What follows belongs to an exercise in optimizing a design on an open flow for small area and a short achievable clock period; a production flow would make more cautious choices.
Where RTL was checked, it was by simulation tests only, not by an equivalence proof against the original.
Some runs may be left out. An edit can pass the tests and still lose a function that they never use.
Only the layout flow was run in runs 4 to 13; the RTL was not checked for function there.

==> design/flow/run.sh <==
#!/bin/bash
# synth_recipe.tcl (not shown) runs the flow's synth.tcl, then flattens the netlist and writes it again
# the make line also repeats each setting of config.mk as NAME=value (left out here)
make -C /OpenROAD-flow-scripts/flow DESIGN_CONFIG=/design/flow/config.mk WORK_HOME=/design/flow/orfs CLKGATE_MAP_FILE= SYNTH_SCRIPT=/design/flow/synth_recipe.tcl finish
==> design/flow/config.mk <==
export PLATFORM = sky130hd
export DESIGN_NAME = CPU
export DESIGN_NICKNAME = CPU
export VERILOG_FILES = /design/flow/design.v
export SDC_FILE = /design/flow/constraint.sdc
export NUM_CORES = 4
export LEC_CHECK = 0
export CAP_MARGIN = 20
export CORE_MARGIN = 2
export CORE_UTILIZATION = 40
export SLEW_MARGIN = 20
==> design/flow/constraint.sdc <==
create_clock -name core_clock -period 12.5 [get_ports {clk}]
set_input_delay 2.5000 -clock core_clock [delete_from_list [all_inputs] [get_ports {clk}]]
set_output_delay 2.5000 -clock core_clock [all_outputs]
set_load 0.01 [all_outputs]
==> design/flow/design.v <==
module Nand(
	input logic a,
	input logic b,
	output logic out
);
	assign out = ~(a & b);
endmodule
module Not(
	input logic in,
	output logic out
);
	Nand nand_(
		.a(in),
		.b(in),
		.out(out)
	);
endmodule
module And(
	input logic a,
	input logic b,
	output logic out
);
	logic nand_out;
	Nand nand_(
		.a(a),
		.b(b),
		.out(nand_out)
	);
	Not not_(
		.in(nand_out),
		.out(out)
	);
endmodule
module Or(
	input logic a,
	input logic b,
	output logic out
);
	logic not_a_out;
	Not not_a(
		.in(a),
		.out(not_a_out)
	);
	logic not_b_out;
	Not not_b(
		.in(b),
		.out(not_b_out)
	);
	Nand nand_(
		.a(not_a_out),
		.b(not_b_out),
		.out(out)
	);
endmodule
module Xor(
	input logic a,
	input logic b,
	output logic out
);
	logic a_or_b;
	Or or_(
		.a(a),
		.b(b),
		.out(a_or_b)
	);
	logic a_nand_b;
	Nand nand_(
		.a(a),
		.b(b),
		.out(a_nand_b)
	);
	And and_(
		.a(a_or_b),
		.b(a_nand_b),
		.out(out)
	);
endmodule
module Mux(
	input logic a,
	input logic b,
	input logic sel,
	output logic out
);
	logic not_sel;
	Not not_(
		.in(sel),
		.out(not_sel)
	);
	logic a_and_not_sel;
	And and1(
		.a(a),
		.b(not_sel),
		.out(a_and_not_sel)
	);
	logic b_and_sel;
	And and2(
		.a(b),
		.b(sel),
		.out(b_and_sel)
	);
	Or or_(
		.a(a_and_not_sel),
		.b(b_and_sel),
		.out(out)
	);
endmodule
module Mux16(
	input logic [msb:lsb] a,
	input logic [msb:lsb] b,
	input logic sel,
	output logic [msb:lsb] out
);
	localparam lsb = 0;
	localparam msb = 15;
	for (genvar i = lsb; i <= msb; ++i)
	begin : mux_loop
		Mux mux(
			.a(a[i]),
			.b(b[i]),
			.sel(sel),
			.out(out[i])
		);
	end
endmodule
module Not16(
	input logic [msb:lsb] in,
	output logic [msb:lsb] out
);
	localparam lsb = 0;
	localparam msb = 15;
	for (genvar i = lsb; i <= msb; ++i)
	begin : not_loop
		Not not_(
			.in(in[i]),
			.out(out[i])
		);
	end
endmodule
module And16(
	input logic [msb:lsb] a,
	input logic [msb:lsb] b,
	output logic [msb:lsb] out
);
	localparam lsb = 0;
	localparam msb = 15;
	for (genvar i = lsb; i <= msb; ++i)
	begin : and_loop
		And and_(
			.a(a[i]),
			.b(b[i]),
			.out(out[i])
		);
	end
endmodule
module Or8Way(
	input logic [7:0] in,
	output logic out
);
	logic or1_out;
	Or or1(
		.a(in[0]),
		.b(in[1]),
		.out(or1_out)
	);
	logic or2_out;
	Or or2(
		.a(in[2]),
		.b(in[3]),
		.out(or2_out)
	);
	logic or3_out;
	Or or3(
		.a(in[4]),
		.b(in[5]),
		.out(or3_out)
	);
	logic or4_out;
	Or or4(
		.a(in[6]),
		.b(in[7]),
		.out(or4_out)
	);
	logic or5_out;
	Or or5(
		.a(or1_out),
		.b(or2_out),
		.out(or5_out)
	);
	logic or6_out;
	Or or6(
		.a(or3_out),
		.b(or4_out),
		.out(or6_out)
	);
	Or or7(
		.a(or5_out),
		.b(or6_out),
		.out(out)
	);
endmodule
module HalfAdder(
	input logic a,
	input logic b,
	output logic sum,
	output logic carry
);
	Xor xor_(
		.a(a),
		.b(b),
		.out(sum)
	);
	And and_(
		.a(a),
		.b(b),
		.out(carry)
	);
endmodule
module FullAdder(
	input logic a,
	input logic b,
	input logic c,
	output logic sum,
	output logic carry
);
	logic sum1;
	logic carry1;
	HalfAdder ha1(
		.a(a),
		.b(b),
		.sum(sum1),
		.carry(carry1)
	);
	logic carry2;
	HalfAdder ha2(
		.a(sum1),
		.b(c),
		.sum(sum),
		.carry(carry2)
	);
	Or or_(
		.a(carry1),
		.b(carry2),
		.out(carry)
	);
endmodule
module Add16(
	input logic [msb:lsb] a,
	input logic [msb:lsb] b,
	output logic [msb:lsb] out
);
	localparam lsb = 0;
	localparam msb = 15;
	logic carries [lsb + 1:msb + 1];  
	HalfAdder ha(
		.a(a[lsb]),
		.b(b[lsb]),
		.sum(out[lsb]),
		.carry(carries[lsb + 1])
	);
	for (genvar i = lsb + 1; i <= msb; ++i)
	begin : adder_loop
		FullAdder fa(
			.a(a[i]),
			.b(b[i]),
			.c(carries[i]),
			.sum(out[i]),
			.carry(carries[i + 1])
		);
	end
endmodule
module Inc16(
	input logic [msb:lsb] in,
	output logic [msb:lsb] out
);
	localparam lsb = 0;
	localparam msb = 15;
	logic carries [lsb:msb + 1];  
	assign carries[lsb] = 1;
	for (genvar i = lsb; i <= msb; ++i)
	begin : adder_loop
		HalfAdder ha(
			.a(in[i]),
			.b(carries[i]),
			.sum(out[i]),
			.carry(carries[i + 1])
		);
	end
endmodule
module ALU(
	input logic [msb:lsb] x,
	input logic [msb:lsb] y,
	input logic zx,
	input logic nx,
	input logic zy,
	input logic ny,
	input logic f,
	input logic no,
	output logic [msb:lsb] out,
	output logic zr,
	output logic ng
);
	localparam lsb = 0;
	localparam msb = 15;
	logic [msb:lsb] in [0:1];
	assign in[0] = x;
	assign in[1] = y;
	logic z [0:1];
	assign z[0] = zx;
	assign z[1] = zy;
	logic n [0:1];
	assign n[0] = nx;
	assign n[1] = ny;
	logic [msb:lsb] operands [0:1];
	for (genvar i = 0; i <= 1; ++i)
	begin : operands_loop
		logic [msb:lsb] mux_z_out;
		Mux16 mux_z(
			.a(in[i]),
			.b(0),
			.sel(z[i]),
			.out(mux_z_out)
		);
		logic [msb:lsb] not_mux_z_out;
		Not16 not_mux_z(
			.in(mux_z_out),
			.out(not_mux_z_out)
		);
		Mux16 mux_n(
			.a(mux_z_out),
			.b(not_mux_z_out),
			.sel(n[i]),
			.out(operands[i])
		);
	end
	logic [msb:lsb] x_and_y;
	And16 and_operands(
		.a(operands[0]),
		.b(operands[1]),
		.out(x_and_y)
	);
	logic [msb:lsb] x_plus_y;
	Add16 add_operands(
		.a(operands[0]),
		.b(operands[1]),
		.out(x_plus_y)
	);
	logic [msb:lsb] mux_f_out;
	Mux16 mux_f(
		.a(x_and_y),
		.b(x_plus_y),
		.sel(f),
		.out(mux_f_out)
	);
	logic [msb:lsb] not_mux_f_out;
	Not16 not_mux_f(
		.in(mux_f_out),
		.out(not_mux_f_out)
	);
	Mux16 mux_no(
		.a(mux_f_out),
		.b(not_mux_f_out),
		.sel(no),
		.out(out)
	);
	logic or1_out;
	Or8Way or1(
		.in(out[msb / 2 : lsb]),
		.out(or1_out)
	);
	logic or2_out;
	Or8Way or2(
		.in(out[msb : msb / 2 + 1]),
		.out(or2_out)
	);
	logic or3_out;
	Or or3(
		.a(or1_out),
		.b(or2_out),
		.out(or3_out)
	);
	Not not_or3(
		.in(or3_out),
		.out(zr)
	);
	assign ng = out[msb];
endmodule
module DFF(
	input logic clk,
	input logic in,
	output logic out
);
	always_ff @(posedge clk)
		out <= in;
endmodule
module Bit(
	input logic clk,
	input logic in,
	input logic load,
	output logic out
);
	logic mux_out;
	Mux mux(
		.a(out),
		.b(in),
		.sel(load),
		.out(mux_out)
	);
	DFF dff(
		.clk(clk),
		.in(mux_out),
		.out(out)
	);
endmodule
module Register(
	input logic clk,
	input logic [msb:lsb] in,
	input logic load,
	output logic [msb:lsb] out
);
	localparam lsb = 0;
	localparam msb = 15;
	for (genvar i = lsb; i <= msb; ++i)
	begin : bit_loop
		Bit bit_(
			.clk(clk),
			.in(in[i]),
			.load(load),
			.out(out[i])
		);
	end
endmodule
module PC(
	input logic clk,
	input logic [15:0] in,
	input logic inc,
	input logic load,
	input logic reset,
	output logic [15:0] out
);
	logic [15:0] incremented;
	Inc16 inc16(
		.in(out),
		.out(incremented)
	);
	logic [15:0] mux_inc_out;
	Mux16 mux_inc(
		.a(out),
		.b(incremented),
		.sel(inc),
		.out(mux_inc_out)
	);
	logic [15:0] mux_load_out;
	Mux16 mux_load(
		.a(mux_inc_out),
		.b(in),
		.sel(load),
		.out(mux_load_out)
	);
	logic [15:0] mux_reset_out;
	Mux16 mux_reset(
		.a(mux_load_out),
		.b(0),
		.sel(reset),
		.out(mux_reset_out)
	);
	Register register(
		.clk(clk),
		.in(mux_reset_out),
		.load(1),
		.out(out)
	);
endmodule
module CPU(
	input logic clk,
	input logic [15:0] inM,
	input logic [15:0] instruction,
	input logic reset,
	output logic [15:0] outM,
	output logic writeM,
	output logic [14:0] addressM,
	output logic [14:0] pc
);
	logic [15:0] A_in;
	Mux16 mux_A(
		.a({1'b0, instruction[14:0]}),  
		.b(outM),  
		.sel(instruction[15]),
		.out(A_in)
	);
	logic [15:0] A_out;
	Register A(
		.clk(clk),
		.in(A_in),
		.load(~instruction[15] | instruction[5]),  
		.out(A_out)
	);
	logic [15:0] D_out;
	Register D(
		.clk(clk),
		.in(outM),  
		.load(instruction[15] & instruction[4]),  
		.out(D_out)
	);
	logic [15:0] mux_a_out;  
	Mux16 mux_a(
		.a(A_out),  
		.b(inM),  
		.sel(instruction[12]),  
		.out(mux_a_out)
	);
	logic zr;
	logic ng;
	ALU ALU(
		.x(D_out),
		.y(mux_a_out),
		.zx(instruction[11]),
		.nx(instruction[10]),
		.zy(instruction[9]),
		.ny(instruction[8]),
		.f(instruction[7]),
		.no(instruction[6]),
		.out(outM),
		.zr(zr),
		.ng(ng)
	);
	PC PC(
		.clk(clk),
		.in(A_out),  
		.inc(1),
		.load(
			instruction[15] & (
				instruction[2] & ng
				| instruction[1] & zr
				| instruction[0] & ~ng & ~zr
			)
		),
		.reset(reset),
		/*verilator lint_off WIDTHEXPAND*/
		.out(pc)
		/*verilator lint_on WIDTHEXPAND*/
	);
	assign writeM = instruction[15] & instruction[3];  
	assign addressM = A_out[14:0];
endmodule
**Run 1: wire density map**

Drawn at 3 px/um. 22 x 22 tiles, from dark purple (low) to yellow (high), scaled to the fullest tile. Values are wire area over tile area, all layers added.
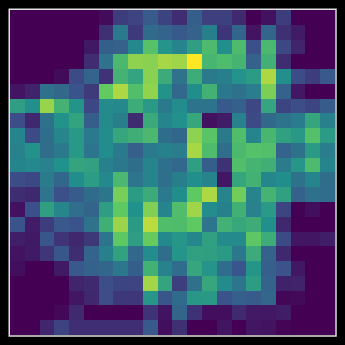
- mean over tiles: 0.14
- fullest tile: 0.44
- nearly empty tiles: 17%
- emptiest ninth of the die: lower left
- tiles over half the peak: 26%

**Run 1: the metal 2 layer**

Drawn at 6 px/um. Cells faint in the background.
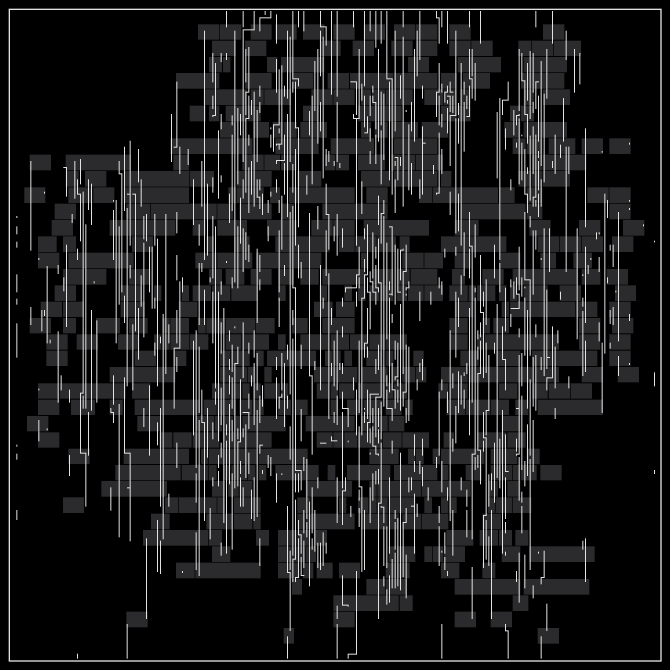
- wire length on this layer: 5000 um
- nets with wire on the layer: 459

**Run 1: the worst timing path**

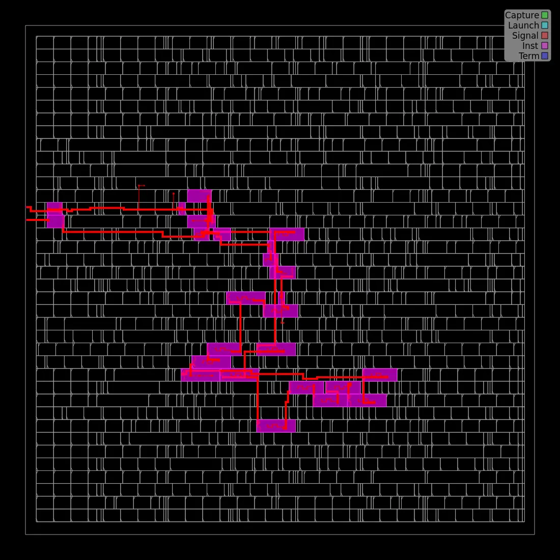
Finished Layout Cells: 616
min Tclk post-route: 12.24 ns
worst setup margin: 0.255 ns
Util after Layout: 0.473
setup_tns: 0 ns

**Run 1: routing view**

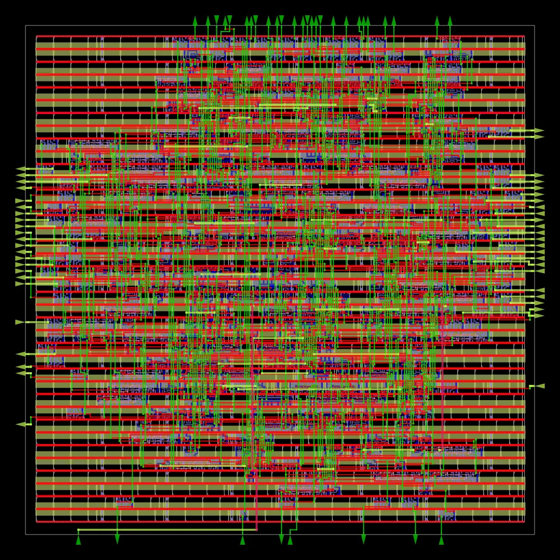
Routed WL: 10800 um
wire length per cell: 17.6 um
via count: 3134
uppermost layer routed: met4

==> flow_summary.json, run 1 <==
{
  "layout.nets": 552,
  "async_reset_ff_frac": 0,
  "outcome": "timing/DRC/antenna clean",
  "worstSetupStartpointType": "primary input",
  "slowest_stage": "clkdlybuf4s50_1",
  "fp.dieW_um": 108,
  "areaGrowthSynthToFinish_pct": 16.7,
  "r2r_setup_slack_ns": 4.02,
  "worst_hold_slack_ns": 0.581,
  "grt_use_met1": 0.274,
  "syn_nets": 520,
  "synth_top_area_share": 0.220,
  "wl_met2_um": 5000,
  "skew_ns": 0.0122,
  "drt_iter0_drc": 153,
  "mappedNetlistArea_mm2": 0.00436,
  "antennaDiodeCount": 0,
  "synth-simple-area-share": 0.147,
  "grt_overflow": 0,
  "fmax_mhz": 81.7,
  "yosys-top-cells-area": "edfxtp_1 22%, ha_1 8.3%, buf_4 8.1%",
  "use_met2": 0.299,
  "syn_inst": 443,
  "gp_congestion": 0.874,
  "startpoint": "inM[0]",
  "cts_max_path_buffers": 2,
  "grt_pass1_wl_um": 17100,
  "synth_edf_count": 32,
  "synthFlopType": "edfxtp_1",
  "cts_hold_buf": 0,
  "final_antenna_net_count": 0,
  "via_per_inst": 5.09,
  "yosys-top-cells-count": "47 x buf_4, 34 x inv_1, 33 x xnor2_1",
  "synth-seq-cells": 47,
  "synthAdderAreaFrac": 0.148,
  "grtUsageTotal": 0.190,
  "slew_viol_final": 0,
  "start_util": 0.406,
  "final-setup-viol-count": 0,
  "clkTransAtPathRegs_ns": 0.10,
  "synth_cell_type_count": 53,
  "ys_seq_area_frac": 0.289,
  "cts_tree": "done",
  "crit_type": "in -> out",
  "core_area_mm2": 0.0107,
  "worstHoldEndpoint": "PC.register.bit_loop[0].bit_.dff.out",
  "ioPinCount": 81,
  "rr_worst_depth": 26,
  "synth_compound_area_frac": 0.0732,
  "first_pass_iters": 4,
  "grt_start_max_net_pins": 44,
  "maxCapViolCount": 0,
  "min_path_cells": 2,
  "cts_root_buffer": "clkbuf_8",
  "syn_avg_cell_area_um2": 9.84,
  "rr_endpoint": "PC.register.bit_loop[0].bit_.dff.out",
  "hold_start": "PC.register.bit_loop[0].bit_.dff.out",
  "dp_hpwl_um": 8190,
  "crit_required_ns": 10.00,
  "yosysTopAreaCell": "edfxtp_1",
  "cp_top_family": "adder cells",
  "synth_mux_area_frac": 0.0924,
  "dp_slack_ns": -0.502,
  "num_rows": 38,
  "synth_warnings": 18,
  "use_met3": 0.0283,
  "cts.sinks": 47,
  "cp_slowest_stage_delay_ns": 0.49,
  "cts_resized": 5,
  "die_area_mm2": 0.0117,
  "critPathBufInv": 4,
  "portBuffers": 80,
  "dr_wl_met3_um": 616,
  "top_usage_layer": "met2",
  "post-cts-setup-buffers": 0,
  "drt-met1-wl_um": 5130,
  "crit_fanout": 4,
  "dpl.cell_count": 608,
  "layout-drive-gt1-share": 0.141,
  "synth-xor-area-share": 0.102,
  "end_kind": "output port",
  "synth_most_common_cell": "buf_4",
  "h-tree-depth": 2,
  "die_h_um": 108,
  "slew-limit-headroom": 0.382,
  "synth_top_family_by_area": "buffers and inverters",
  "drc": 0,
  "antenna_found_initial": 0,
  "grt_pass1_vias": 3122,
  "hold_viol": 0,
  "crit_cells": 25,
  "worst_pin_slew_ns": 0.926,
  "worst_setup_path_endpoint": "outM[15]",
  "clock_latency_ns": 0.31,
  "critPathArrivalTime_ns": 9.74,
  "cts_buffers": 5,
  "finalCritPeriodShare": 0.980,
  "hp-class": "reg -> reg"
}
## run 1: through the flow
| step | area [um^2] |
|---|---|
| after floorplan | 4360 |
| after global placement | 4960 |
| after detailed placement | 4960 |
| after global routing | 5090 |
| final | 5090 |
| after CTS | 5070 |
## run 1: cell usage in the layout, fill, tap and decap left out, drive strengths merged, types with 3 or more instances in the layout
cell,n
a21oi,15
a31oi,5
and2,3
and3,7
buf,20
clkbuf,6
clkdlybuf4s50,76
dfxtp,15
dlygate4sd2,3
edfxtp,32
fa,14
ha,29
inv,36
mux2,15
mux2i,23
nand2,12
nand2b,17
nand3,4
nand3b,3
nand4,16
nor2,20
nor2b,3
nor3,14
o21ai,8
o31ai,13
or3,4
xnor2,33
xor2,17
## run 1: worst min-delay path: stages (launching register included)
cell     delay [ns]
dfxtp_1        0.34
nor2_1         0.09
mux2_1         0.12
## run 1: final cells by class
class / instances / area, um^2
clock inverter: 2 / 17.5
clock buffer: 6 / 93.8
fill: 1041 / 5660
multi-input combinational: 286 / 2470
tap: 140 / 175
inverter: 36 / 135
timing repair buffer: 99 / 935
sequential: 47 / 1260
==> inputs of run 2 (changes only) <==
==> design/flow/design.v (replaced) <==
module CPU(
	input logic clk,
	input logic [15:0] inM,
	input logic [15:0] instruction,
	input logic reset,
	output logic [15:0] outM,
	output logic writeM,
	output logic [14:0] addressM,
	output logic [14:0] pc
);
	logic [15:0] A, D;
	logic [14:0] PC;
	wire c = instruction[15];
	wire [15:0] y0 = instruction[12] ? inM : A;
	wire [15:0] x = ({16{~instruction[11]}} & D) ^ {16{instruction[10]}};
	wire [15:0] y = ({16{~instruction[9]}} & y0) ^ {16{instruction[8]}};
	wire [15:0] r = instruction[7] ? (x + y) : (x & y);
	assign outM = r ^ {16{instruction[6]}};
	wire zr = (outM == 16'd0);
	wire ng = outM[15];
	wire jmp = c & ((instruction[2] & ng) | (instruction[1] & zr) | (instruction[0] & ~ng & ~zr));
	always_ff @(posedge clk) begin
		if (~c) A <= {1'b0, instruction[14:0]};
		else if (instruction[5]) A <= outM;
		if (c & instruction[4]) D <= outM;
		if (reset) PC <= 15'd0;
		else if (jmp) PC <= A[14:0];
		else PC <= PC + 15'd1;
	end
	assign writeM = c & instruction[3];
	assign addressM = A[14:0];
	assign pc = PC;
endmodule
--- a/design/flow/config.mk
+++ b/design/flow/config.mk
@@ -9,3 +9,4 @@
 export CORE_MARGIN = 2
 export CORE_UTILIZATION = 40
+export SETUP_SLACK_MARGIN = 5
 export SLEW_MARGIN = 20
**Run 2: drive-strength map**

Drawn at 4 px/um.
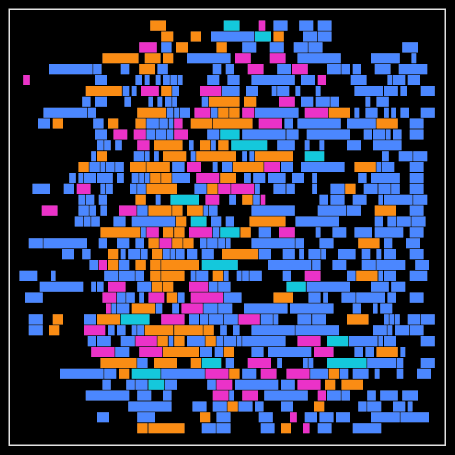
- cyan: _6 and larger (cells 16; share 2.7%)
- orange: _3 and _4 cells (cells 101; share 17%)
- magenta: _2 cells (cells 62; share 11%)
- blue: _0 and _1 cells (cells 409; share 70%)
worst setup margin: 4.65 ns
P&R area growth vs syn: 43.3%
fin area: 0.00628 mm^2
Buffers excl. clock: 136

**Run 2: routing view**

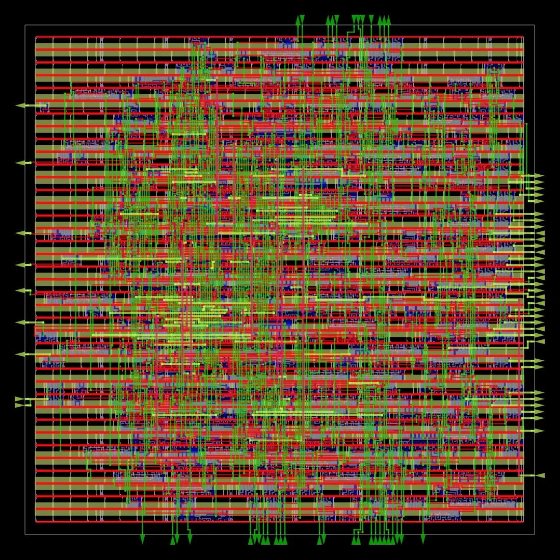
DRT met1 WL: 6000 um
via count: 4036
Routed WL: 13600 um

==> run 2 against run 1 <==
  * Via count increased by 29%
  * Maximum frequency increased by 56%
  * Design area increased by 23%
  * Hold slack got worse by 0.054 ns
  * Count of clock-buffer cells in the layout increased by 2
  * Setup slack improved by 4.4 ns
  * Critical path depth decreased by 12
  * Global-route usage increased by 3.3 points
  * Synthesized area increased by 0.49%
  * Critical path type unchanged
  * Critical endpoint is now outM[12]
==> flow_summary.json, run 2 <==
{
  "ys_seq_area_frac": 0.286,
  "slew_viol_final": 0,
  "worstHoldEndpoint": "A[15]",
  "maxCapViolCount": 0,
  "rsz0062_at_grt": "yes",
  "mappedNetlistArea_mm2": 0.00438,
  "worstSetupStartpointType": "primary input",
  "synth-xor-area-share": 0.112,
  "cts_root_buffer": "clkbuf_8",
  "drt_iter0_drc": 282,
  "portBuffers": 80,
  "synth_top_family_by_area": "simple AND/OR/NAND/NOR gates",
  "final-setup-viol-count": 0,
  "num_rows": 38,
  "synth_warnings": 1,
  "ioPinCount": 81,
  "fillCellCount": 965,
  "wl_per_cell_um": 18.7,
  "end_kind": "output port",
  "synth_edf_count": 31,
  "fp.dieW_um": 109,
  "yosys-top-cells-count": "50 x nor2_1, 36 x xnor2_1, 31 x edfxtp_1",
  "synthFlopType": "edfxtp_1",
  "core_area_mm2": 0.0107,
  "first_pass_iters": 5,
  "r2r_setup_slack_ns": 7.60,
  "layout.nets": 639,
  "die_area_mm2": 0.0118,
  "syn_avg_cell_area_um2": 8.99,
  "crit_required_ns": 10.00,
  "dp_slack_ns": 3.10,
  "worstPathCellList": "buf_16 -> mux2i_1 -> nor2_1 -> xor2_2 -> buf_4 -> fa_2 -> a211oi_4 -> nor4_4 -> or4_4 -> and3_4 -> or4_4 -> and2_4 -> buf_6",
  "crit_type": "in -> out",
  "dpl.cell_count": 667,
  "stdcell_count": 729,
  "grt_pass1_wl_um": 20400,
  "tns_ns": 0,
  "yosysTopAreaCell": "edfxtp_1",
  "grt_start_max_net_pins": 44,
  "rr_worst_depth": 18,
  "dp_hpwl_um": 8700,
  "async_reset_ff_frac": 0,
  "rr_endpoint": "PC[0]",
  "synthAdderAreaFrac": 0.0531,
  "final_util": 0.584,
  "synth-simple-area-share": 0.209,
  "synth_cell_type_count": 70,
  "worst_hold_slack_ns": 0.527,
  "drc": 0,
  "startpoint": "instruction[12]",
  "cp_slowest_stage_delay_ns": 0.44,
  "synth_compound_area_frac": 0.145,
  "gp_congestion": 0.898,
  "syn_nets": 539,
  "worst_setup_path_endpoint": "outM[12]",
  "h-tree-depth": 2,
  "syn_inst": 487,
  "outcome": "timing/DRC/antenna clean",
  "critPathArrivalTime_ns": 5.35,
  "multi_input_area_mm2": 0.00340,
  "slew-limit-headroom": 0.318,
  "finalCritPeriodShare": 0.628,
  "synth_mux_area_frac": 0.127,
  "slowest_stage": "or4_4",
  "top_regs": "A x16, D x16, PC x15",
  "cts.sinks": 47,
  "hp-class": "reg -> reg",
  "r2r-start": "A[1]",
  "grt_overflow": 0,
  "synth_most_common_cell": "nor2_1",
  "synth-seq-cells": 47,
  "antenna_found_initial": 1,
  "grt_pass1_vias": 3883,
  "via_per_inst": 5.54,
  "cts_buffers": 5,
  "grtUsageTotal": 0.224,
  "clkTransAtPathRegs_ns": 0.09,
  "hold_start": "A[15]",
  "cts_hold_buf": 0,
  "clock_latency_ns": 0.32,
  "area.sequential_mm2": 0.00125,
  "worst_pin_slew_ns": 1.02,
  "timing.critical_path.mode_cell": "or4_4",
  "period_minus_slack_ns": 7.85,
  "cts_max_path_buffers": 2,
  "crit_fanout": 5,
  "min_path_cells": 2,
  "skew_ns": 0.0113,
  "layout_common_cells": "55 x buf_4, 53 x clkdlybuf4s50_1, 47 x nor2_1, 31 x edfxtp_1, 30 x xnor2_1",
  "synth_top_area_share": 0.213,
  "final_antenna_net_count": 0,
  "die_h_um": 109,
  "start_util": 0.408,
  "place_area_mm2": 0.00516,
  "cts_tree": "done",
  "yosys-top-cells-area": "edfxtp_1 21%, dfxtp_1 7.3%, xnor2_1 7.2%",
  "hold_viol": 0,
  "final_common_cell": "buf_4",
  "layout-drive-gt1-share": 0.304,
  "fmax_mhz": 127
}
[run 2: cell types whose count changed after synthesis, sizes merged, moves of 11 or more]
cell   previous run  this run
inv              35        13
buf              66        26
nor2             20        50
mux2             15        27
ha               29        17
nand4            16         2
nand3             4        15
fa               14         1
nor2b             3        19
[run 2: critical path: cells and delay by family]
family | cells | cell delay (ns)
simple gates | 6 | 1.40
fa+ha+maj | 1 | 0.41
buf+inv | 3 | 0.36
compound gates | 1 | 0.30
mux | 1 | 0.20
xor+xnor | 1 | 0.17
[run 2: final cells by class]
class | instances | area share
inverters | 14 | 0.00837
repair buffers | 136 | 0.202
flip-flops and latches | 47 | 0.199
well taps | 140 | 0.0279
clock buffers | 8 | 0.0195
multi-input cells | 383 | 0.542
diodes | 1 | 0.000399
[run 2: per-layer routing]
metal / share of wire / vias up / global-route usage / wire length [um]
li1: - / 1923 / - / -
met1: 0.44 / 1933 / 0.291 / 6000
met2: 0.47 / 154 / 0.373 / 6460
met3: 0.058 / 26 / 0.0383 / 792
met4: 0.026 / 0 / 0.0815 / 354
met5: 0 / - / 0 / 0
[run 2: what timing repair did]
action	4_1_cts	5_1_grt
gates resized for setup	108	67
pin swaps	28	47
buffers inserted	23	30
setup endpoints to repair	31	14
==> inputs of run 3 (changes only) <==
--- a/design/flow/config.mk
+++ b/design/flow/config.mk
@@ -9,4 +9,3 @@
 export CORE_MARGIN = 2
 export CORE_UTILIZATION = 40
-export SETUP_SLACK_MARGIN = 5
 export SLEW_MARGIN = 20
**Run 3: register map, names as in the netlist**

Drawn at 3 px/um.
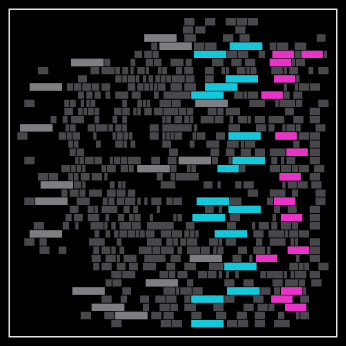
- cyan: `A` (flops 16)
- magenta: `PC` (flops 15)
FF/Latch Area: 0.00125 mm^2
fraction of area in registers: 0.238
Util after Layout: 0.489

**Run 3: routing view**

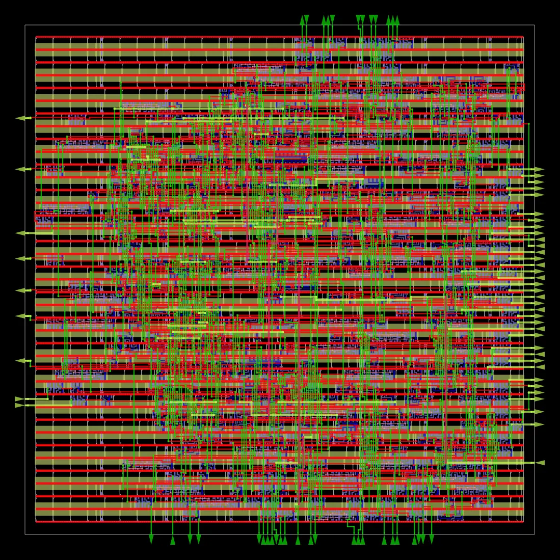
DRT met1 WL: 5310 um
wire length per cell: 16.7 um

==> run 3 against run 2 <==
  * Still clean
  * Flip-flop and latch count is the same
  * Design area shrank 16%
  * Via count shrank 8.7%
  * Register-to-register slack gained 0.16 ns
==> flow_summary.json, run 3 <==
{
  "dpl.cell_count": 667,
  "yosys-top-cells-count": "50 x nor2_1, 36 x xnor2_1, 31 x edfxtp_1",
  "crit_fanout": 17,
  "post-cts-setup-buffers": 0,
  "syn_avg_cell_area_um2": 8.99,
  "drt_iter0_drc": 218,
  "r2r-start": "A[0]",
  "finalCritPeriodShare": 0.767,
  "cp_top_family": "buffers and inverters",
  "dp_hpwl_um": 8420,
  "clkTransAtPathRegs_ns": 0.09,
  "worstSetupStartpointType": "primary input",
  "fmax_mhz": 104,
  "core_area_mm2": 0.0107,
  "worstPathCellList": "clkdlybuf4s50_1 -> mux2i_1 -> nor2_1 -> xor2_1 -> ha_1 -> fa_1 -> a211oi_1 -> nor4_1 -> or4_1 -> and3_1 -> or4_1 -> and2_1 -> clkdlybuf4s50_1",
  "synth_top_family_by_area": "simple AND/OR/NAND/NOR gates",
  "syn_nets": 539,
  "synth_mux_area_frac": 0.127,
  "first_pass_iters": 5,
  "cts_root_buffer": "clkbuf_8",
  "cts_buffers": 5,
  "cts_resized": 0,
  "synth-xor-area-share": 0.112,
  "grt_pass1_vias": 3561,
  "grt_pass1_wl_um": 18200,
  "place_area_mm2": 0.00513,
  "final_common_cell": "clkdlybuf4s50_1",
  "outcome": "timing/DRC/antenna clean",
  "synth_edf_count": 31,
  "layout_common_cells": "80 x clkdlybuf4s50_1, 50 x nor2_1, 36 x xnor2_1, 31 x edfxtp_1",
  "tns_ns": 0,
  "maxCapViolCount": 0,
  "hp-class": "reg -> reg",
  "synthAdderAreaFrac": 0.0531,
  "vias": 3684,
  "slowest_stage": "clkdlybuf4s50_1",
  "synth_top_area_share": 0.213,
  "crit_required_ns": 10.00,
  "slew_viol_final": 0,
  "layout.nets": 586,
  "cts.sinks": 47,
  "synth-simple-area-share": 0.209,
  "synth_compound_area_frac": 0.145,
  "antennaDiodeCount": 0,
  "stdcell_count": 675,
  "end_kind": "output port",
  "rr_endpoint": "PC[2]",
  "slew-limit-headroom": 0.263,
  "start_util": 0.408,
  "worst_hold_slack_ns": 0.547,
  "wirelength_um": 11300,
  "cts_hold_buf": 0,
  "portBuffers": 80,
  "grtUsageTotal": 0.198,
  "worst_pin_slew_ns": 1.10,
  "skew_ns": 0.0111,
  "synth_most_common_cell": "nor2_1",
  "die_area_mm2": 0.0118,
  "critPathArrivalTime_ns": 7.08,
  "hold_viol": 0,
  "synth-seq-cells": 47,
  "ys_seq_area_frac": 0.286,
  "cp_slowest_stage_delay_ns": 1.09,
  "rr_worst_depth": 14,
  "critPathBufInv": 2,
  "startpoint": "instruction[12]",
  "crit_cells": 13,
  "fin_ws_ns": 2.92,
  "period_minus_slack_ns": 9.58,
  "clock_latency_ns": 0.32,
  "gp_congestion": 0.882,
  "yosysTopAreaCell": "edfxtp_1",
  "drc": 0,
  "die_h_um": 109,
  "fillCellCount": 1070,
  "synth_cell_type_count": 70,
  "grt_overflow": 0,
  "fin_area_mm2": 0.00526,
  "multi_input_area_mm2": 0.00283,
  "dp_slack_ns": 2.93,
  "mappedNetlistArea_mm2": 0.00438,
  "antenna_found_initial": 0,
  "cts_tree": "done",
  "synth_warnings": 1,
  "grt_start_max_net_pins": 44,
  "cts_max_path_buffers": 2,
  "h-tree-depth": 2,
  "syn_inst": 487,
  "async_reset_ff_frac": 0,
  "yosys-top-cells-area": "edfxtp_1 21%, dfxtp_1 7.3%, xnor2_1 7.2%",
  "r2r_setup_slack_ns": 7.76,
  "areaGrowthSynthToFinish_pct": 20.0
}
==> run 3: cell counts after synthesis <==
Identical to the previous run, type by type.
==> run 3: layout make-up <==
class / count / share of cell area
clock buffer: 8 / 0.0233
inverter: 14 / 0.0100
multi-input combinational: 383 / 0.539
sequential: 47 / 0.238
tap: 140 / 0.0333
timing repair buffer: 83 / 0.157
==> run 3: worst min-delay path by stage <==
stage               startpoint  endpoint  slack, ns  cells past startpoint
floorplan                A[15]     A[15]       0.48                      2
global placement         A[15]     A[15]       0.50                      2
detailed placement       A[15]     A[15]       0.53                      2
CTS                      A[15]     A[15]       0.55                      2
global route             A[15]     A[15]       0.59                      2
finish                   A[15]     A[15]       0.55                      2
==> run 3: logic make-up (layout without fill, tap and decap cells) <==
logic type,count (synthesis),count (layout)
xor gates and xnor gates,56,56
AOI/OAI and AO/OA,83,83
and+or+nand+nor,177,177
adders and majority gates,18,18
DFF,47,47
muxes,49,49
buffers and inverters,57,105
==> run 3: layer usage <==
metal / vias up / track usage / routed length, um
met4: 0 / 0.0458 / 174
met1: 1732 / 0.268 / 5310
li1: 1833 / - / -
met2: 108 / 0.333 / 5170
met3: 11 / 0.0281 / 645
met5: - / 0 / 0
==> inputs of run 4 (changes only) <==
--- a/design/flow/design.v
+++ b/design/flow/design.v
@@ -11,10 +11,36 @@
 	logic [15:0] A, D;
 	logic [14:0] PC;
-	wire c = instruction[15];
-	wire [15:0] y0 = instruction[12] ? inM : A;
-	wire [15:0] x = ({16{~instruction[11]}} & D) ^ {16{instruction[10]}};
-	wire [15:0] y = ({16{~instruction[9]}} & y0) ^ {16{instruction[8]}};
-	wire [15:0] r = instruction[7] ? (x + y) : (x & y);
-	assign outM = r ^ {16{instruction[6]}};
+	wire c  = instruction[15];
+	wire am = instruction[12];
+	wire zx = instruction[11];
+	wire nx = instruction[10];
+	wire zy = instruction[9];
+	wire ny = instruction[8];
+	wire f  = instruction[7];
+	wire no = instruction[6];
+	wire [15:0] x = ({16{~zx}} & D) ^ {16{nx}};
+	wire [15:0] y = ((am ? inM : A) & {16{~zy}}) ^ {16{ny}};
+	wire [15:0] g = x & y;
+	wire [15:0] p = x ^ y;
+	wire [15:0] gf = g & {16{f}};
+	logic [15:0] G [0:4];
+	logic [15:0] P [0:4];
+	assign G[0] = gf;
+	assign P[0] = p;
+	for (genvar l = 0; l < 4; l++) begin : lvl
+		for (genvar i = 0; i < 16; i++) begin : bitn
+			if ((i >> l) & 1) begin : comb
+				localparam int j = ((i >> l) << l) - 1;
+				assign G[l+1][i] = G[l][i] | (P[l][i] & G[l][j]);
+				assign P[l+1][i] = P[l][i] & P[l][j];
+			end else begin : pass
+				assign G[l+1][i] = G[l][i];
+				assign P[l+1][i] = P[l][i];
+			end
+		end
+	end
+	wire [15:0] cin = {G[4][14:0], 1'b0};
+	wire [15:0] t = (f ? p : g) ^ {16{no}};
+	assign outM = t ^ cin;
 	wire zr = (outM == 16'd0);
 	wire ng = outM[15];
==> design/flow/flow/run.sh (new file) <==
#!/bin/bash
# Layout flow: the standard ORFS flow (standard.sh) with two changes:
#  - synthesis maps the logic with the ABC script in flow/abc.script
#    (ORFS's synth.tcl otherwise unchanged; same -nofsm -noshare, flatten and renames)
#  - port buffers are sky130_fd_sc_hd__buf_1 instead of the default choice
set -euo pipefail
W=$PWD
sed "s#log_cmd abc {\*}\$abc_args#log_cmd abc {*}[lreplace \$abc_args 1 1 $W/flow/abc.script]#" \
  "$FLOW_HOME/scripts/synth.tcl" > "$W/synth_custom.tcl"
grep -q "flow/abc.script" "$W/synth_custom.tcl"
sed "s#\$::env(SCRIPTS_DIR)/synth.tcl#$W/synth_custom.tcl#" synth_recipe.tcl > "$W/synth_top.tcl"
grep -q "synth_custom.tcl" "$W/synth_top.tcl"
EXTRA=()
if [[ -f flow/make_args.txt ]]; then mapfile -t EXTRA < <(grep -v '^\s*$' flow/make_args.txt); fi
bash standard.sh SYNTH_SCRIPT="$W/synth_top.tcl" \
  "BUFFER_PORTS_ARGS=-buffer_cell sky130_fd_sc_hd__buf_1" "${EXTRA[@]}" finish > "$W/flow.log" 2>&1
==> design/flow/flow/abc.script (new file) <==
strash; dch; map -a; topo; stime -c
==> design/flow/flow/make_args.txt (new file) <==
==> design/flow/standard.sh (new file) <==
#!/bin/bash
# synth_recipe.tcl (not shown) runs the flow's synth.tcl, then flattens the netlist and writes it again
# the make line also repeats each setting of config.mk as NAME=value (left out here)
make -C /OpenROAD-flow-scripts/flow DESIGN_CONFIG=/design/flow/config.mk WORK_HOME=/design/flow/orfs CLKGATE_MAP_FILE= SYNTH_SCRIPT=/design/flow/synth_recipe.tcl "${@:-finish}"
removed: design/flow/run.sh
**Run 4: logic cells by family**

Drawn at 4 px/um.
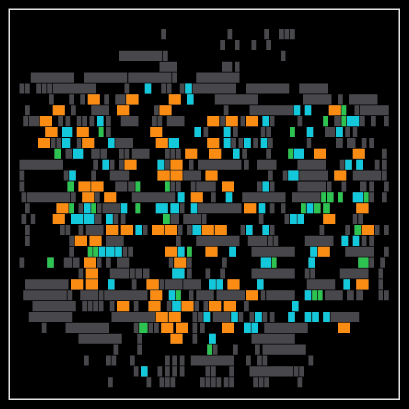
- green: nor cells (cells 33)
- orange: xor and xnor cells (cells 73)
- cyan: aoi and oai cells (cells 79)

**Run 4: the metal 2 layer**

Drawn at 6 px/um. Cells faint in the background.
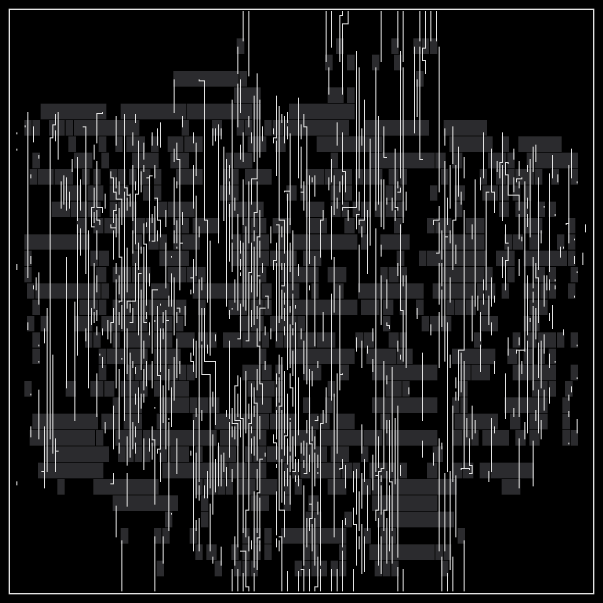
- share of all routed wire: 45%
- nets with wire on the layer: 446

==> run 4 against run 3 <==
  * Still clean on timing, DRC and antenna
  * Count of clock-buffer cells in the layout fell by 3
  * Non-clock buffer count did not move
  * Sequential share of layout area rose by 8.1 points
==> flow_summary.json, run 4 <==
{
  "top_regs": "A x16, D x16, PC x15",
  "syn_inst": 436,
  "layout.nets": 561,
  "outcome": "timing/DRC/antenna clean",
  "rsz0062_at_grt": "no",
  "wl_per_cell_um": 15.4,
  "worst_hold_slack_ns": 0.508,
  "vias": 3139,
  "worst_pin_slew_ns": 1.07,
  "end_kind": "output port",
  "multi_input_cells": 340,
  "multi_input_area_mm2": 0.00198,
  "grt_start_max_net_pins": 28,
  "worst_setup_path_endpoint": "outM[13]",
  "crit_cells": 18,
  "fillCellCount": 862,
  "wirelength_um": 9520,
  "period_minus_slack_ns": 9.52,
  "synth-seq-cells": 47,
  "portBuffers": 80,
  "layout-drive-gt1-share": 0.0235,
  "worstPathCellList": "buf_1 -> clkinv_1 -> nand2_1 -> a21oi_1 -> xor2_1 -> ha_1 -> a21oi_1 -> clkinv_1 -> a221oi_1 -> nor3_1 -> a2111oi_0 -> nor2_1 -> clkinv_1 -> nor2_1 -> a221oi_1 -> xor2_1 -> clkinv_1 -> buf_1",
  "inverters": 33,
  "post-cts-setup-buffers": 0,
  "via_per_inst": 5.10,
  "design.seq.count": 47,
  "sh_seq_area": 0.319,
  "grt_overflow": 0,
  "dp_hpwl_um": 7330,
  "multi_input_area_share": 0.504,
  "synth_edf_count": 31,
  "tns_ns": 0,
  "ioPinCount": 81,
  "antennaDiodeCount": 0,
  "grtUsageTotal": 0.203,
  "critPathArrivalTime_ns": 7.02,
  "largestClassByArea": "multi-input gates",
  "bufAreaShareNonClock": 0.0823,
  "final_common_cell": "nand2_1",
  "synth_cell_type_count": 26,
  "drc": 0,
  "finalCritPeriodShare": 0.761,
  "yosysTopAreaCell": "edfxtp_1",
  "synthFlopType": "edfxtp_1",
  "worstHoldEndpoint": "PC[0]",
  "fmax_mhz": 105,
  "cts_buffers": 5,
  "cts_root_buffer": "clkbuf_8",
  "worstSetupStartpointType": "primary input",
  "place_area_mm2": 0.00380,
  "maxCapViolCount": 0,
  "nWellTaps": 105,
  "gp_congestion": 0.905,
  "clock_latency_ns": 0.31,
  "crit_type": "in -> out",
  "core_area_mm2": 0.00830,
  "timing.critical_path.mode_cell": "clkinv_1",
  "start_util": 0.418,
  "r2r_setup_slack_ns": 6.89,
  "hold_start": "PC[0]",
  "ys_seq_area_frac": 0.360,
  "slew_viol_final": 0,
  "cp_top_family": "buffers and inverters",
  "synth_warnings": 3,
  "cts_resized": 0,
  "r2r-start": "A[1]",
  "grt_pass1_wl_um": 15400,
  "slew-limit-headroom": 0.287,
  "die_h_um": 97.2,
  "cts.sinks": 47,
  "synth_top_area_share": 0.268,
  "fin_ws_ns": 2.98,
  "final-clk-cell-share": 0.0297,
  "synth_most_common_cell": "nand2_1",
  "hp-class": "reg -> reg",
  "h-tree-depth": 2,
  "stdcell_count": 616,
  "cts_hold_buf": 0,
  "skew_ns": 0.00610,
  "cts_tree": "done",
  "grt_pass1_vias": 2993
}
## run 4: changes by cell type in the layout (fill, tap and decap cells not counted), sizes merged, moves of 18 or more
cell / previous run / this run
buf: 3 / 83
nor2b: 19 / 0
mux2: 27 / 0
xor2: 20 / 63
o21ai: 9 / 27
xnor2: 36 / 10
clkinv: 1 / 34
nand2: 19 / 121
mux2i: 22 / 0
nor2: 50 / 23
clkdlybuf4s50: 80 / 0
nand2b: 21 / 0
## run 4: per-layer routing
layer	global-route usage	wire length [um]
met5	0	0
met4	0.0444	81
met3	0.0288	484
met2	0.323	4320
met1	0.295	4630
## run 4: worst reg2reg max path, delay by kind of cell, from the launching register on
family          cells  cell delay [ns]
compound gates      7             1.89
simple gates        9             1.62
buf+inv             4             0.75
flops               1             0.45
xor+xnor            2             0.44
fa+ha+maj           1             0.34
## run 4: cells by family after synthesis
| kind of cell | Yosys count | synth area share |
|---|---|---|
| buffers and inverters | 49 | 0.0703 |
| XOR/XNOR | 73 | 0.184 |
| flip-flops | 47 | 0.360 |
| adder cells (fa/ha/maj) | 17 | 0.0613 |
| AO/OA/AOI/OAI | 79 | 0.126 |
| AND/OR/NAND/NOR | 171 | 0.198 |
==> inputs of run 5 (changes only) <==
--- a/design/flow/config.mk
+++ b/design/flow/config.mk
@@ -9,3 +9,4 @@
 export CORE_MARGIN = 2
 export CORE_UTILIZATION = 40
+export SETUP_SLACK_MARGIN = 3.5
 export SLEW_MARGIN = 20
**Run 5: logic cells by family**

Drawn at 4 px/um.
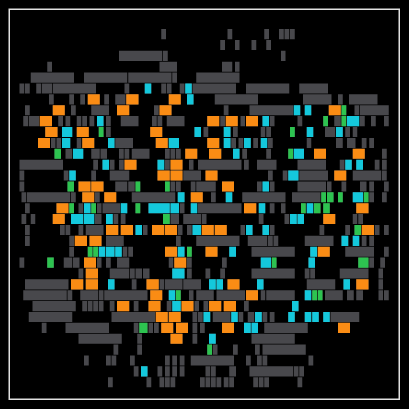
- green: nor cells (cells 33)
- orange: xor and xnor cells (cells 73)
- cyan: aoi and oai cells (cells 79)

**Run 5: the metal 2 layer**

Drawn at 6 px/um. Cells faint in the background.
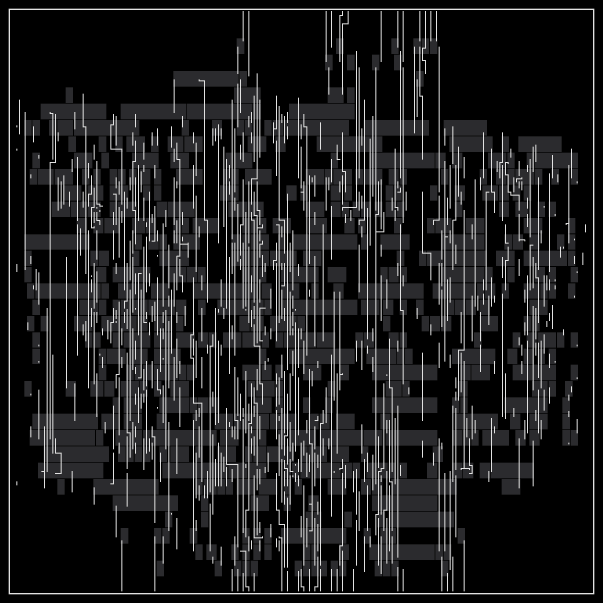
- longest straight run: 46.1 um
- share of all routed wire: 46%
- nets with wire on the layer: 443
- main direction: vertical
via count: 3147
Routed WL: 9520 um

==> run 5 against run 4 <==
  * Still clean on timing, DRC and antenna
  * Setup slack better by 0.92 ns
  * Register-to-register slack gained 0.37 ns
  * Flip-flop and latch count is the same
  * Non-clock buffer count unchanged
  * Critical path depth fell by 3
  * Global-route usage unchanged
  * Design area increased by 0.32%
  * Critical endpoint unchanged
==> flow_summary.json, run 5 <==
{
  "syn_nets": 487,
  "start_util": 0.418,
  "grt_overflow": 0,
  "end_kind": "output port",
  "fp.dieW_um": 97.2,
  "yosysTopAreaCell": "edfxtp_1",
  "synthFlopType": "edfxtp_1",
  "grt_pass1_wl_um": 15400,
  "syn_avg_cell_area_um2": 7.96,
  "synth_edf_count": 31,
  "ioPinCount": 81,
  "critPathBufInv": 5,
  "cp_top_family": "buffers and inverters",
  "synth_most_common_cell": "nand2_1",
  "cts.sinks": 47,
  "antennaDiodeCount": 0,
  "layout_common_cells": "121 x nand2_1, 79 x buf_1, 63 x xor2_1, 35 x a21oi_1",
  "worst_hold_slack_ns": 0.508,
  "async_reset_ff_frac": 0,
  "crit_fanout": 17,
  "yosys-top-cells-area": "edfxtp_1 27%, xor2_1 16%, nand2_1 13%",
  "first_pass_iters": 4,
  "outcome": "timing/DRC/antenna clean",
  "final_antenna_net_count": 0,
  "die_area_mm2": 0.00944,
  "dp_slack_ns": 3.12,
  "timing.critical_path.mode_cell": "clkinv_1",
  "synth_top_area_share": 0.268,
  "ys_seq_area_frac": 0.360,
  "areaGrowthSynthToFinish_pct": 13.3,
  "clock_latency_ns": 0.31,
  "worstPathCellList": "buf_1 -> xor2_1 -> ha_1 -> a21oi_1 -> clkinv_1 -> a221oi_1 -> nor3_1 -> a2111oi_2 -> nor2_1 -> clkinv_1 -> nor2_1 -> a221oi_1 -> xor2_1 -> clkinv_1 -> buf_1",
  "cts_max_path_buffers": 2,
  "fin_area_mm2": 0.00393,
  "die_h_um": 97.2,
  "portBuffers": 80,
  "top_regs": "A x16, D x16, PC x15",
  "mappedNetlistArea_mm2": 0.00347,
  "gp_congestion": 0.905,
  "drt_iter0_drc": 131,
  "yosys-top-cells-count": "121 x nand2_1, 63 x xor2_1, 35 x a21oi_1",
  "cp_slowest_stage_delay_ns": 0.76,
  "synth-seq-cells": 47,
  "grt_pass1_vias": 2993,
  "core_area_mm2": 0.00830,
  "cts_buffers": 5,
  "antenna_found_initial": 0,
  "critPathArrivalTime_ns": 6.10,
  "cts_root_buffer": "clkbuf_8",
  "post-cts-setup-buffers": 0,
  "num_rows": 33,
  "syn_inst": 436,
  "synth_cell_type_count": 26,
  "via_per_inst": 5.11,
  "hold_viol": 0,
  "grt_start_max_net_pins": 28,
  "fmax_mhz": 116,
  "h-tree-depth": 2,
  "fillCellCount": 861,
  "skew_ns": 0.00594,
  "finalCritPeriodShare": 0.688,
  "clkTransAtPathRegs_ns": 0.09,
  "place_area_mm2": 0.00380,
  "worst_pin_slew_ns": 1.06,
  "stdcell_count": 616,
  "synth_warnings": 3,
  "maxCapViolCount": 0,
  "slew_viol_final": 0,
  "slowest_stage": "buf_1",
  "grtUsageTotal": 0.203,
  "cts_tree": "done",
  "dp_hpwl_um": 7330,
  "layout.nets": 561,
  "layout-drive-gt1-share": 0.0313,
  "crit_type": "in -> out",
  "dpl.cell_count": 608,
  "fin_ws_ns": 3.90,
  "final-setup-viol-count": 0,
  "drc": 0,
  "area.sequential_mm2": 0.00125,
  "period_minus_slack_ns": 8.60,
  "hp-class": "reg -> reg",
  "multi_input_area_mm2": 0.00198,
  "tns_ns": 0,
  "wl_per_cell_um": 15.5,
  "final_common_cell": "nand2_1",
  "worstSetupStartpointType": "primary input",
  "slew-limit-headroom": 0.291,
  "final_util": 0.474,
  "rsz0062_at_grt": "no",
  "crit_required_ns": 10.00
}
run 5: kinds of logic after synthesis:
group           count (synthesis)  synth area share
xor+xnor                       73             0.184
fa+ha+maj                      17            0.0613
compound gates                 79             0.126
flops                          47             0.360
simple gates                  171             0.198
buf+inv                        49            0.0703
run 5: final cells by class:
cell class,instances,share of cell area
multi-input cells,340,0.504
well taps,105,0.0334
clock inverters,3,0.0121
repair buffers,83,0.0824
inverters,33,0.0328
flip-flops and latches,47,0.318
clock buffers,5,0.0175
run 5: per-layer routing:
layer  GRT usage  share of wire  wire length [um]
met2       0.323           0.46              4340
met4      0.0444         0.0085                81
met5           0              0                 0
met3      0.0288          0.051               486
met1       0.295           0.48              4610
run 5: worst paths after layout:
| path | start | endpoint | slack [ns] | depth (start not counted) |
|---|---|---|---|---|
| worst min-delay path | PC[0] | PC[0] | 0.51 | 1 |
| worst min register to register | PC[0] | PC[0] | 0.51 | 1 |
| worst max register to register | A[1] | PC[14] | 7.26 | 23 |
| worst max-delay path | instruction[8] | outM[13] | 3.90 | 15 |
run 5: what timing repair did:
item / CTS / global route
pin swaps: 0 / 0
endpoints found under the setup margin: 7 / 6
hold buffers: 0 / 0
gates resized for setup: 2 / 3
==> inputs of run 6 (changes only) <==
--- a/design/flow/config.mk
+++ b/design/flow/config.mk
@@ -9,4 +9,4 @@
 export CORE_MARGIN = 2
 export CORE_UTILIZATION = 40
-export SETUP_SLACK_MARGIN = 3.5
+export SETUP_SLACK_MARGIN = 4.5
 export SLEW_MARGIN = 20
**Run 6: routing view**

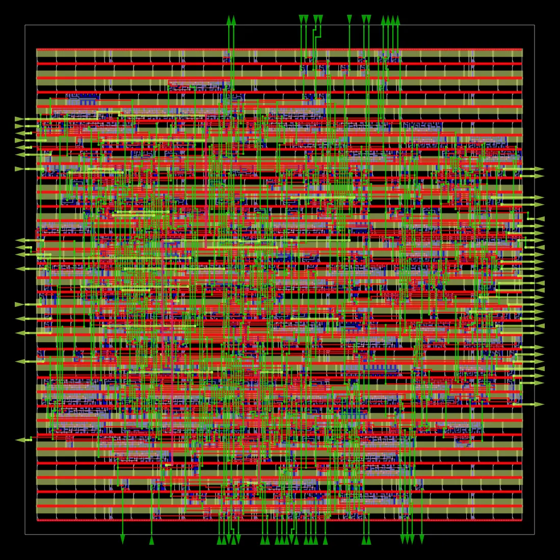
via count: 3143
wire length on met3: 443 um
Routed WL: 9680 um
Routed met2 length: 4440 um

**Run 6: the metal 2 layer**

Drawn at 6 px/um. Cells faint in the background.
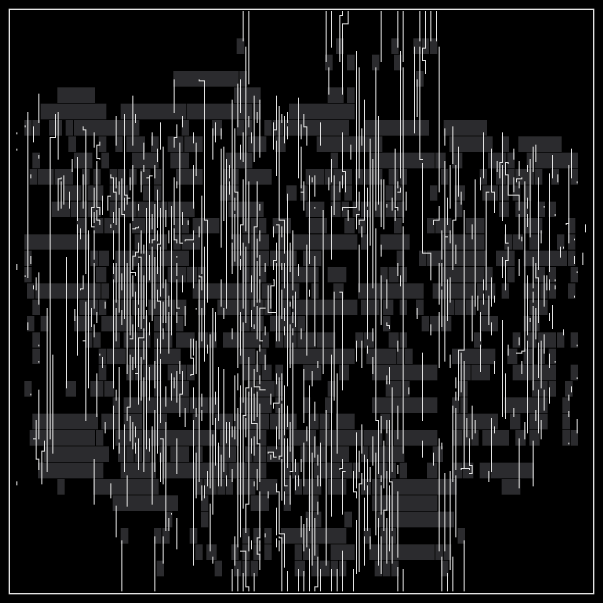
- longest straight run: 50.2 um
- wire length on this layer: 4440 um
- nets with wire on the layer: 449

==> run 6 against run 5 <==
  * Synthesized cell count unchanged
  * Sequential share of layout area down 0.67 points
  * Die area unchanged
  * First-iteration DRC count rose by 3.1%
  * Via count shrank 0.13%
  * Design area grew 2.2%
  * Critical path type unchanged
  * Critical endpoint unchanged
  * Largest cell class unchanged
==> flow_summary.json, run 6 <==
{
  "outcome": "timing/DRC/antenna clean",
  "synth_warnings": 3,
  "synth-seq-cells": 47,
  "dp_slack_ns": 3.12,
  "layout_common_cells": "121 x nand2_1, 77 x buf_1, 62 x xor2_1, 33 x a21oi_1, 31 x edfxtp_1",
  "worstSetupStartpointType": "primary input",
  "use_met3": 0.0288,
  "stdcell_count": 619,
  "grt_overflow": 0,
  "final-setup-viol-count": 0,
  "via_per_inst": 5.08,
  "r2r_setup_slack_ns": 7.60,
  "synth_most_common_cell": "nand2_1",
  "grt_use_met1": 0.297,
  "top_usage_layer": "met2",
  "top_regs": "A x16, D x16, PC x15",
  "final_util": 0.484,
  "tns_ns": 0,
  "yosys-top-cells-area": "edfxtp_1 27%, xor2_1 16%, nand2_1 13%",
  "cp_top_family": "compound AO/OA/AOI/OAI gates",
  "syn_nets": 487,
  "worstHoldEndpoint": "PC[0]",
  "die_h_um": 97.2,
  "cp_slowest_stage_delay_ns": 0.29,
  "dpl.cell_count": 608,
  "synth_cell_type_count": 26,
  "antenna_found_initial": 0,
  "core_area_mm2": 0.00830,
  "final_antenna_net_count": 0,
  "grtUsageTotal": 0.208,
  "synthFlopType": "edfxtp_1",
  "crit_required_ns": 10.00,
  "synth_edf_count": 31,
  "hold_start": "PC[0]",
  "fin_ws_ns": 4.60,
  "ys_seq_area_frac": 0.360,
  "grt_pass1_wl_um": 15700,
  "async_reset_ff_frac": 0,
  "h-tree-depth": 2,
  "mappedNetlistArea_mm2": 0.00347,
  "start_util": 0.418,
  "maxCapViolCount": 0,
  "clkTransAtPathRegs_ns": 0.09,
  "cts_max_path_buffers": 2,
  "crit_fanout": 18,
  "first_pass_iters": 4,
  "layout-drive-gt1-share": 0.0564,
  "use_met2": 0.335,
  "startpoint": "instruction[12]",
  "yosysTopAreaCell": "edfxtp_1",
  "num_rows": 33,
  "cts.sinks": 47,
  "worst_hold_slack_ns": 0.508,
  "finalCritPeriodShare": 0.632,
  "antennaDiodeCount": 0,
  "rsz0062_at_grt": "yes",
  "synth_top_area_share": 0.268,
  "worstPathCellList": "buf_6 -> clkinv_8 -> nand2_1 -> a21oi_1 -> xor2_1 -> ha_1 -> a21oi_2 -> clkinv_1 -> a221oi_2 -> nor3_1 -> a2111oi_2 -> buf_4 -> nor2_2 -> clkinv_1 -> nor2_1 -> a221oi_2 -> xor2_1 -> inv_2 -> buf_1",
  "rr_endpoint": "PC[14]",
  "grt_pass1_vias": 3043,
  "fin_area_mm2": 0.00402,
  "r2r-start": "A[1]",
  "cts_buffers": 5,
  "place_area_mm2": 0.00380,
  "yosys-top-cells-count": "121 x nand2_1, 63 x xor2_1, 35 x a21oi_1",
  "fp.dieW_um": 97.2,
  "die_area_mm2": 0.00944,
  "cts_root_buffer": "clkbuf_8",
  "syn_avg_cell_area_um2": 7.96,
  "final_common_cell": "nand2_1",
  "gp_congestion": 0.905,
  "layout.nets": 564,
  "critPathBufInv": 7,
  "drt_iter0_drc": 135,
  "slew_viol_final": 0,
  "cts_tree": "done",
  "ioPinCount": 81,
  "drt-met1-wl_um": 4690,
  "skew_ns": 0.00591,
  "fmax_mhz": 127,
  "grt_start_max_net_pins": 28,
  "critPathArrivalTime_ns": 5.40,
  "end_kind": "output port",
  "areaGrowthSynthToFinish_pct": 15.8,
  "clock_latency_ns": 0.31,
  "hp-class": "reg -> reg",
  "cts_hold_buf": 0,
  "hold_viol": 0,
  "syn_inst": 436,
  "wl_per_cell_um": 15.6,
  "drc": 0
}
run 6: cell types whose count changed in the layout (fill, tap and decap cells not counted), moves of 2 or more:
| cell | before | now |
|---|---|---|
| a21oi_1 | 35 | 33 |
| a21oi_2 | 0 | 2 |
| a221oi_1 | 2 | 0 |
| a221oi_2 | 0 | 2 |
| buf_1 | 79 | 77 |
| buf_4 | 3 | 6 |
| clkinv_1 | 31 | 29 |
run 6: cells by family after synthesis:
group / share of synthesized area
adders and majority gates: 0.0613
buffers and inverters: 0.0703
and+or+nand+nor: 0.198
DFF: 0.360
AOI/OAI and AO/OA: 0.126
xor gates and xnor gates: 0.184
run 6: layout make-up:
type,instances,area [um^2]
Multi-Input combinational cell,340,2010
Sequential cell,47,1250
Clock inverter,3,47.5
Inverter,33,153
Clock buffer,5,68.8
Tap cell,105,131
Fill cell,850,4280
Timing Repair Buffer,86,355
run 6: what timing repair did:
| action | in CTS | in global routing |
|---|---|---|
| setup buffers | 2 | 1 |
| pin swaps | 2 | 2 |
| setup endpoints to repair | 17 | 7 |
| resized for setup | 21 | 4 |
==> inputs of run 7 (changes only) <==
--- a/design/flow/config.mk
+++ b/design/flow/config.mk
@@ -9,4 +9,4 @@
 export CORE_MARGIN = 2
 export CORE_UTILIZATION = 40
-export SETUP_SLACK_MARGIN = 4.5
+export SETUP_SLACK_MARGIN = 5
 export SLEW_MARGIN = 20
**Run 7: met4 routing**

Drawn at 4 px/um.
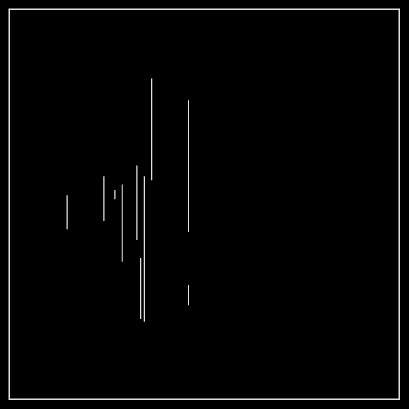
- longest straight run: 36.0 um
- wire length on this layer: 172 um
- main direction: vertical
- nets with wire on the layer: 10
via count: 3383
Routed WL: 10300 um

**Run 7: the worst timing path**

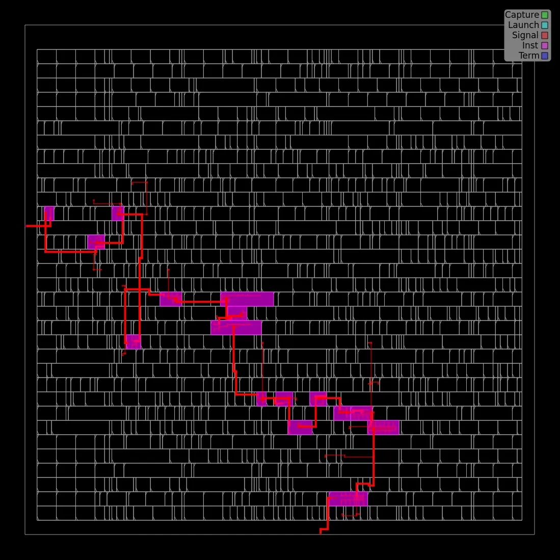
worst setup margin: 4.99 ns
Util after Layout: 0.532
Finished Layout Cells: 654

==> run 7 against run 6 <==
  * First-iteration DRC count is 34% higher
  * Routed wire length is 6.2% higher
  * Design area is 10% higher
  * Critical endpoint is now outM[10]
  * Final cell count is 5.7% higher
  * Global-route usage is 0.72 points higher
  * Hold slack worse by 0.011 ns
==> flow_summary.json, run 7 <==
{
  "outcome": "timing/DRC/antenna clean",
  "async_reset_ff_frac": 0,
  "grt_pass1_wl_um": 16300,
  "fmax_mhz": 133,
  "cts_resized": 41,
  "worstSetupStartpointType": "primary input",
  "clock_latency_ns": 0.30,
  "slew-limit-headroom": 0.570,
  "largestClassByArea": "multi-input gates",
  "min_path_cells": 1,
  "synthFlopType": "edfxtp_1",
  "hp-class": "reg -> reg",
  "synth_top_area_share": 0.268,
  "cts_tree": "done",
  "worst_hold_slack_ns": 0.498,
  "r2r_setup_slack_ns": 7.34,
  "num_rows": 33,
  "num-nonclk-buffers": 122,
  "finalCritPeriodShare": 0.601,
  "inverters": 33,
  "slew_viol_final": 0,
  "critPathBufInv": 5,
  "dpl.cell_count": 608,
  "areaGrowthSynthToFinish_pct": 27.3,
  "syn_nets": 487,
  "multi_input_cells": 340,
  "rsz0062_at_grt": "yes",
  "post-cts-setup-buffers": 30,
  "synth_cell_type_count": 26,
  "rr_endpoint": "PC[12]",
  "crit_fanout": 7,
  "sh_seq_area": 0.283,
  "core_area_mm2": 0.00830,
  "fp.dieW_um": 97.2,
  "worstPathCellList": "buf_12 -> clkinv_8 -> nand2_4 -> a21oi_2 -> xor2_1 -> ha_1 -> a21oi_2 -> clkinv_2 -> a221oi_4 -> nor3_2 -> a2111oi_4 -> nor2_4 -> buf_4 -> a31oi_1 -> xor2_1 -> buf_2",
  "tns_ns": 0,
  "worstHoldEndpoint": "PC[0]",
  "worst_pin_slew_ns": 0.643,
  "yosys-top-cells-count": "121 x nand2_1, 63 x xor2_1, 35 x a21oi_1",
  "hold_start": "PC[0]",
  "cts_max_path_buffers": 2,
  "critPathArrivalTime_ns": 5.01,
  "fin_area_mm2": 0.00442,
  "die_h_um": 97.2,
  "syn_inst": 436,
  "nWellTaps": 105,
  "layout-drive-gt1-share": 0.160,
  "drc": 0,
  "syn_avg_cell_area_um2": 7.96,
  "startpoint": "instruction[12]",
  "multi_input_area_share": 0.481,
  "r2r-start": "A[1]",
  "rr_worst_depth": 32,
  "slowest_stage": "a2111oi_4",
  "layout.nets": 600,
  "clock_buffers": 6,
  "crit_required_ns": 10.00,
  "synth_edf_count": 31,
  "top_regs": "A x16, D x16, PC x15",
  "skew_ns": 0.0117,
  "antennaDiodeCount": 0,
  "grt_pass1_vias": 3203,
  "drt_iter0_drc": 181,
  "antenna_found_initial": 0,
  "gp_congestion": 0.903,
  "cp_slowest_stage_delay_ns": 0.28,
  "synth_most_common_cell": "nand2_1",
  "yosys-top-cells-area": "edfxtp_1 27%, xor2_1 16%, nand2_1 13%",
  "dp_slack_ns": 3.73,
  "start_util": 0.418,
  "worst_setup_path_endpoint": "outM[10]",
  "cts_hold_buf": 0,
  "portBuffers": 80,
  "period_minus_slack_ns": 7.51,
  "crit_cells": 16,
  "mappedNetlistArea_mm2": 0.00347,
  "wl_per_cell_um": 15.7,
  "ys_seq_area_frac": 0.360,
  "final-clk-cell-share": 0.0227,
  "clkTransAtPathRegs_ns": 0.10,
  "grt_overflow": 0,
  "grt_start_max_net_pins": 28,
  "fillCellCount": 798,
  "crit_type": "in -> out",
  "cts_root_buffer": "clkbuf_8",
  "synth_warnings": 3,
  "final_common_cell": "nand2_1",
  "first_pass_iters": 4,
  "dp_hpwl_um": 7310,
  "final-setup-viol-count": 0,
  "synth-seq-cells": 47,
  "hold_viol": 0,
  "die_area_mm2": 0.00944,
  "final_antenna_net_count": 0,
  "end_kind": "output port",
  "via_per_inst": 5.17,
  "h-tree-depth": 2,
  "cp_top_family": "compound AO/OA/AOI/OAI gates",
  "bufAreaShareNonClock": 0.149,
  "maxCapViolCount": 0,
  "cts.sinks": 47,
  "cts_buffers": 5,
  "ioPinCount": 81,
  "place_area_mm2": 0.00382,
  "design.seq.count": 47,
  "multi_input_area_mm2": 0.00213,
  "grtUsageTotal": 0.215,
  "layout_common_cells": "119 x nand2_1, 70 x buf_1, 59 x xor2_1, 43 x buf_4, 31 x edfxtp_1",
  "area.sequential_mm2": 0.00125,
  "yosysTopAreaCell": "edfxtp_1"
}
[run 7: cell types whose count changed in the layout (fill, tap and decap cells not counted), moves of 3 or more]
cell / before / now
a21oi_1: 33 / 30
a21oi_2: 2 / 5
buf_1: 77 / 70
buf_4: 6 / 43
clkinv_1: 29 / 25
xor2_1: 62 / 59
xor2_2: 1 / 4
[run 7: layer usage]
| layer | vias to the layer above | GRT usage | share of wire |
|---|---|---|---|
| met1 | 1557 | 0.293 | 0.45 |
| met4 | 0 | 0.0574 | 0.017 |
| met3 | 22 | 0.0367 | 0.062 |
| met5 | - | 0 | 0 |
| li1 | 1675 | - | - |
| met2 | 129 | 0.353 | 0.47 |
[run 7: cell families (layout without fill, tap and decap cells)]
logic type	count (synthesis)	after routing	synth area share
DFF	47	47	0.360
buffers and inverters	49	162	0.0703
and+or+nand+nor	171	171	0.198
AOI/OAI and AO/OA	79	79	0.126
xor gates and xnor gates	73	73	0.184
adders and majority gates	17	17	0.0613
==> inputs of run 8 (changes only) <==
==> design/flow/flow/make_args.txt (replaced) <==
SETUP_SLACK_MARGIN=6
--- a/design/flow/config.mk
+++ b/design/flow/config.mk
@@ -9,4 +9,3 @@
 export CORE_MARGIN = 2
 export CORE_UTILIZATION = 40
-export SETUP_SLACK_MARGIN = 5
 export SLEW_MARGIN = 20
**Run 8: register map, names as in the netlist**

Drawn at 4 px/um.
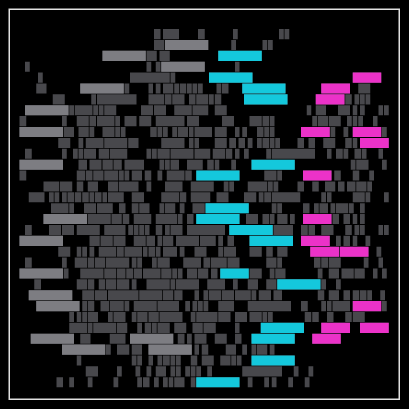
- cyan: `A` (flops 16)
- magenta: `PC` (flops 15)
- not colored: 16
fraction of area in registers: 0.262
Util after Layout: 0.574

**Run 8: met4 routing**

Drawn at 4 px/um.
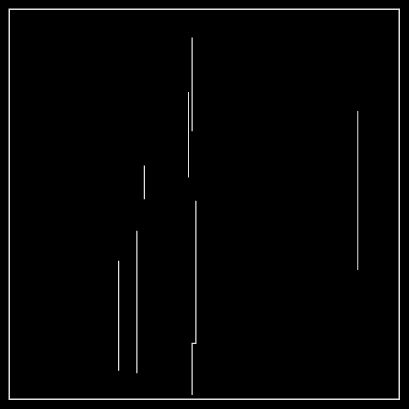
- wire length on this layer: 204 um
- share of all routed wire: 1.8%
- main direction: vertical
- longest straight run: 39.4 um
Routed WL: 11100 um
via count: 3488

==> run 8 against run 7 <==
  * Register-to-register slack improved by 0.78 ns
  * Clock skew decreased by 0.0010 ns
  * Synthesized area unchanged
  * Die area unchanged
  * Final cell count increased by 1.7%
  * Synthesized cell count unchanged
  * First-iteration DRC count increased by 16%
  * Sequential share of layout area decreased by 2.1 points
  * Global-route usage increased by 0.43 points
  * Setup slack got worse by 0.21 ns
  * Critical path type unchanged
  * Critical endpoint is now outM[13]
==> flow_summary.json, run 8 <==
{
  "outcome": "timing/DRC/antenna clean",
  "final_antenna_net_count": 0,
  "worstSetupStartpointType": "primary input",
  "post-cts-setup-buffers": 32,
  "slew-limit-headroom": 0.566,
  "areaGrowthSynthToFinish_pct": 37.3,
  "slowest_stage": "a21oi_1",
  "end_kind": "output port",
  "synth_cell_type_count": 26,
  "cts_buffers": 5,
  "crit_fanout": 8,
  "yosysTopAreaCell": "edfxtp_1",
  "drt_iter0_drc": 210,
  "fmax_mhz": 130,
  "cts_max_path_buffers": 2,
  "tns_ns": 0,
  "hold_viol": 0,
  "rr_worst_depth": 26,
  "maxCapViolCount": 0,
  "synth_top_area_share": 0.268,
  "yosys-top-cells-area": "edfxtp_1 27%, xor2_1 16%, nand2_1 13%",
  "critPathArrivalTime_ns": 5.22,
  "cts.sinks": 47,
  "via_per_inst": 5.25,
  "die_area_mm2": 0.00944,
  "core_area_mm2": 0.00830,
  "synth_most_common_cell": "nand2_1",
  "fin_area_mm2": 0.00477,
  "layout.nets": 610,
  "cts_root_buffer": "clkbuf_8",
  "worstPathCellList": "buf_16 -> buf_4 -> nand2_1 -> a21oi_1 -> xor2_1 -> ha_1 -> a21oi_1 -> nor2_1 -> a2111oi_2 -> buf_4 -> nor2_4 -> clkinv_2 -> nor2_2 -> a221oi_2 -> xor2_1 -> clkinv_2 -> buf_6",
  "synth_warnings": 3,
  "layout_common_cells": "118 x nand2_1, 62 x buf_1, 53 x xor2_1, 45 x buf_4, 31 x edfxtp_1",
  "async_reset_ff_frac": 0,
  "grt_pass1_vias": 3286,
  "drc": 0,
  "cp_slowest_stage_delay_ns": 0.32,
  "grt_start_max_net_pins": 28,
  "syn_nets": 487,
  "layout-drive-gt1-share": 0.245,
  "ioPinCount": 81,
  "wl_per_cell_um": 16.6,
  "syn_inst": 436,
  "worst_hold_slack_ns": 0.518,
  "min_path_cells": 2,
  "start_util": 0.418,
  "final_common_cell": "nand2_1",
  "crit_type": "in -> out",
  "syn_avg_cell_area_um2": 7.96,
  "first_pass_iters": 4,
  "place_area_mm2": 0.00396,
  "dp_slack_ns": 3.80,
  "fp.dieW_um": 97.2,
  "synthFlopType": "edfxtp_1",
  "slew_viol_final": 0,
  "portBuffers": 80,
  "yosys-top-cells-count": "121 x nand2_1, 63 x xor2_1, 35 x a21oi_1",
  "cts_resized": 51,
  "synth-seq-cells": 47,
  "skew_ns": 0.0106,
  "rsz0062_at_grt": "yes",
  "clkTransAtPathRegs_ns": 0.09,
  "mappedNetlistArea_mm2": 0.00347,
  "ys_seq_area_frac": 0.360,
  "fin_ws_ns": 4.78,
  "crit_cells": 17,
  "antenna_found_initial": 0,
  "top_regs": "A x16, D x16, PC x15",
  "crit_required_ns": 10.00,
  "stdcell_count": 665,
  "dpl.cell_count": 608,
  "hp-class": "reg -> reg",
  "grtUsageTotal": 0.219,
  "antennaDiodeCount": 0,
  "num_rows": 33,
  "period_minus_slack_ns": 7.72,
  "grt_overflow": 0,
  "clock_latency_ns": 0.31,
  "finalCritPeriodShare": 0.617,
  "cts_hold_buf": 0,
  "worst_pin_slew_ns": 0.651,
  "synth_edf_count": 31,
  "fillCellCount": 758,
  "cts_tree": "done",
  "grt_pass1_wl_um": 16600,
  "dp_hpwl_um": 7380,
  "critPathBufInv": 6,
  "h-tree-depth": 2,
  "gp_congestion": 0.882,
  "die_h_um": 97.2,
  "final-setup-viol-count": 0,
  "cp_top_family": "compound AO/OA/AOI/OAI gates"
}
[run 8: per-layer routing]
layer | share of wire | track usage | vias up
li1 | - | - | 1688
met1 | 0.45 | 0.294 | 1633
met2 | 0.48 | 0.374 | 152
met3 | 0.057 | 0.0273 | 15
met4 | 0.018 | 0.0574 | 0
met5 | 0 | 0 | -
[run 8: cell type report]
cell class	count	area, um^2	area share
clock buffers	5	68.8	0.0144
multi-input cells	341	2310	0.484
clock inverters	3	47.5	0.00997
inverters	33	170	0.0357
well taps	105	131	0.0276
flip-flops and latches	47	1250	0.262
repair buffers	131	791	0.166
[run 8: cells by family (layout without fill, tap and decap cells)]
group | after synthesis | count (layout) | synth area share
and+or+nand+nor | 171 | 172 | 0.198
AOI/OAI and AO/OA | 79 | 79 | 0.126
xor gates and xnor gates | 73 | 73 | 0.184
buffers and inverters | 49 | 172 | 0.0703
DFF | 47 | 47 | 0.360
adders and majority gates | 17 | 17 | 0.0613
[run 8: final timing paths]
path / start / slack, ns / to
setup / recovery: instruction[12] / 4.78 / outM[13]
hold / removal: PC[7] / 0.52 / PC[7]
setup reg to reg: A[3] / 8.12 / PC[12]
hold reg to reg: PC[7] / 0.52 / PC[7]
==> inputs of run 9 (changes only) <==
==> design/flow/flow/abc.script (replaced) <==
strash; dch; map -D 2500; topo; buffer -c; upsize -c; dnsize -c
==> design/flow/flow/make_args.txt (replaced) <==
--- a/design/flow/config.mk
+++ b/design/flow/config.mk
@@ -9,3 +9,4 @@
 export CORE_MARGIN = 2
 export CORE_UTILIZATION = 40
+export SETUP_SLACK_MARGIN = 4.5
 export SLEW_MARGIN = 20
**Run 9: logic cells by family**

Drawn at 4 px/um.
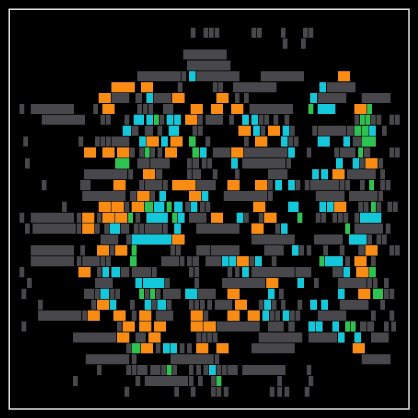
- orange: xor and xnor cells (cells 73)
- cyan: aoi and oai cells (cells 79)
- green: nor cells (cells 33)

**Run 9: routing view**

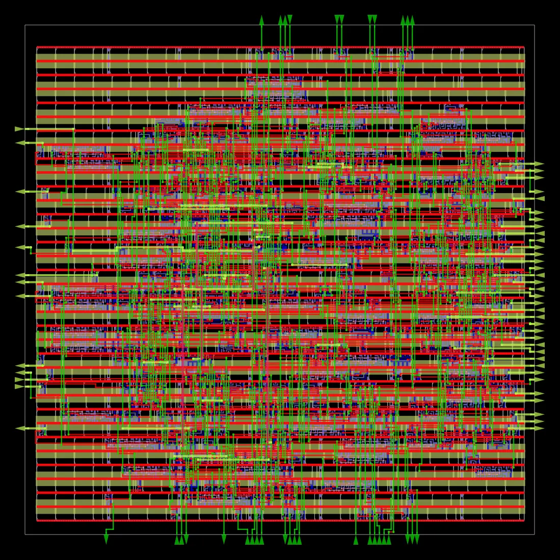
Routed WL: 9160 um
via count: 3133
Routed met2 length: 4100 um
DRT met1 WL: 4500 um
GRT Overall Usage: 0.186

==> run 9 against run 8 <==
  * Design area is 15% lower
  * Non-clock buffer count decreased by 45
  * Critical path type unchanged
  * Largest cell class unchanged
  * Flip-flop and latch count unchanged
  * Hold slack worse by 0.019 ns
  * First-iteration DRC count down 13%
  * Still clean on timing, DRC and antenna
  * Highest routed layer unchanged
==> flow_summary.json, run 9 <==
{
  "cts_buffers": 5,
  "dp_hpwl_um": 7030,
  "area.sequential_mm2": 0.00125,
  "synth_top_area_share": 0.255,
  "synth-simple-area-share": 0.196,
  "hold_viol": 0,
  "outcome": "timing/DRC/antenna clean",
  "synth-seq-cells": 47,
  "cts_tree": "done",
  "synth_most_common_cell": "nand2_1",
  "highest-signal-layer": "met4",
  "crit_fanout": 18,
  "wl_per_cell_um": 14.7,
  "top_regs": "A x16, D x16, PC x15",
  "layout.nets": 564,
  "post-cts-setup-buffers": 0,
  "layout-drive-gt1-share": 0.0778,
  "via_per_inst": 5.04,
  "maxCapViolCount": 0,
  "worstSetupStartpointType": "primary input",
  "drt_iter0_drc": 182,
  "period_minus_slack_ns": 7.84,
  "hp-class": "reg -> reg",
  "synth_cell_type_count": 39,
  "use_met2": 0.294,
  "areaGrowthSynthToFinish_pct": 10.8,
  "dp_slack_ns": 3.83,
  "fin_area_mm2": 0.00405,
  "final-setup-viol-count": 0,
  "cts.sinks": 47,
  "slew_viol_final": 0,
  "yosys-top-cells-count": "120 x nand2_1, 63 x xor2_1, 33 x a21oi_1",
  "clkTransAtPathRegs_ns": 0.10,
  "dr_wl_met3_um": 458,
  "cts_hold_buf": 0,
  "multi_input_area_mm2": 0.00208,
  "cts_resized": 5,
  "fin_ws_ns": 4.66,
  "top_usage_layer": "met2",
  "startpoint": "instruction[12]",
  "rsz0062_at_grt": "yes",
  "rr_worst_depth": 23,
  "use_met3": 0.0302,
  "die_h_um": 99.5,
  "fillCellCount": 897,
  "crit_type": "in -> out",
  "tns_ns": 0,
  "h-tree-depth": 2,
  "synth_compound_area_frac": 0.136,
  "yosysTopAreaCell": "edfxtp_1",
  "mappedNetlistArea_mm2": 0.00365,
  "worst_hold_slack_ns": 0.499,
  "grt_overflow": 0,
  "synthAdderAreaFrac": 0.0583,
  "place_area_mm2": 0.00390,
  "slew-limit-headroom": 0.549,
  "end_kind": "output port",
  "antenna_found_initial": 0,
  "synth_top_family_by_area": "simple AND/OR/NAND/NOR gates",
  "fp.dieW_um": 99.5,
  "rr_endpoint": "PC[12]"
}
run 9: how the worst min path moves through the flow:
stage | from | end | slack, ns | cells past startpoint
floorplan | PC[0] | PC[0] | 0.49 | 1
global placement | PC[0] | PC[0] | 0.47 | 1
detailed placement | PC[0] | PC[0] | 0.48 | 1
CTS | PC[0] | PC[0] | 0.50 | 1
global route | PC[0] | PC[0] | 0.54 | 1
finish | PC[0] | PC[0] | 0.50 | 1
run 9: critical path, stage by stage:
cell       delay, ns
clkbuf_4        0.21
inv_8           0.14
nand2_1         0.06
a21oi_1         0.15
xor2_1          0.17
ha_1            0.28
a21oi_2         0.19
inv_2           0.06
a221oi_2        0.24
nor3_1          0.11
a2111oi_4       0.25
nor2_2          0.13
inv_2           0.09
nor2_1          0.05
a221oi_2        0.20
xor2_1          0.24
inv_1           0.12
buf_1           0.15
run 9: cell type report:
class	instances	share of cell area
clock inverters	3	0.00464
inverters	33	0.0334
multi-input cells	340	0.514
repair buffers	86	0.0884
flip-flops and latches	47	0.309
clock buffers	5	0.0170
well taps	108	0.0334
==> inputs of run 10 (changes only) <==
==> design/flow/flow/abc.script (replaced) <==
&get -n
&st
&dch
&nf
&st
&syn2
&if -g -K 6
&synch2
&nf
&st
&syn2
&if -g -K 6
&synch2
&nf
&st
&syn2
&if -g -K 6
&synch2
&nf
&st
&syn2
&if -g -K 6
&synch2
&nf
&st
&syn2
&if -g -K 6
&synch2
&nf
&put
buffer -c
topo
stime -c
upsize -c
dnsize -c
**Run 10: the metal 2 layer**

Drawn at 6 px/um. Cells faint in the background.
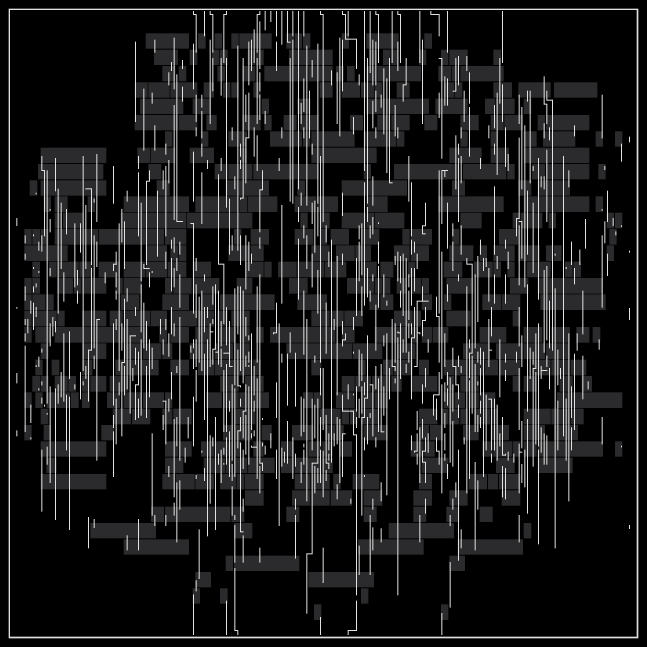
- longest straight run: 46.6 um
- nets with wire on the layer: 456
- main direction: vertical

**Run 10: logic cells by family**

Drawn at 4 px/um.
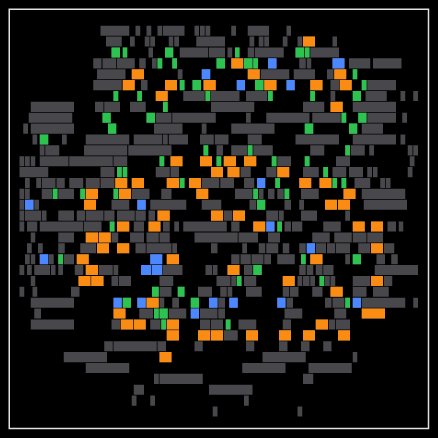
- orange: xor and xnor cells (cells 71)
- green: nor cells (cells 68)
- blue: and/or cells (cells 21)

==> run 10 against run 9 <==
  * Final cell count is 1.1% lower
  * Routed wire length grew 13%
  * Register-to-register slack lost 1.1 ns
  * Critical path depth is 5 lower
  * Non-clock buffer count increased by 1
==> flow_summary.json, run 10 <==
{
  "outcome": "timing/DRC/antenna clean",
  "die_area_mm2": 0.0109,
  "worst_pin_slew_ns": 0.962,
  "end_kind": "output port",
  "final_antenna_net_count": 0,
  "synth_warnings": 3,
  "top_usage_layer": "met2",
  "grt_start_max_net_pins": 33,
  "drc": 0,
  "gp_congestion": 0.854,
  "layout_common_cells": "74 x buf_1, 45 x nor2_1, 38 x xnor2_1, 32 x xor2_1, 31 x edfxtp_1",
  "clkTransAtPathRegs_ns": 0.09,
  "period_minus_slack_ns": 7.92,
  "synth-simple-area-share": 0.180,
  "num_rows": 36,
  "wirelength_um": 10300,
  "slew_viol_final": 0,
  "syn_avg_cell_area_um2": 9.43,
  "clock_buffers": 7,
  "worstSetupStartpointType": "primary input",
  "cts_root_buffer": "clkbuf_8",
  "critPathBufInv": 2,
  "layout.nets": 532,
  "layout-drive-gt1-share": 0.108,
  "areaGrowthSynthToFinish_pct": 10.6,
  "cp_top_family": "compound AO/OA/AOI/OAI gates",
  "inverters": 6,
  "synth_cell_type_count": 52,
  "portBuffers": 80,
  "largestClassByArea": "multi-input gates",
  "cts.sinks": 47,
  "drt_iter0_drc": 106,
  "synthFlopType": "edfxtp_1",
  "vias": 3202,
  "hold_viol": 0,
  "crit_type": "in -> out",
  "dp_hpwl_um": 7820,
  "slew-limit-headroom": 0.359,
  "synth_top_area_share": 0.231,
  "yosys-top-cells-area": "edfxtp_1 23%, xnor2_1 8.5%, dfxtp_1 7.9%",
  "async_reset_ff_frac": 0,
  "fillCellCount": 993,
  "yosysTopAreaCell": "edfxtp_1",
  "synth-xor-area-share": 0.154,
  "grt_overflow": 0,
  "grt_use_met1": 0.262,
  "nWellTaps": 133,
  "wl_per_cell_um": 16.8,
  "top_regs": "A x16, D x16, PC x15",
  "cts_buffers": 5,
  "synth_most_common_cell": "nor2_1",
  "multi_input_area_share": 0.570,
  "final_common_cell": "buf_1",
  "use_met2": 0.297,
  "crit_fanout": 17,
  "multi_input_area_mm2": 0.00254,
  "bufAreaShareNonClock": 0.0846,
  "synth_compound_area_frac": 0.0939,
  "first_pass_iters": 4,
  "cts_tree": "done",
  "antenna_found_initial": 0,
  "final-setup-viol-count": 0,
  "worstPathCellList": "buf_12 -> mux2i_1 -> nor2_1 -> xor2_1 -> ha_1 -> a21o_1 -> a22o_4 -> a2111o_1 -> a31o_2 -> xor2_1 -> mux2i_1 -> xnor2_2 -> buf_2",
  "synthAdderAreaFrac": 0.0527,
  "num-nonclk-buffers": 87,
  "drt-met1-wl_um": 4880,
  "place_area_mm2": 0.00431,
  "cp_slowest_stage_delay_ns": 0.49,
  "fin_area_mm2": 0.00446,
  "slowest_stage": "a2111o_1",
  "startpoint": "instruction[12]",
  "synth-seq-cells": 47,
  "tns_ns": 0,
  "dr_wl_met3_um": 526,
  "final-clk-cell-share": 0.0233,
  "mappedNetlistArea_mm2": 0.00404,
  "design.seq.count": 47,
  "ys_seq_area_frac": 0.310,
  "grt_pass1_wl_um": 16100,
  "finalCritPeriodShare": 0.634,
  "die_h_um": 104,
  "r2r-start": "A[3]",
  "highest-signal-layer": "met4",
  "synth_mux_area_frac": 0.145,
  "wl_met2_um": 4770,
  "crit_required_ns": 10.00,
  "clock_latency_ns": 0.31,
  "fmax_mhz": 126,
  "area.sequential_mm2": 0.00125,
  "synth_top_family_by_area": "simple AND/OR/NAND/NOR gates",
  "multi_input_cells": 334,
  "antennaDiodeCount": 0,
  "final_util": 0.457,
  "hold_start": "A[15]",
  "ioPinCount": 81,
  "syn_nets": 479,
  "grt_pass1_vias": 3068,
  "fp.dieW_um": 104,
  "hp-class": "reg -> reg",
  "cts_max_path_buffers": 2,
  "yosys-top-cells-count": "45 x nor2_1, 39 x xnor2_1, 32 x xor2_1"
}
## run 10: per-stage QoR
| stage | hold WS (ns) | setup slack [ns] | cells |
|---|---|---|---|
| final | 0.545 | 4.58 | 615 |
| after global routing | 0.600 | 4.49 | 615 |
| after CTS | 0.534 | 4.50 | 613 |
| after detailed placement | 0.513 | 3.74 | 605 |
| after global placement | 0.500 | 3.83 | 605 |
| after floorplan | 0.482 | 4.55 | 428 |
## run 10: path summary, 6_finish.rpt
path	cells past startpoint	endpoint	slack (ns)
hold / removal	2	A[15]	0.54
setup / recovery	13	outM[11]	4.58
hold reg to reg	2	A[15]	0.54
setup reg to reg	14	PC[14]	7.38
## run 10: timing repair
item | in CTS | in global routing
resized for setup | 14 | 4
pin swaps | 0 | 5
setup endpoints to repair | 13 | 3
hold buffers | 0 | 0
hold endpoints to repair | 0 | 0
setup buffers | 0 | 2
==> inputs of run 11 (changes only) <==
--- a/design/flow/design.v
+++ b/design/flow/design.v
@@ -13,11 +13,12 @@
 	wire c  = instruction[15];
 	wire am = instruction[12];
-	wire zx = instruction[11];
-	wire nx = instruction[10];
-	wire zy = instruction[9];
-	wire ny = instruction[8];
-	wire f  = instruction[7];
-	wire no = instruction[6];
-	wire [15:0] x = ({16{~zx}} & D) ^ {16{nx}};
+	wire zx = instruction[11] & c;
+	wire nx = instruction[10] & c;
+	wire zy = instruction[9] | ~c;
+	wire ny = instruction[8] & c;
+	wire f  = instruction[7] | ~c;
+	wire no = instruction[6] & c;
+	wire [15:0] xd = c ? (D & {16{~zx}}) : {1'b0, instruction[14:0]};
+	wire [15:0] x = xd ^ {16{nx}};
 	wire [15:0] y = ((am ? inM : A) & {16{~zy}}) ^ {16{ny}};
 	wire [15:0] g = x & y;
@@ -47,6 +48,5 @@
 	wire jmp = c & ((instruction[2] & ng) | (instruction[1] & zr) | (instruction[0] & ~ng & ~zr));
 	always_ff @(posedge clk) begin
-		if (~c) A <= {1'b0, instruction[14:0]};
-		else if (instruction[5]) A <= outM;
+		if (~c | instruction[5]) A <= outM;
 		if (c & instruction[4]) D <= outM;
 		if (reset) PC <= 15'd0;
==> design/flow/flow/abc.script (replaced) <==
strash; dch; map -a; topo; stime -c
**Run 11: the metal 2 layer**

Drawn at 6 px/um. Cells faint in the background.
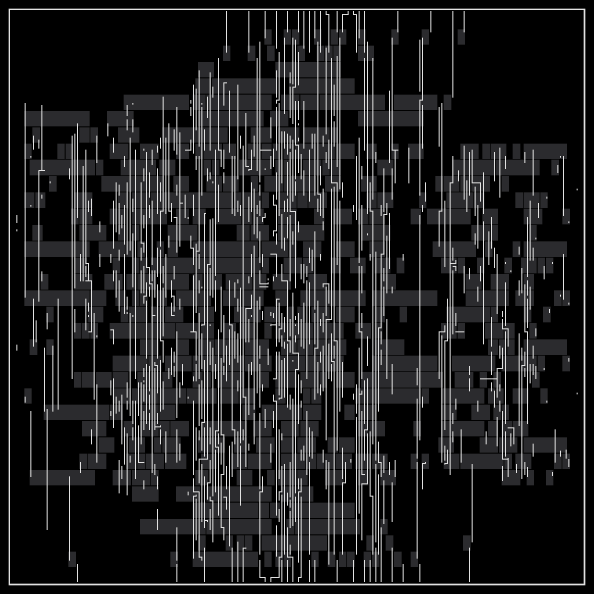
- nets with wire on the layer: 431
- share of all routed wire: 47%
- wire length on this layer: 4570 um

**Run 11: register map, names as in the netlist**

Drawn at 4 px/um.
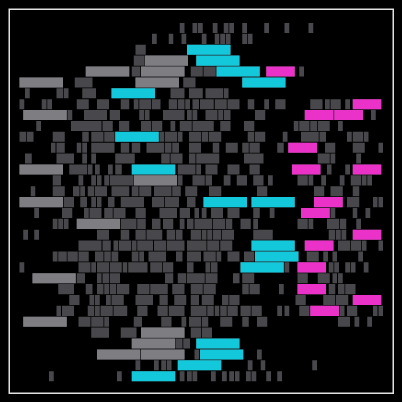
- cyan: `A` (flops 16)
- magenta: `PC` (flops 15)
- not colored: 16

==> run 11 against run 10 <==
  * Clock skew grew 0.00078 ns
  * Hold slack lost 0.015 ns
  * Highest routed layer unchanged
  * Critical path type unchanged
  * Largest cell class unchanged
  * Global-route usage grew 2.7 points
  * Setup slack gained 0.073 ns
  * Count of clock-buffer cells in the layout shrank 1
  * First-iteration DRC count grew 71%
  * Via count shrank 4.5%
  * Still clean on timing, DRC and antenna
  * Core utilization grew 4.3 points
  * Critical endpoint is now outM[13]
  * Design area shrank 8.5%
  * Maximum frequency grew 0.93%
==> flow_summary.json, run 11 <==
{
  "outcome": "timing/DRC/antenna clean",
  "end_kind": "output port",
  "mappedNetlistArea_mm2": 0.00336,
  "hp-class": "reg -> reg",
  "period_minus_slack_ns": 7.85,
  "die_area_mm2": 0.00914,
  "final_antenna_net_count": 0,
  "portBuffers": 80,
  "cts_hold_buf": 0,
  "clock_latency_ns": 0.31,
  "synth-simple-area-share": 0.114,
  "final_common_cell": "buf_1",
  "synth_warnings": 3,
  "cts_resized": 17,
  "synth_compound_area_frac": 0.196,
  "worstPathCellList": "buf_4 -> clkinv_4 -> nor2_4 -> buf_4 -> o21a_1 -> o21ai_0 -> xor2_1 -> ha_1 -> inv_2 -> nor2_2 -> o21ai_2 -> o21ai_4 -> inv_2 -> nor2_4 -> nor2_4 -> nor3_4 -> or2_2 -> a22oi_2 -> xor2_2 -> buf_2",
  "skew_ns": 0.0121,
  "grt_use_met1": 0.290,
  "first_pass_iters": 4,
  "maxCapViolCount": 0,
  "yosys-top-cells-count": "46 x xor2_1, 35 x nor2_1, 33 x nand2_1",
  "startpoint": "instruction[15]",
  "h-tree-depth": 2,
  "grt_start_max_net_pins": 37,
  "rr_endpoint": "PC[0]",
  "top_usage_layer": "met2",
  "wl_met2_um": 4570,
  "grt_overflow": 0,
  "synth_most_common_cell": "xor2_1",
  "dp_hpwl_um": 6720,
  "slew-limit-headroom": 0.373,
  "dr_wl_met3_um": 603,
  "yosys-top-cells-area": "edfxtp_1 29%, xor2_1 12%, dfxtp_1 8.9%",
  "finalCritPeriodShare": 0.628,
  "layout_common_cells": "75 x buf_1, 43 x xor2_1, 32 x edfxtp_1, 32 x nand2_1",
  "slew_viol_final": 0,
  "num_rows": 33,
  "antenna_found_initial": 0,
  "crit_cells": 20,
  "highest-signal-layer": "met4",
  "tns_ns": 0,
  "r2r_setup_slack_ns": 7.72,
  "cp_slowest_stage_delay_ns": 0.31,
  "fillCellCount": 792,
  "use_met2": 0.346,
  "cts_tree": "done",
  "worst_setup_path_endpoint": "outM[13]",
  "worstSetupStartpointType": "primary input",
  "worstHoldEndpoint": "PC[0]",
  "use_met3": 0.0348,
  "critPathBufInv": 6,
  "cts_root_buffer": "clkbuf_8",
  "synth_edf_count": 32,
  "crit_type": "in -> out",
  "clkTransAtPathRegs_ns": 0.10,
  "worst_pin_slew_ns": 0.938,
  "cts_max_path_buffers": 2,
  "crit_required_ns": 10.00,
  "ys_seq_area_frac": 0.376,
  "synth-xor-area-share": 0.164,
  "synth_top_family_by_area": "compound AO/OA/AOI/OAI gates",
  "grt_pass1_vias": 2787,
  "top_regs": "A x16, D x16, PC x15",
  "ioPinCount": 81,
  "wirelength_um": 9640,
  "layout.nets": 515,
  "hold_start": "PC[0]",
  "r2r-start": "A[1]",
  "grtUsageTotal": 0.213,
  "synth_mux_area_frac": 0.0209,
  "grt_pass1_wl_um": 14600,
  "via_per_inst": 5.37,
  "synth-seq-cells": 47,
  "worst_hold_slack_ns": 0.529,
  "synth_top_area_share": 0.286,
  "layout-drive-gt1-share": 0.135,
  "final-setup-viol-count": 0,
  "syn_nets": 421,
  "synthAdderAreaFrac": 0.0633,
  "drt_iter0_drc": 181,
  "rsz0062_at_grt": "no",
  "timing.critical_path.mode_cell": "nor2_4",
  "core_area_mm2": 0.00818,
  "post-cts-setup-buffers": 8,
  "drt-met1-wl_um": 4300,
  "fmax_mhz": 127,
  "synthFlopType": "edfxtp_1",
  "crit_fanout": 8,
  "drc": 0,
  "areaGrowthSynthToFinish_pct": 21.7,
  "antennaDiodeCount": 0,
  "cts_buffers": 5
}
-- run 11: cell types whose count changed after synthesis, sizes merged, moves of 11 or more --
cell	change
a31oi	+11
clkbuf	-17
o21a	+13
xnor2	-22
clkinv	+27
nor2b	-19
mux2	-26
mux2i	-19
nand2b	-22
nand2	+18
o21ai	+22
a211oi	+11
xor2	+14
-- run 11: metrics by stage --
step                instances  cell area, um^2  utilization  setup WS (ns)
floorplan                 370             3380            -           4.53
global placement          541             3710        0.454           3.62
detailed placement        541             3710        0.454           3.46
CTS                       560             3940        0.481           4.49
global route              570             4090        0.500           4.47
finish                    570             4090        0.500           4.65
-- run 11: cell type report --
| cell class | count | area [um^2] | area share |
|---|---|---|---|
| clock buffer | 6 | 72.6 | 0.0178 |
| clock inverter | 2 | 11.3 | 0.00276 |
| inverter | 27 | 111 | 0.0273 |
| multi-input combinational | 282 | 2030 | 0.497 |
| sequential | 47 | 1260 | 0.309 |
| tap | 105 | 131 | 0.0321 |
| timing repair buffer | 100 | 462 | 0.113 |
| timing repair inverter | 1 | 5.00 | 0.00122 |
==> inputs of run 12 (changes only) <==
==> design/flow/design.v (replaced) <==
module CPU(
	input logic clk,
	input logic [15:0] inM,
	input logic [15:0] instruction,
	input logic reset,
	output logic [15:0] outM,
	output logic writeM,
	output logic [14:0] addressM,
	output logic [14:0] pc
);
	logic [15:0] A, D;
	logic [14:0] PC;
	wire c  = instruction[15];
	wire am = instruction[12];
	wire zx = instruction[11];
	wire nx = instruction[10];
	wire zy = instruction[9];
	wire ny = instruction[8];
	wire f  = instruction[7];
	wire no = instruction[6];
	wire kx0 = c & ~(zx ^ nx);
	wire kx1 = c & nx;
	wire kI  = ~c;
	wire ky0 = c & ~(zy ^ ny);
	wire ky1 = c & ny;
	wire kM0 = ky0 & am;
	wire kM1 = ky1 & am;
	wire kA0 = ky0 & ~am;
	wire kA1 = ky1 & ~am;
	wire fe  = f | ~c;
	wire noe = no & c;
	wire [15:0] xi = {1'b0, instruction[14:0]};
	wire [15:0] x = (D & {16{kx0}}) | (~D & {16{kx1}}) | (xi & {16{kI}});
	wire [15:0] y = (A & {16{kA0}}) | (~A & {16{kA1}}) | (inM & {16{kM0}}) | (~inM & {16{kM1}});
	wire [15:0] g = x & y;
	wire [15:0] p = x ^ y;
	wire [15:0] gf = g & {16{fe}};
	wire g0 = gf[1] | (p[1] & gf[0]);
	wire p0 = p[1] & p[0];
	wire g1 = gf[3] | (p[3] & gf[2]);
	wire p1 = p[3] & p[2];
	wire g2 = gf[5] | (p[5] & gf[4]);
	wire p2 = p[5] & p[4];
	wire g3 = gf[7] | (p[7] & gf[6]);
	wire p3 = p[7] & p[6];
	wire g4 = gf[9] | (p[9] & gf[8]);
	wire p4 = p[9] & p[8];
	wire g5 = gf[11] | (p[11] & gf[10]);
	wire p5 = p[11] & p[10];
	wire g6 = gf[13] | (p[13] & gf[12]);
	wire p6 = p[13] & p[12];
	wire g7 = gf[15] | (p[15] & gf[14]);
	wire p7 = p[15] & p[14];
	wire g8 = gf[2] | (p[2] & g0);
	wire p8 = p[2] & p0;
	wire g9 = g1 | (p1 & g0);
	wire p9 = p1 & p0;
	wire g10 = gf[6] | (p[6] & g2);
	wire p10 = p[6] & p2;
	wire g11 = g3 | (p3 & g2);
	wire p11 = p3 & p2;
	wire g12 = gf[10] | (p[10] & g4);
	wire p12 = p[10] & p4;
	wire g13 = g5 | (p5 & g4);
	wire p13 = p5 & p4;
	wire g14 = gf[14] | (p[14] & g6);
	wire p14 = p[14] & p6;
	wire g15 = g7 | (p7 & g6);
	wire p15 = p7 & p6;
	wire g16 = gf[4] | (p[4] & g9);
	wire p16 = p[4] & p9;
	wire g17 = g2 | (p2 & g9);
	wire p17 = p2 & p9;
	wire g18 = g10 | (p10 & g9);
	wire p18 = p10 & p9;
	wire g19 = g11 | (p11 & g9);
	wire p19 = p11 & p9;
	wire g20 = gf[12] | (p[12] & g13);
	wire p20 = p[12] & p13;
	wire g21 = g6 | (p6 & g13);
	wire p21 = p6 & p13;
	wire g22 = g14 | (p14 & g13);
	wire p22 = p14 & p13;
	wire g23 = g15 | (p15 & g13);
	wire p23 = p15 & p13;
	wire g24 = gf[8] | (p[8] & g19);
	wire p24 = p[8] & p19;
	wire g25 = g4 | (p4 & g19);
	wire p25 = p4 & p19;
	wire g26 = g12 | (p12 & g19);
	wire p26 = p12 & p19;
	wire g27 = g13 | (p13 & g19);
	wire p27 = p13 & p19;
	wire g28 = g20 | (p20 & g19);
	wire p28 = p20 & p19;
	wire g29 = g21 | (p21 & g19);
	wire p29 = p21 & p19;
	wire g30 = g22 | (p22 & g19);
	wire p30 = p22 & p19;
	wire g31 = g23 | (p23 & g19);
	wire p31 = p23 & p19;
	wire [15:0] cin = {g30, g29, g28, g27, g26, g25, g24, g19, g18, g17, g16, g9, g8, g0, gf[0], 1'b0};
	wire [15:0] t = (fe ? p : g) ^ {16{noe}};
	assign outM = t ^ cin;
	wire zr = (outM == 16'd0);
	wire ng = outM[15];
	wire jmp = c & ((instruction[2] & ng) | (instruction[1] & zr) | (instruction[0] & ~ng & ~zr));
	always_ff @(posedge clk) begin
		if (~c | instruction[5]) A <= outM;
		if (c & instruction[4]) D <= outM;
		if (reset) PC <= 15'd0;
		else if (jmp) PC <= A[14:0];
		else PC <= PC + 15'd1;
	end
	assign writeM = c & instruction[3];
	assign addressM = A[14:0];
	assign pc = PC;
endmodule
**Run 12: the metal 2 layer**

Drawn at 6 px/um. Cells faint in the background.
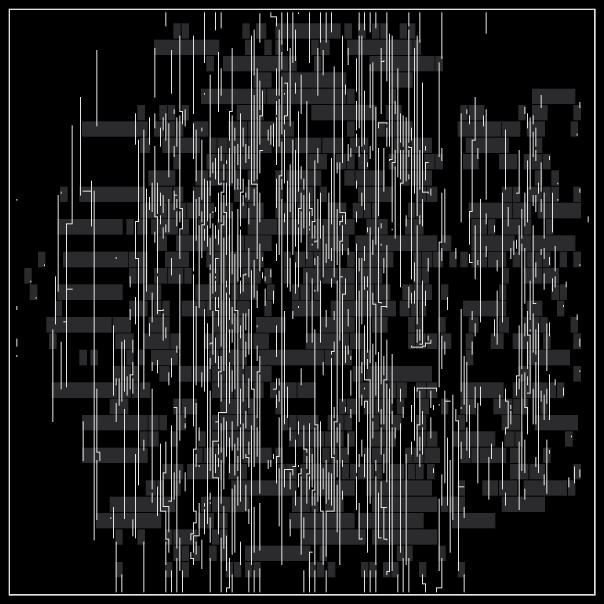
- wire length on this layer: 4820 um
- nets with wire on the layer: 449
M2 GR Usage: 0.353
Routed WL: 10100 um

**Run 12: routing view**

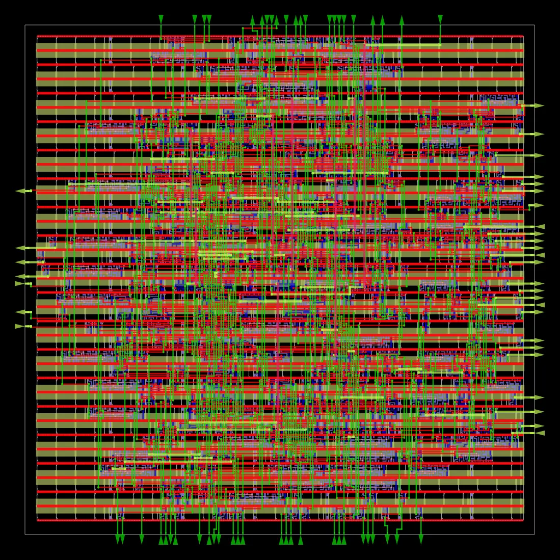
DRT met1 WL: 4570 um
Routed met2 length: 4820 um
via count: 3368
wire length on met3: 518 um

==> run 12 against run 11 <==
  * Core utilization down 1.6 points
  * Hold slack better by 0.00078 ns
  * Maximum frequency up 1.2%
  * Non-clock buffer count down 2
  * Synthesized cell count up 22%
  * Critical path depth down 1
  * First-iteration DRC count up 8.3%
  * Count of clock-buffer cells in the layout down 1
==> flow_summary.json, run 12 <==
{
  "worstSetupStartpointType": "primary input",
  "outcome": "timing/DRC/antenna clean",
  "cts.sinks": 47,
  "crit_type": "in -> out",
  "portBuffers": 80,
  "area.sequential_mm2": 0.00126,
  "cts_tree": "done",
  "period_minus_slack_ns": 7.76,
  "first_pass_iters": 4,
  "final-setup-viol-count": 0,
  "hold_viol": 0,
  "dp_slack_ns": 3.18,
  "dpl.cell_count": 624,
  "antennaDiodeCount": 0,
  "crit_fanout": 8,
  "cts_buffers": 5,
  "hold_start": "PC[0]",
  "multi_input_area_mm2": 0.00204,
  "num_rows": 34,
  "start_util": 0.406,
  "grtUsageTotal": 0.215,
  "gp_congestion": 0.980,
  "wl_per_cell_um": 15.6,
  "grt_start_max_net_pins": 31,
  "rr_worst_depth": 21,
  "mappedNetlistArea_mm2": 0.00349,
  "fp.dieW_um": 97.4,
  "clock_latency_ns": 0.31,
  "antenna_found_initial": 0,
  "worstHoldEndpoint": "PC[0]",
  "startpoint": "instruction[8]",
  "worst_hold_slack_ns": 0.530,
  "areaGrowthSynthToFinish_pct": 19.4,
  "syn_inst": 450,
  "crit_cells": 19,
  "highest-signal-layer": "met4",
  "layout-drive-gt1-share": 0.0981,
  "cp_slowest_stage_delay_ns": 0.36,
  "top_usage_layer": "met2",
  "rr_endpoint": "PC[1]",
  "layout_common_cells": "96 x nand2_1, 76 x buf_1, 64 x o21ai_0, 43 x clkinv_1, 34 x xor2_1",
  "synth_warnings": 1,
  "timing.critical_path.mode_cell": "nand2_1",
  "slowest_stage": "xor2_1",
  "fin_area_mm2": 0.00416,
  "core_area_mm2": 0.00859,
  "cts_max_path_buffers": 2,
  "worst_pin_slew_ns": 0.953,
  "synth_top_area_share": 0.276,
  "crit_required_ns": 10.00,
  "drt_iter0_drc": 196,
  "slew-limit-headroom": 0.363,
  "fmax_mhz": 129,
  "synth-seq-cells": 47,
  "place_area_mm2": 0.00384,
  "die_area_mm2": 0.00948,
  "use_met3": 0.0252,
  "r2r-start": "A[1]",
  "cp_top_family": "simple AND/OR/NAND/NOR gates",
  "end_kind": "output port",
  "grt_pass1_wl_um": 16400,
  "dp_hpwl_um": 7470,
  "yosys-top-cells-count": "96 x nand2_1, 68 x o21ai_0, 46 x clkinv_1",
  "maxCapViolCount": 0,
  "layout.nets": 590,
  "stdcell_count": 648,
  "h-tree-depth": 2,
  "cts_hold_buf": 0,
  "die_h_um": 97.4,
  "synth_cell_type_count": 24,
  "ioPinCount": 81,
  "finalCritPeriodShare": 0.621,
  "min_path_cells": 1,
  "synth_most_common_cell": "nand2_1",
  "yosysTopAreaCell": "edfxtp_1",
  "critPathArrivalTime_ns": 5.26,
  "grt_use_met1": 0.296,
  "synth_edf_count": 32,
  "grt_overflow": 0,
  "drc": 0,
  "r2r_setup_slack_ns": 7.96,
  "top_regs": "A x16, D x16, PC x15",
  "slew_viol_final": 0,
  "final_util": 0.484,
  "via_per_inst": 5.20,
  "tns_ns": 0,
  "ys_seq_area_frac": 0.362,
  "clkTransAtPathRegs_ns": 0.10,
  "grt_pass1_vias": 3185,
  "final_antenna_net_count": 0,
  "worstPathCellList": "buf_1 -> inv_4 -> a21oi_2 -> o21ai_4 -> nor2_4 -> buf_4 -> nand2_1 -> nand3_1 -> ha_1 -> a21oi_1 -> nor2_1 -> nand3_1 -> o21ai_0 -> nor2_2 -> clkinv_1 -> nand2_1 -> nand2_1 -> xor2_1 -> buf_1",
  "syn_avg_cell_area_um2": 7.75,
  "worst_setup_path_endpoint": "outM[12]",
  "critPathBufInv": 5,
  "final_common_cell": "nand2_1",
  "syn_nets": 501,
  "hp-class": "reg -> reg",
  "synthFlopType": "edfxtp_1",
  "fin_ws_ns": 4.74,
  "async_reset_ff_frac": 0,
  "cts_root_buffer": "clkbuf_8",
  "yosys-top-cells-area": "edfxtp_1 28%, nand2_1 10%, o21ai_0 9.8%",
  "rsz0062_at_grt": "yes",
  "skew_ns": 0.00529,
  "fillCellCount": 877
}
## run 12: repair_timing
item,CTS,global route
endpoints found under the setup margin,21,9
resized for setup,18,20
buffers inserted,12,4
pin swaps,5,7
## run 12: final cells by class
type,count,area share
clock buffer,5,0.0165
clock inverter,3,0.00361
inverter,46,0.0448
multi-input combinational,341,0.491
sequential,47,0.303
tap,108,0.0325
timing repair buffer,98,0.109
## run 12: cells by family after synthesis
| family | count (synthesis) | synth area share |
|---|---|---|
| adder cells (fa/ha/maj) | 17 | 0.0610 |
| flip-flops | 47 | 0.362 |
| multiplexers | 7 | 0.0201 |
| AND/OR/NAND/NOR | 172 | 0.204 |
| buffers and inverters | 62 | 0.0840 |
| AO/OA/AOI/OAI | 102 | 0.162 |
| XOR/XNOR | 43 | 0.108 |
==> inputs of run 13 (changes only) <==
==> design/flow/flow/make_args.txt (replaced) <==
ADDER_MAP_FILE=
**Run 13: the metal 2 layer**

Drawn at 6 px/um. Cells faint in the background.
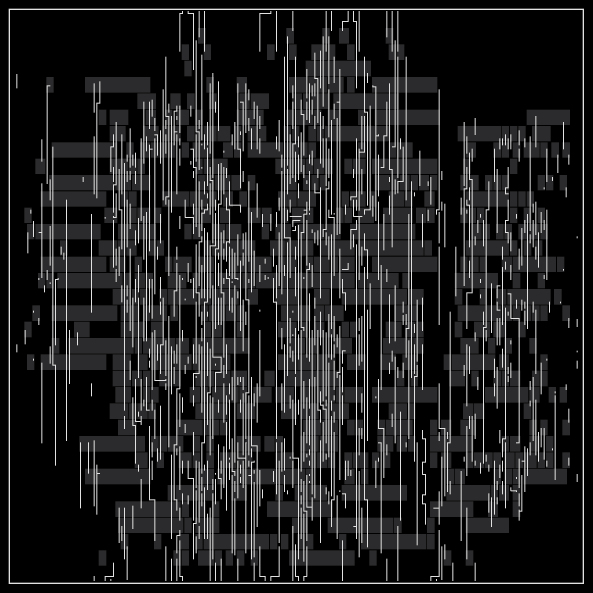
- wire length on this layer: 4850 um
- main direction: vertical
- nets with wire on the layer: 471
- longest straight run: 49.0 um

**Run 13: drive-strength map**

Drawn at 4 px/um.
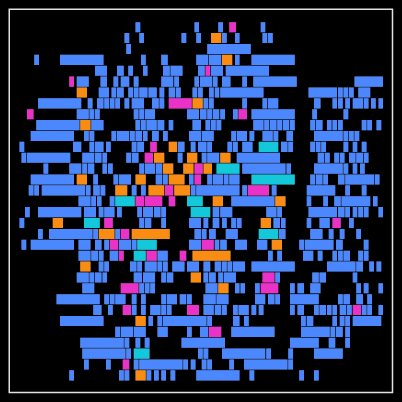
- cyan: _6 and larger (cells 11; share 2.0%)
- blue: _0 and _1 cells (cells 482; share 87%)
- magenta: _2 cells (cells 31; share 5.6%)
- orange: _3 and _4 cells (cells 31; share 5.6%)

==> run 13 against run 12 <==
  * Count of clock-buffer cells in the layout unchanged
  * Clock skew up 0.0025 ns
  * Maximum frequency down 1.2%
  * Sequential share of layout area up 0.21 points
  * Critical endpoint is now outM[13]
==> flow_summary.json, run 13 <==
{
  "final_common_cell": "nand2_1",
  "start_util": 0.409,
  "grtUsageTotal": 0.219,
  "layout-drive-gt1-share": 0.132,
  "tns_ns": 0,
  "inverters": 48,
  "clock_buffers": 5,
  "outcome": "timing/DRC/antenna clean",
  "drt-met1-wl_um": 4510,
  "worstHoldEndpoint": "PC[0]",
  "portBuffers": 80,
  "r2r-start": "A[5]",
  "dr_wl_met3_um": 716,
  "synth-seq-cells": 47,
  "synthFlopType": "edfxtp_1",
  "largestClassByArea": "multi-input gates",
  "cts_root_buffer": "clkbuf_8",
  "cts.sinks": 47,
  "first_pass_iters": 5,
  "cts_max_path_buffers": 2,
  "cts_resized": 20,
  "num-nonclk-buffers": 106,
  "syn_nets": 490,
  "grt_pass1_vias": 3241,
  "cts_hold_buf": 0,
  "grt_start_max_net_pins": 18,
  "sh_seq_area": 0.305,
  "period_minus_slack_ns": 7.85,
  "synth_edf_count": 32,
  "syn_avg_cell_area_um2": 7.33,
  "r2r_setup_slack_ns": 7.89,
  "fillCellCount": 824,
  "drt_iter0_drc": 206,
  "top_regs": "A x16, D x16, PC x15",
  "multi_input_cells": 346,
  "startpoint": "instruction[15]",
  "clock_latency_ns": 0.31,
  "slew_viol_final": 0,
  "synth_warnings": 1,
  "highest-signal-layer": "met4",
  "multi_input_area_share": 0.463,
  "design.seq.count": 47,
  "layout.nets": 588,
  "crit_required_ns": 10.00,
  "synth_most_common_cell": "nand2_1",
  "rr_worst_depth": 23,
  "post-cts-setup-buffers": 13,
  "hold_start": "PC[0]",
  "fp.dieW_um": 95.4,
  "cts_tree": "done",
  "cp_top_family": "buffers and inverters",
  "worst_pin_slew_ns": 0.977,
  "clkTransAtPathRegs_ns": 0.10,
  "dpl.cell_count": 626,
  "die_h_um": 95.4,
  "gp_congestion": 0.873,
  "antenna_found_initial": 0,
  "hp-class": "reg -> reg",
  "final_util": 0.506,
  "dp_hpwl_um": 7160,
  "worstPathCellList": "clkbuf_2 -> buf_6 -> clkinv_8 -> buf_4 -> nor2_4 -> clkinv_2 -> nand2_1 -> a21oi_2 -> nand3_1 -> o311ai_4 -> a221oi_4 -> nor4_1 -> nor2_1 -> o21ai_1 -> xnor2_1 -> buf_2",
  "critPathBufInv": 6,
  "async_reset_ff_frac": 0,
  "num_rows": 33,
  "ioPinCount": 81,
  "critPathArrivalTime_ns": 5.35,
  "antennaDiodeCount": 0,
  "slowest_stage": "a221oi_4",
  "crit_fanout": 14,
  "cts_buffers": 5,
  "fmax_mhz": 127,
  "stdcell_count": 660,
  "finalCritPeriodShare": 0.628,
  "dp_slack_ns": 3.00,
  "yosys-top-cells-area": "edfxtp_1 29%, nand2_1 11%, nor2_1 9.3%",
  "final-setup-viol-count": 0,
  "crit_cells": 16,
  "skew_ns": 0.00778,
  "rr_endpoint": "PC[2]",
  "bufAreaShareNonClock": 0.123,
  "ys_seq_area_frac": 0.377,
  "min_path_cells": 1,
  "areaGrowthSynthToFinish_pct": 23.6,
  "wirelength_um": 10300,
  "area.sequential_mm2": 0.00126,
  "fin_ws_ns": 4.65,
  "nWellTaps": 105,
  "maxCapViolCount": 0,
  "wl_met2_um": 4850,
  "mappedNetlistArea_mm2": 0.00334,
  "yosysTopAreaCell": "edfxtp_1",
  "hold_viol": 0,
  "core_area_mm2": 0.00818,
  "synth_cell_type_count": 29
}
## run 13: per-layer routing
layer	track usage	vias up
li1	-	1751
met5	0	-
met4	0.0810	0
met2	0.376	144
met1	0.281	1616
met3	0.0300	23
## run 13: per-stage QoR
stage          area (um^2)  hold WS (ns)
2_1_floorplan         3360         0.528
3_3_place_gp          3680         0.535
3_5_place_dp          3680         0.549
4_1_cts               3970         0.562
5_1_grt               4130         0.616
6_report              4130         0.560
## run 13: logic make-up (layout without fill, tap and decap cells)
logic type,count (synthesis),in the layout,share of synthesized area
buf+inv,64,162,0.0898
compound gates,107,107,0.197
flops,47,47,0.377
simple gates,202,203,0.241
xor+xnor,36,36,0.0943

## Gallery

The worst timing path.
Plate I
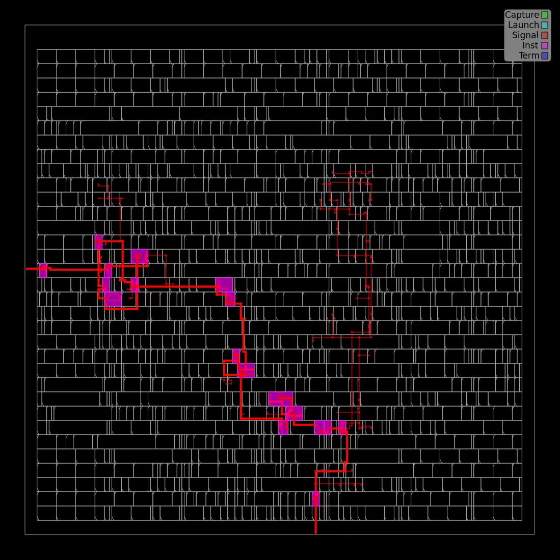
Plate II
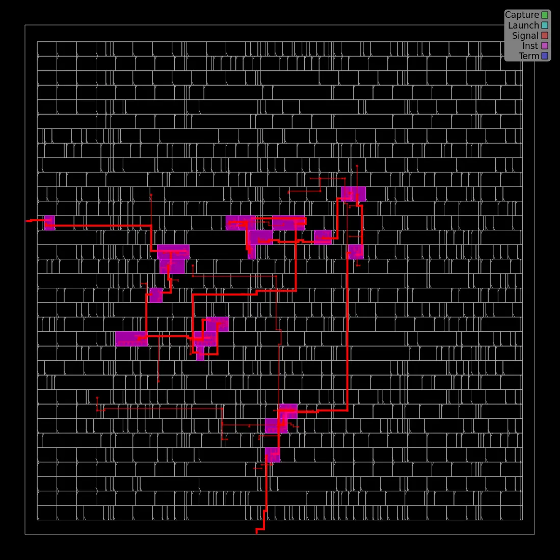
Plate I comes from run 4.
Plate II comes from run 11.


## Gallery

The metal 2 layer.
Drawn at 6 px/um. Cells faint in the background.
image #1
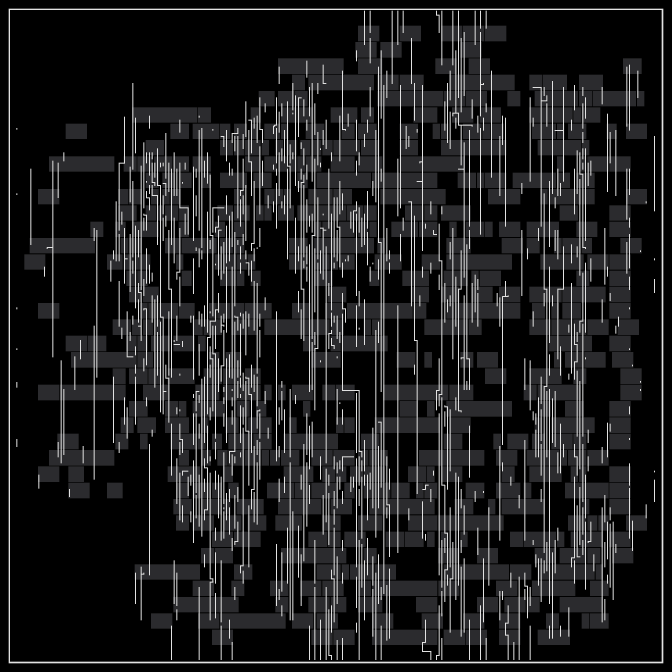
image #2
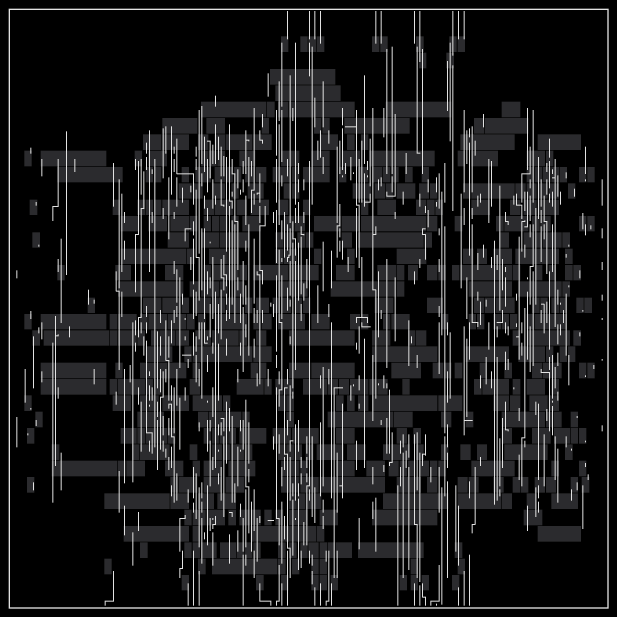
image #3
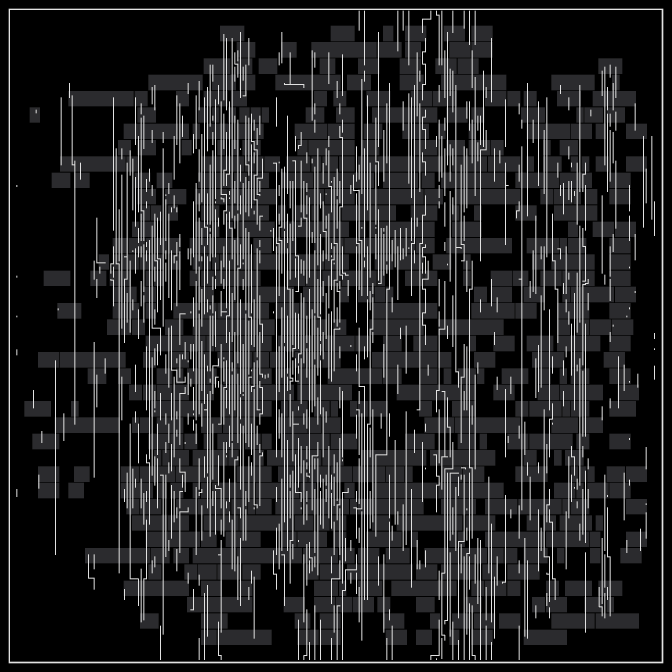
image #4
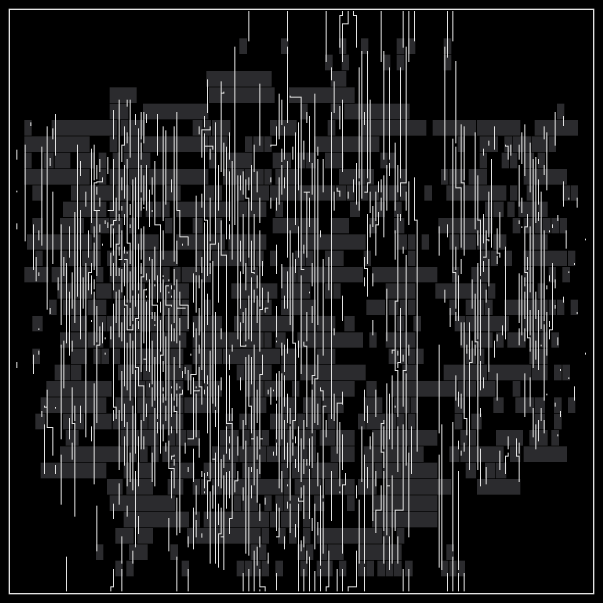
image #5
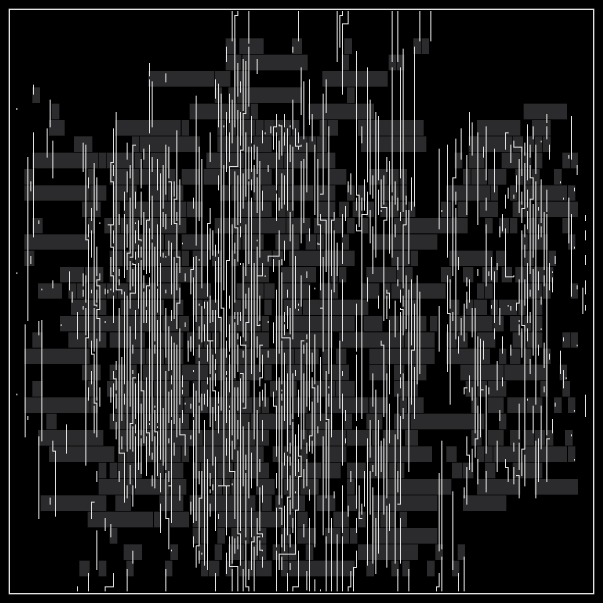
- run 2 = image #3
- run 3 = image #1
- run 8 = image #5
- run 7 = image #4
- run 9 = image #2

Key to image #5:
- share of all routed wire: 48%
- nets with wire on the layer: 507
- longest straight run: 41.1 um

-- afterwards: timing with drivers on the ports --
The flow's constraints put no driver on any port. The routed layouts listed below were extracted and timed again, unchanged, in two steps. Step 1 assumes that a clkbuf_16 drives the clock port and a buf_2 every other input. Step 2 also shifts input and output timing later by t, the mid clock arrival at the registers, as if the neighbouring blocks saw the same clock. Slacks: ideal / step 1 / step 2; pairs: ideal / step 1.
| run | t, ns | setup slack, ns | worst register clock-pin slew, ns |
|---|---|---|---|
| run 1 | 0.338 | 0.255 / 0.232 / 0.232 | 0.11 / 0.11 |
| run 2 | 0.350 | 4.649 / 4.556 / 4.556 | 0.10 / 0.10 |
| run 3 | 0.349 | 2.918 / 2.892 / 2.892 | 0.11 / 0.11 |
| run 4 | 0.338 | 2.982 / 2.956 / 2.956 | 0.10 / 0.10 |
| run 5 | 0.337 | 3.903 / 3.874 / 3.874 | 0.10 / 0.10 |
| run 6 | 0.338 | 4.603 / 4.565 / 4.565 | 0.10 / 0.10 |
| run 7 | 0.330 | 4.993 / 4.932 / 4.932 | 0.10 / 0.10 |
| run 8 | 0.336 | 4.783 / 4.697 / 4.697 | 0.10 / 0.10 |
| run 9 | 0.335 | 4.663 / 4.632 / 4.632 | 0.10 / 0.10 |
| run 10 | 0.335 | 4.578 / 4.517 / 4.517 | 0.11 / 0.11 |
| run 11 | 0.340 | 4.651 / 4.616 / 4.616 | 0.10 / 0.10 |
| run 12 | 0.338 | 4.742 / 4.704 / 4.704 | 0.10 / 0.10 |
| run 13 | 0.336 | 4.646 / 4.620 / 4.620 | 0.10 / 0.10 |
After both steps every run listed still meets setup and hold. The setup slack of run 2, which loses most, moves by -0.093 ns with the drivers and by -0.093 ns with both steps.
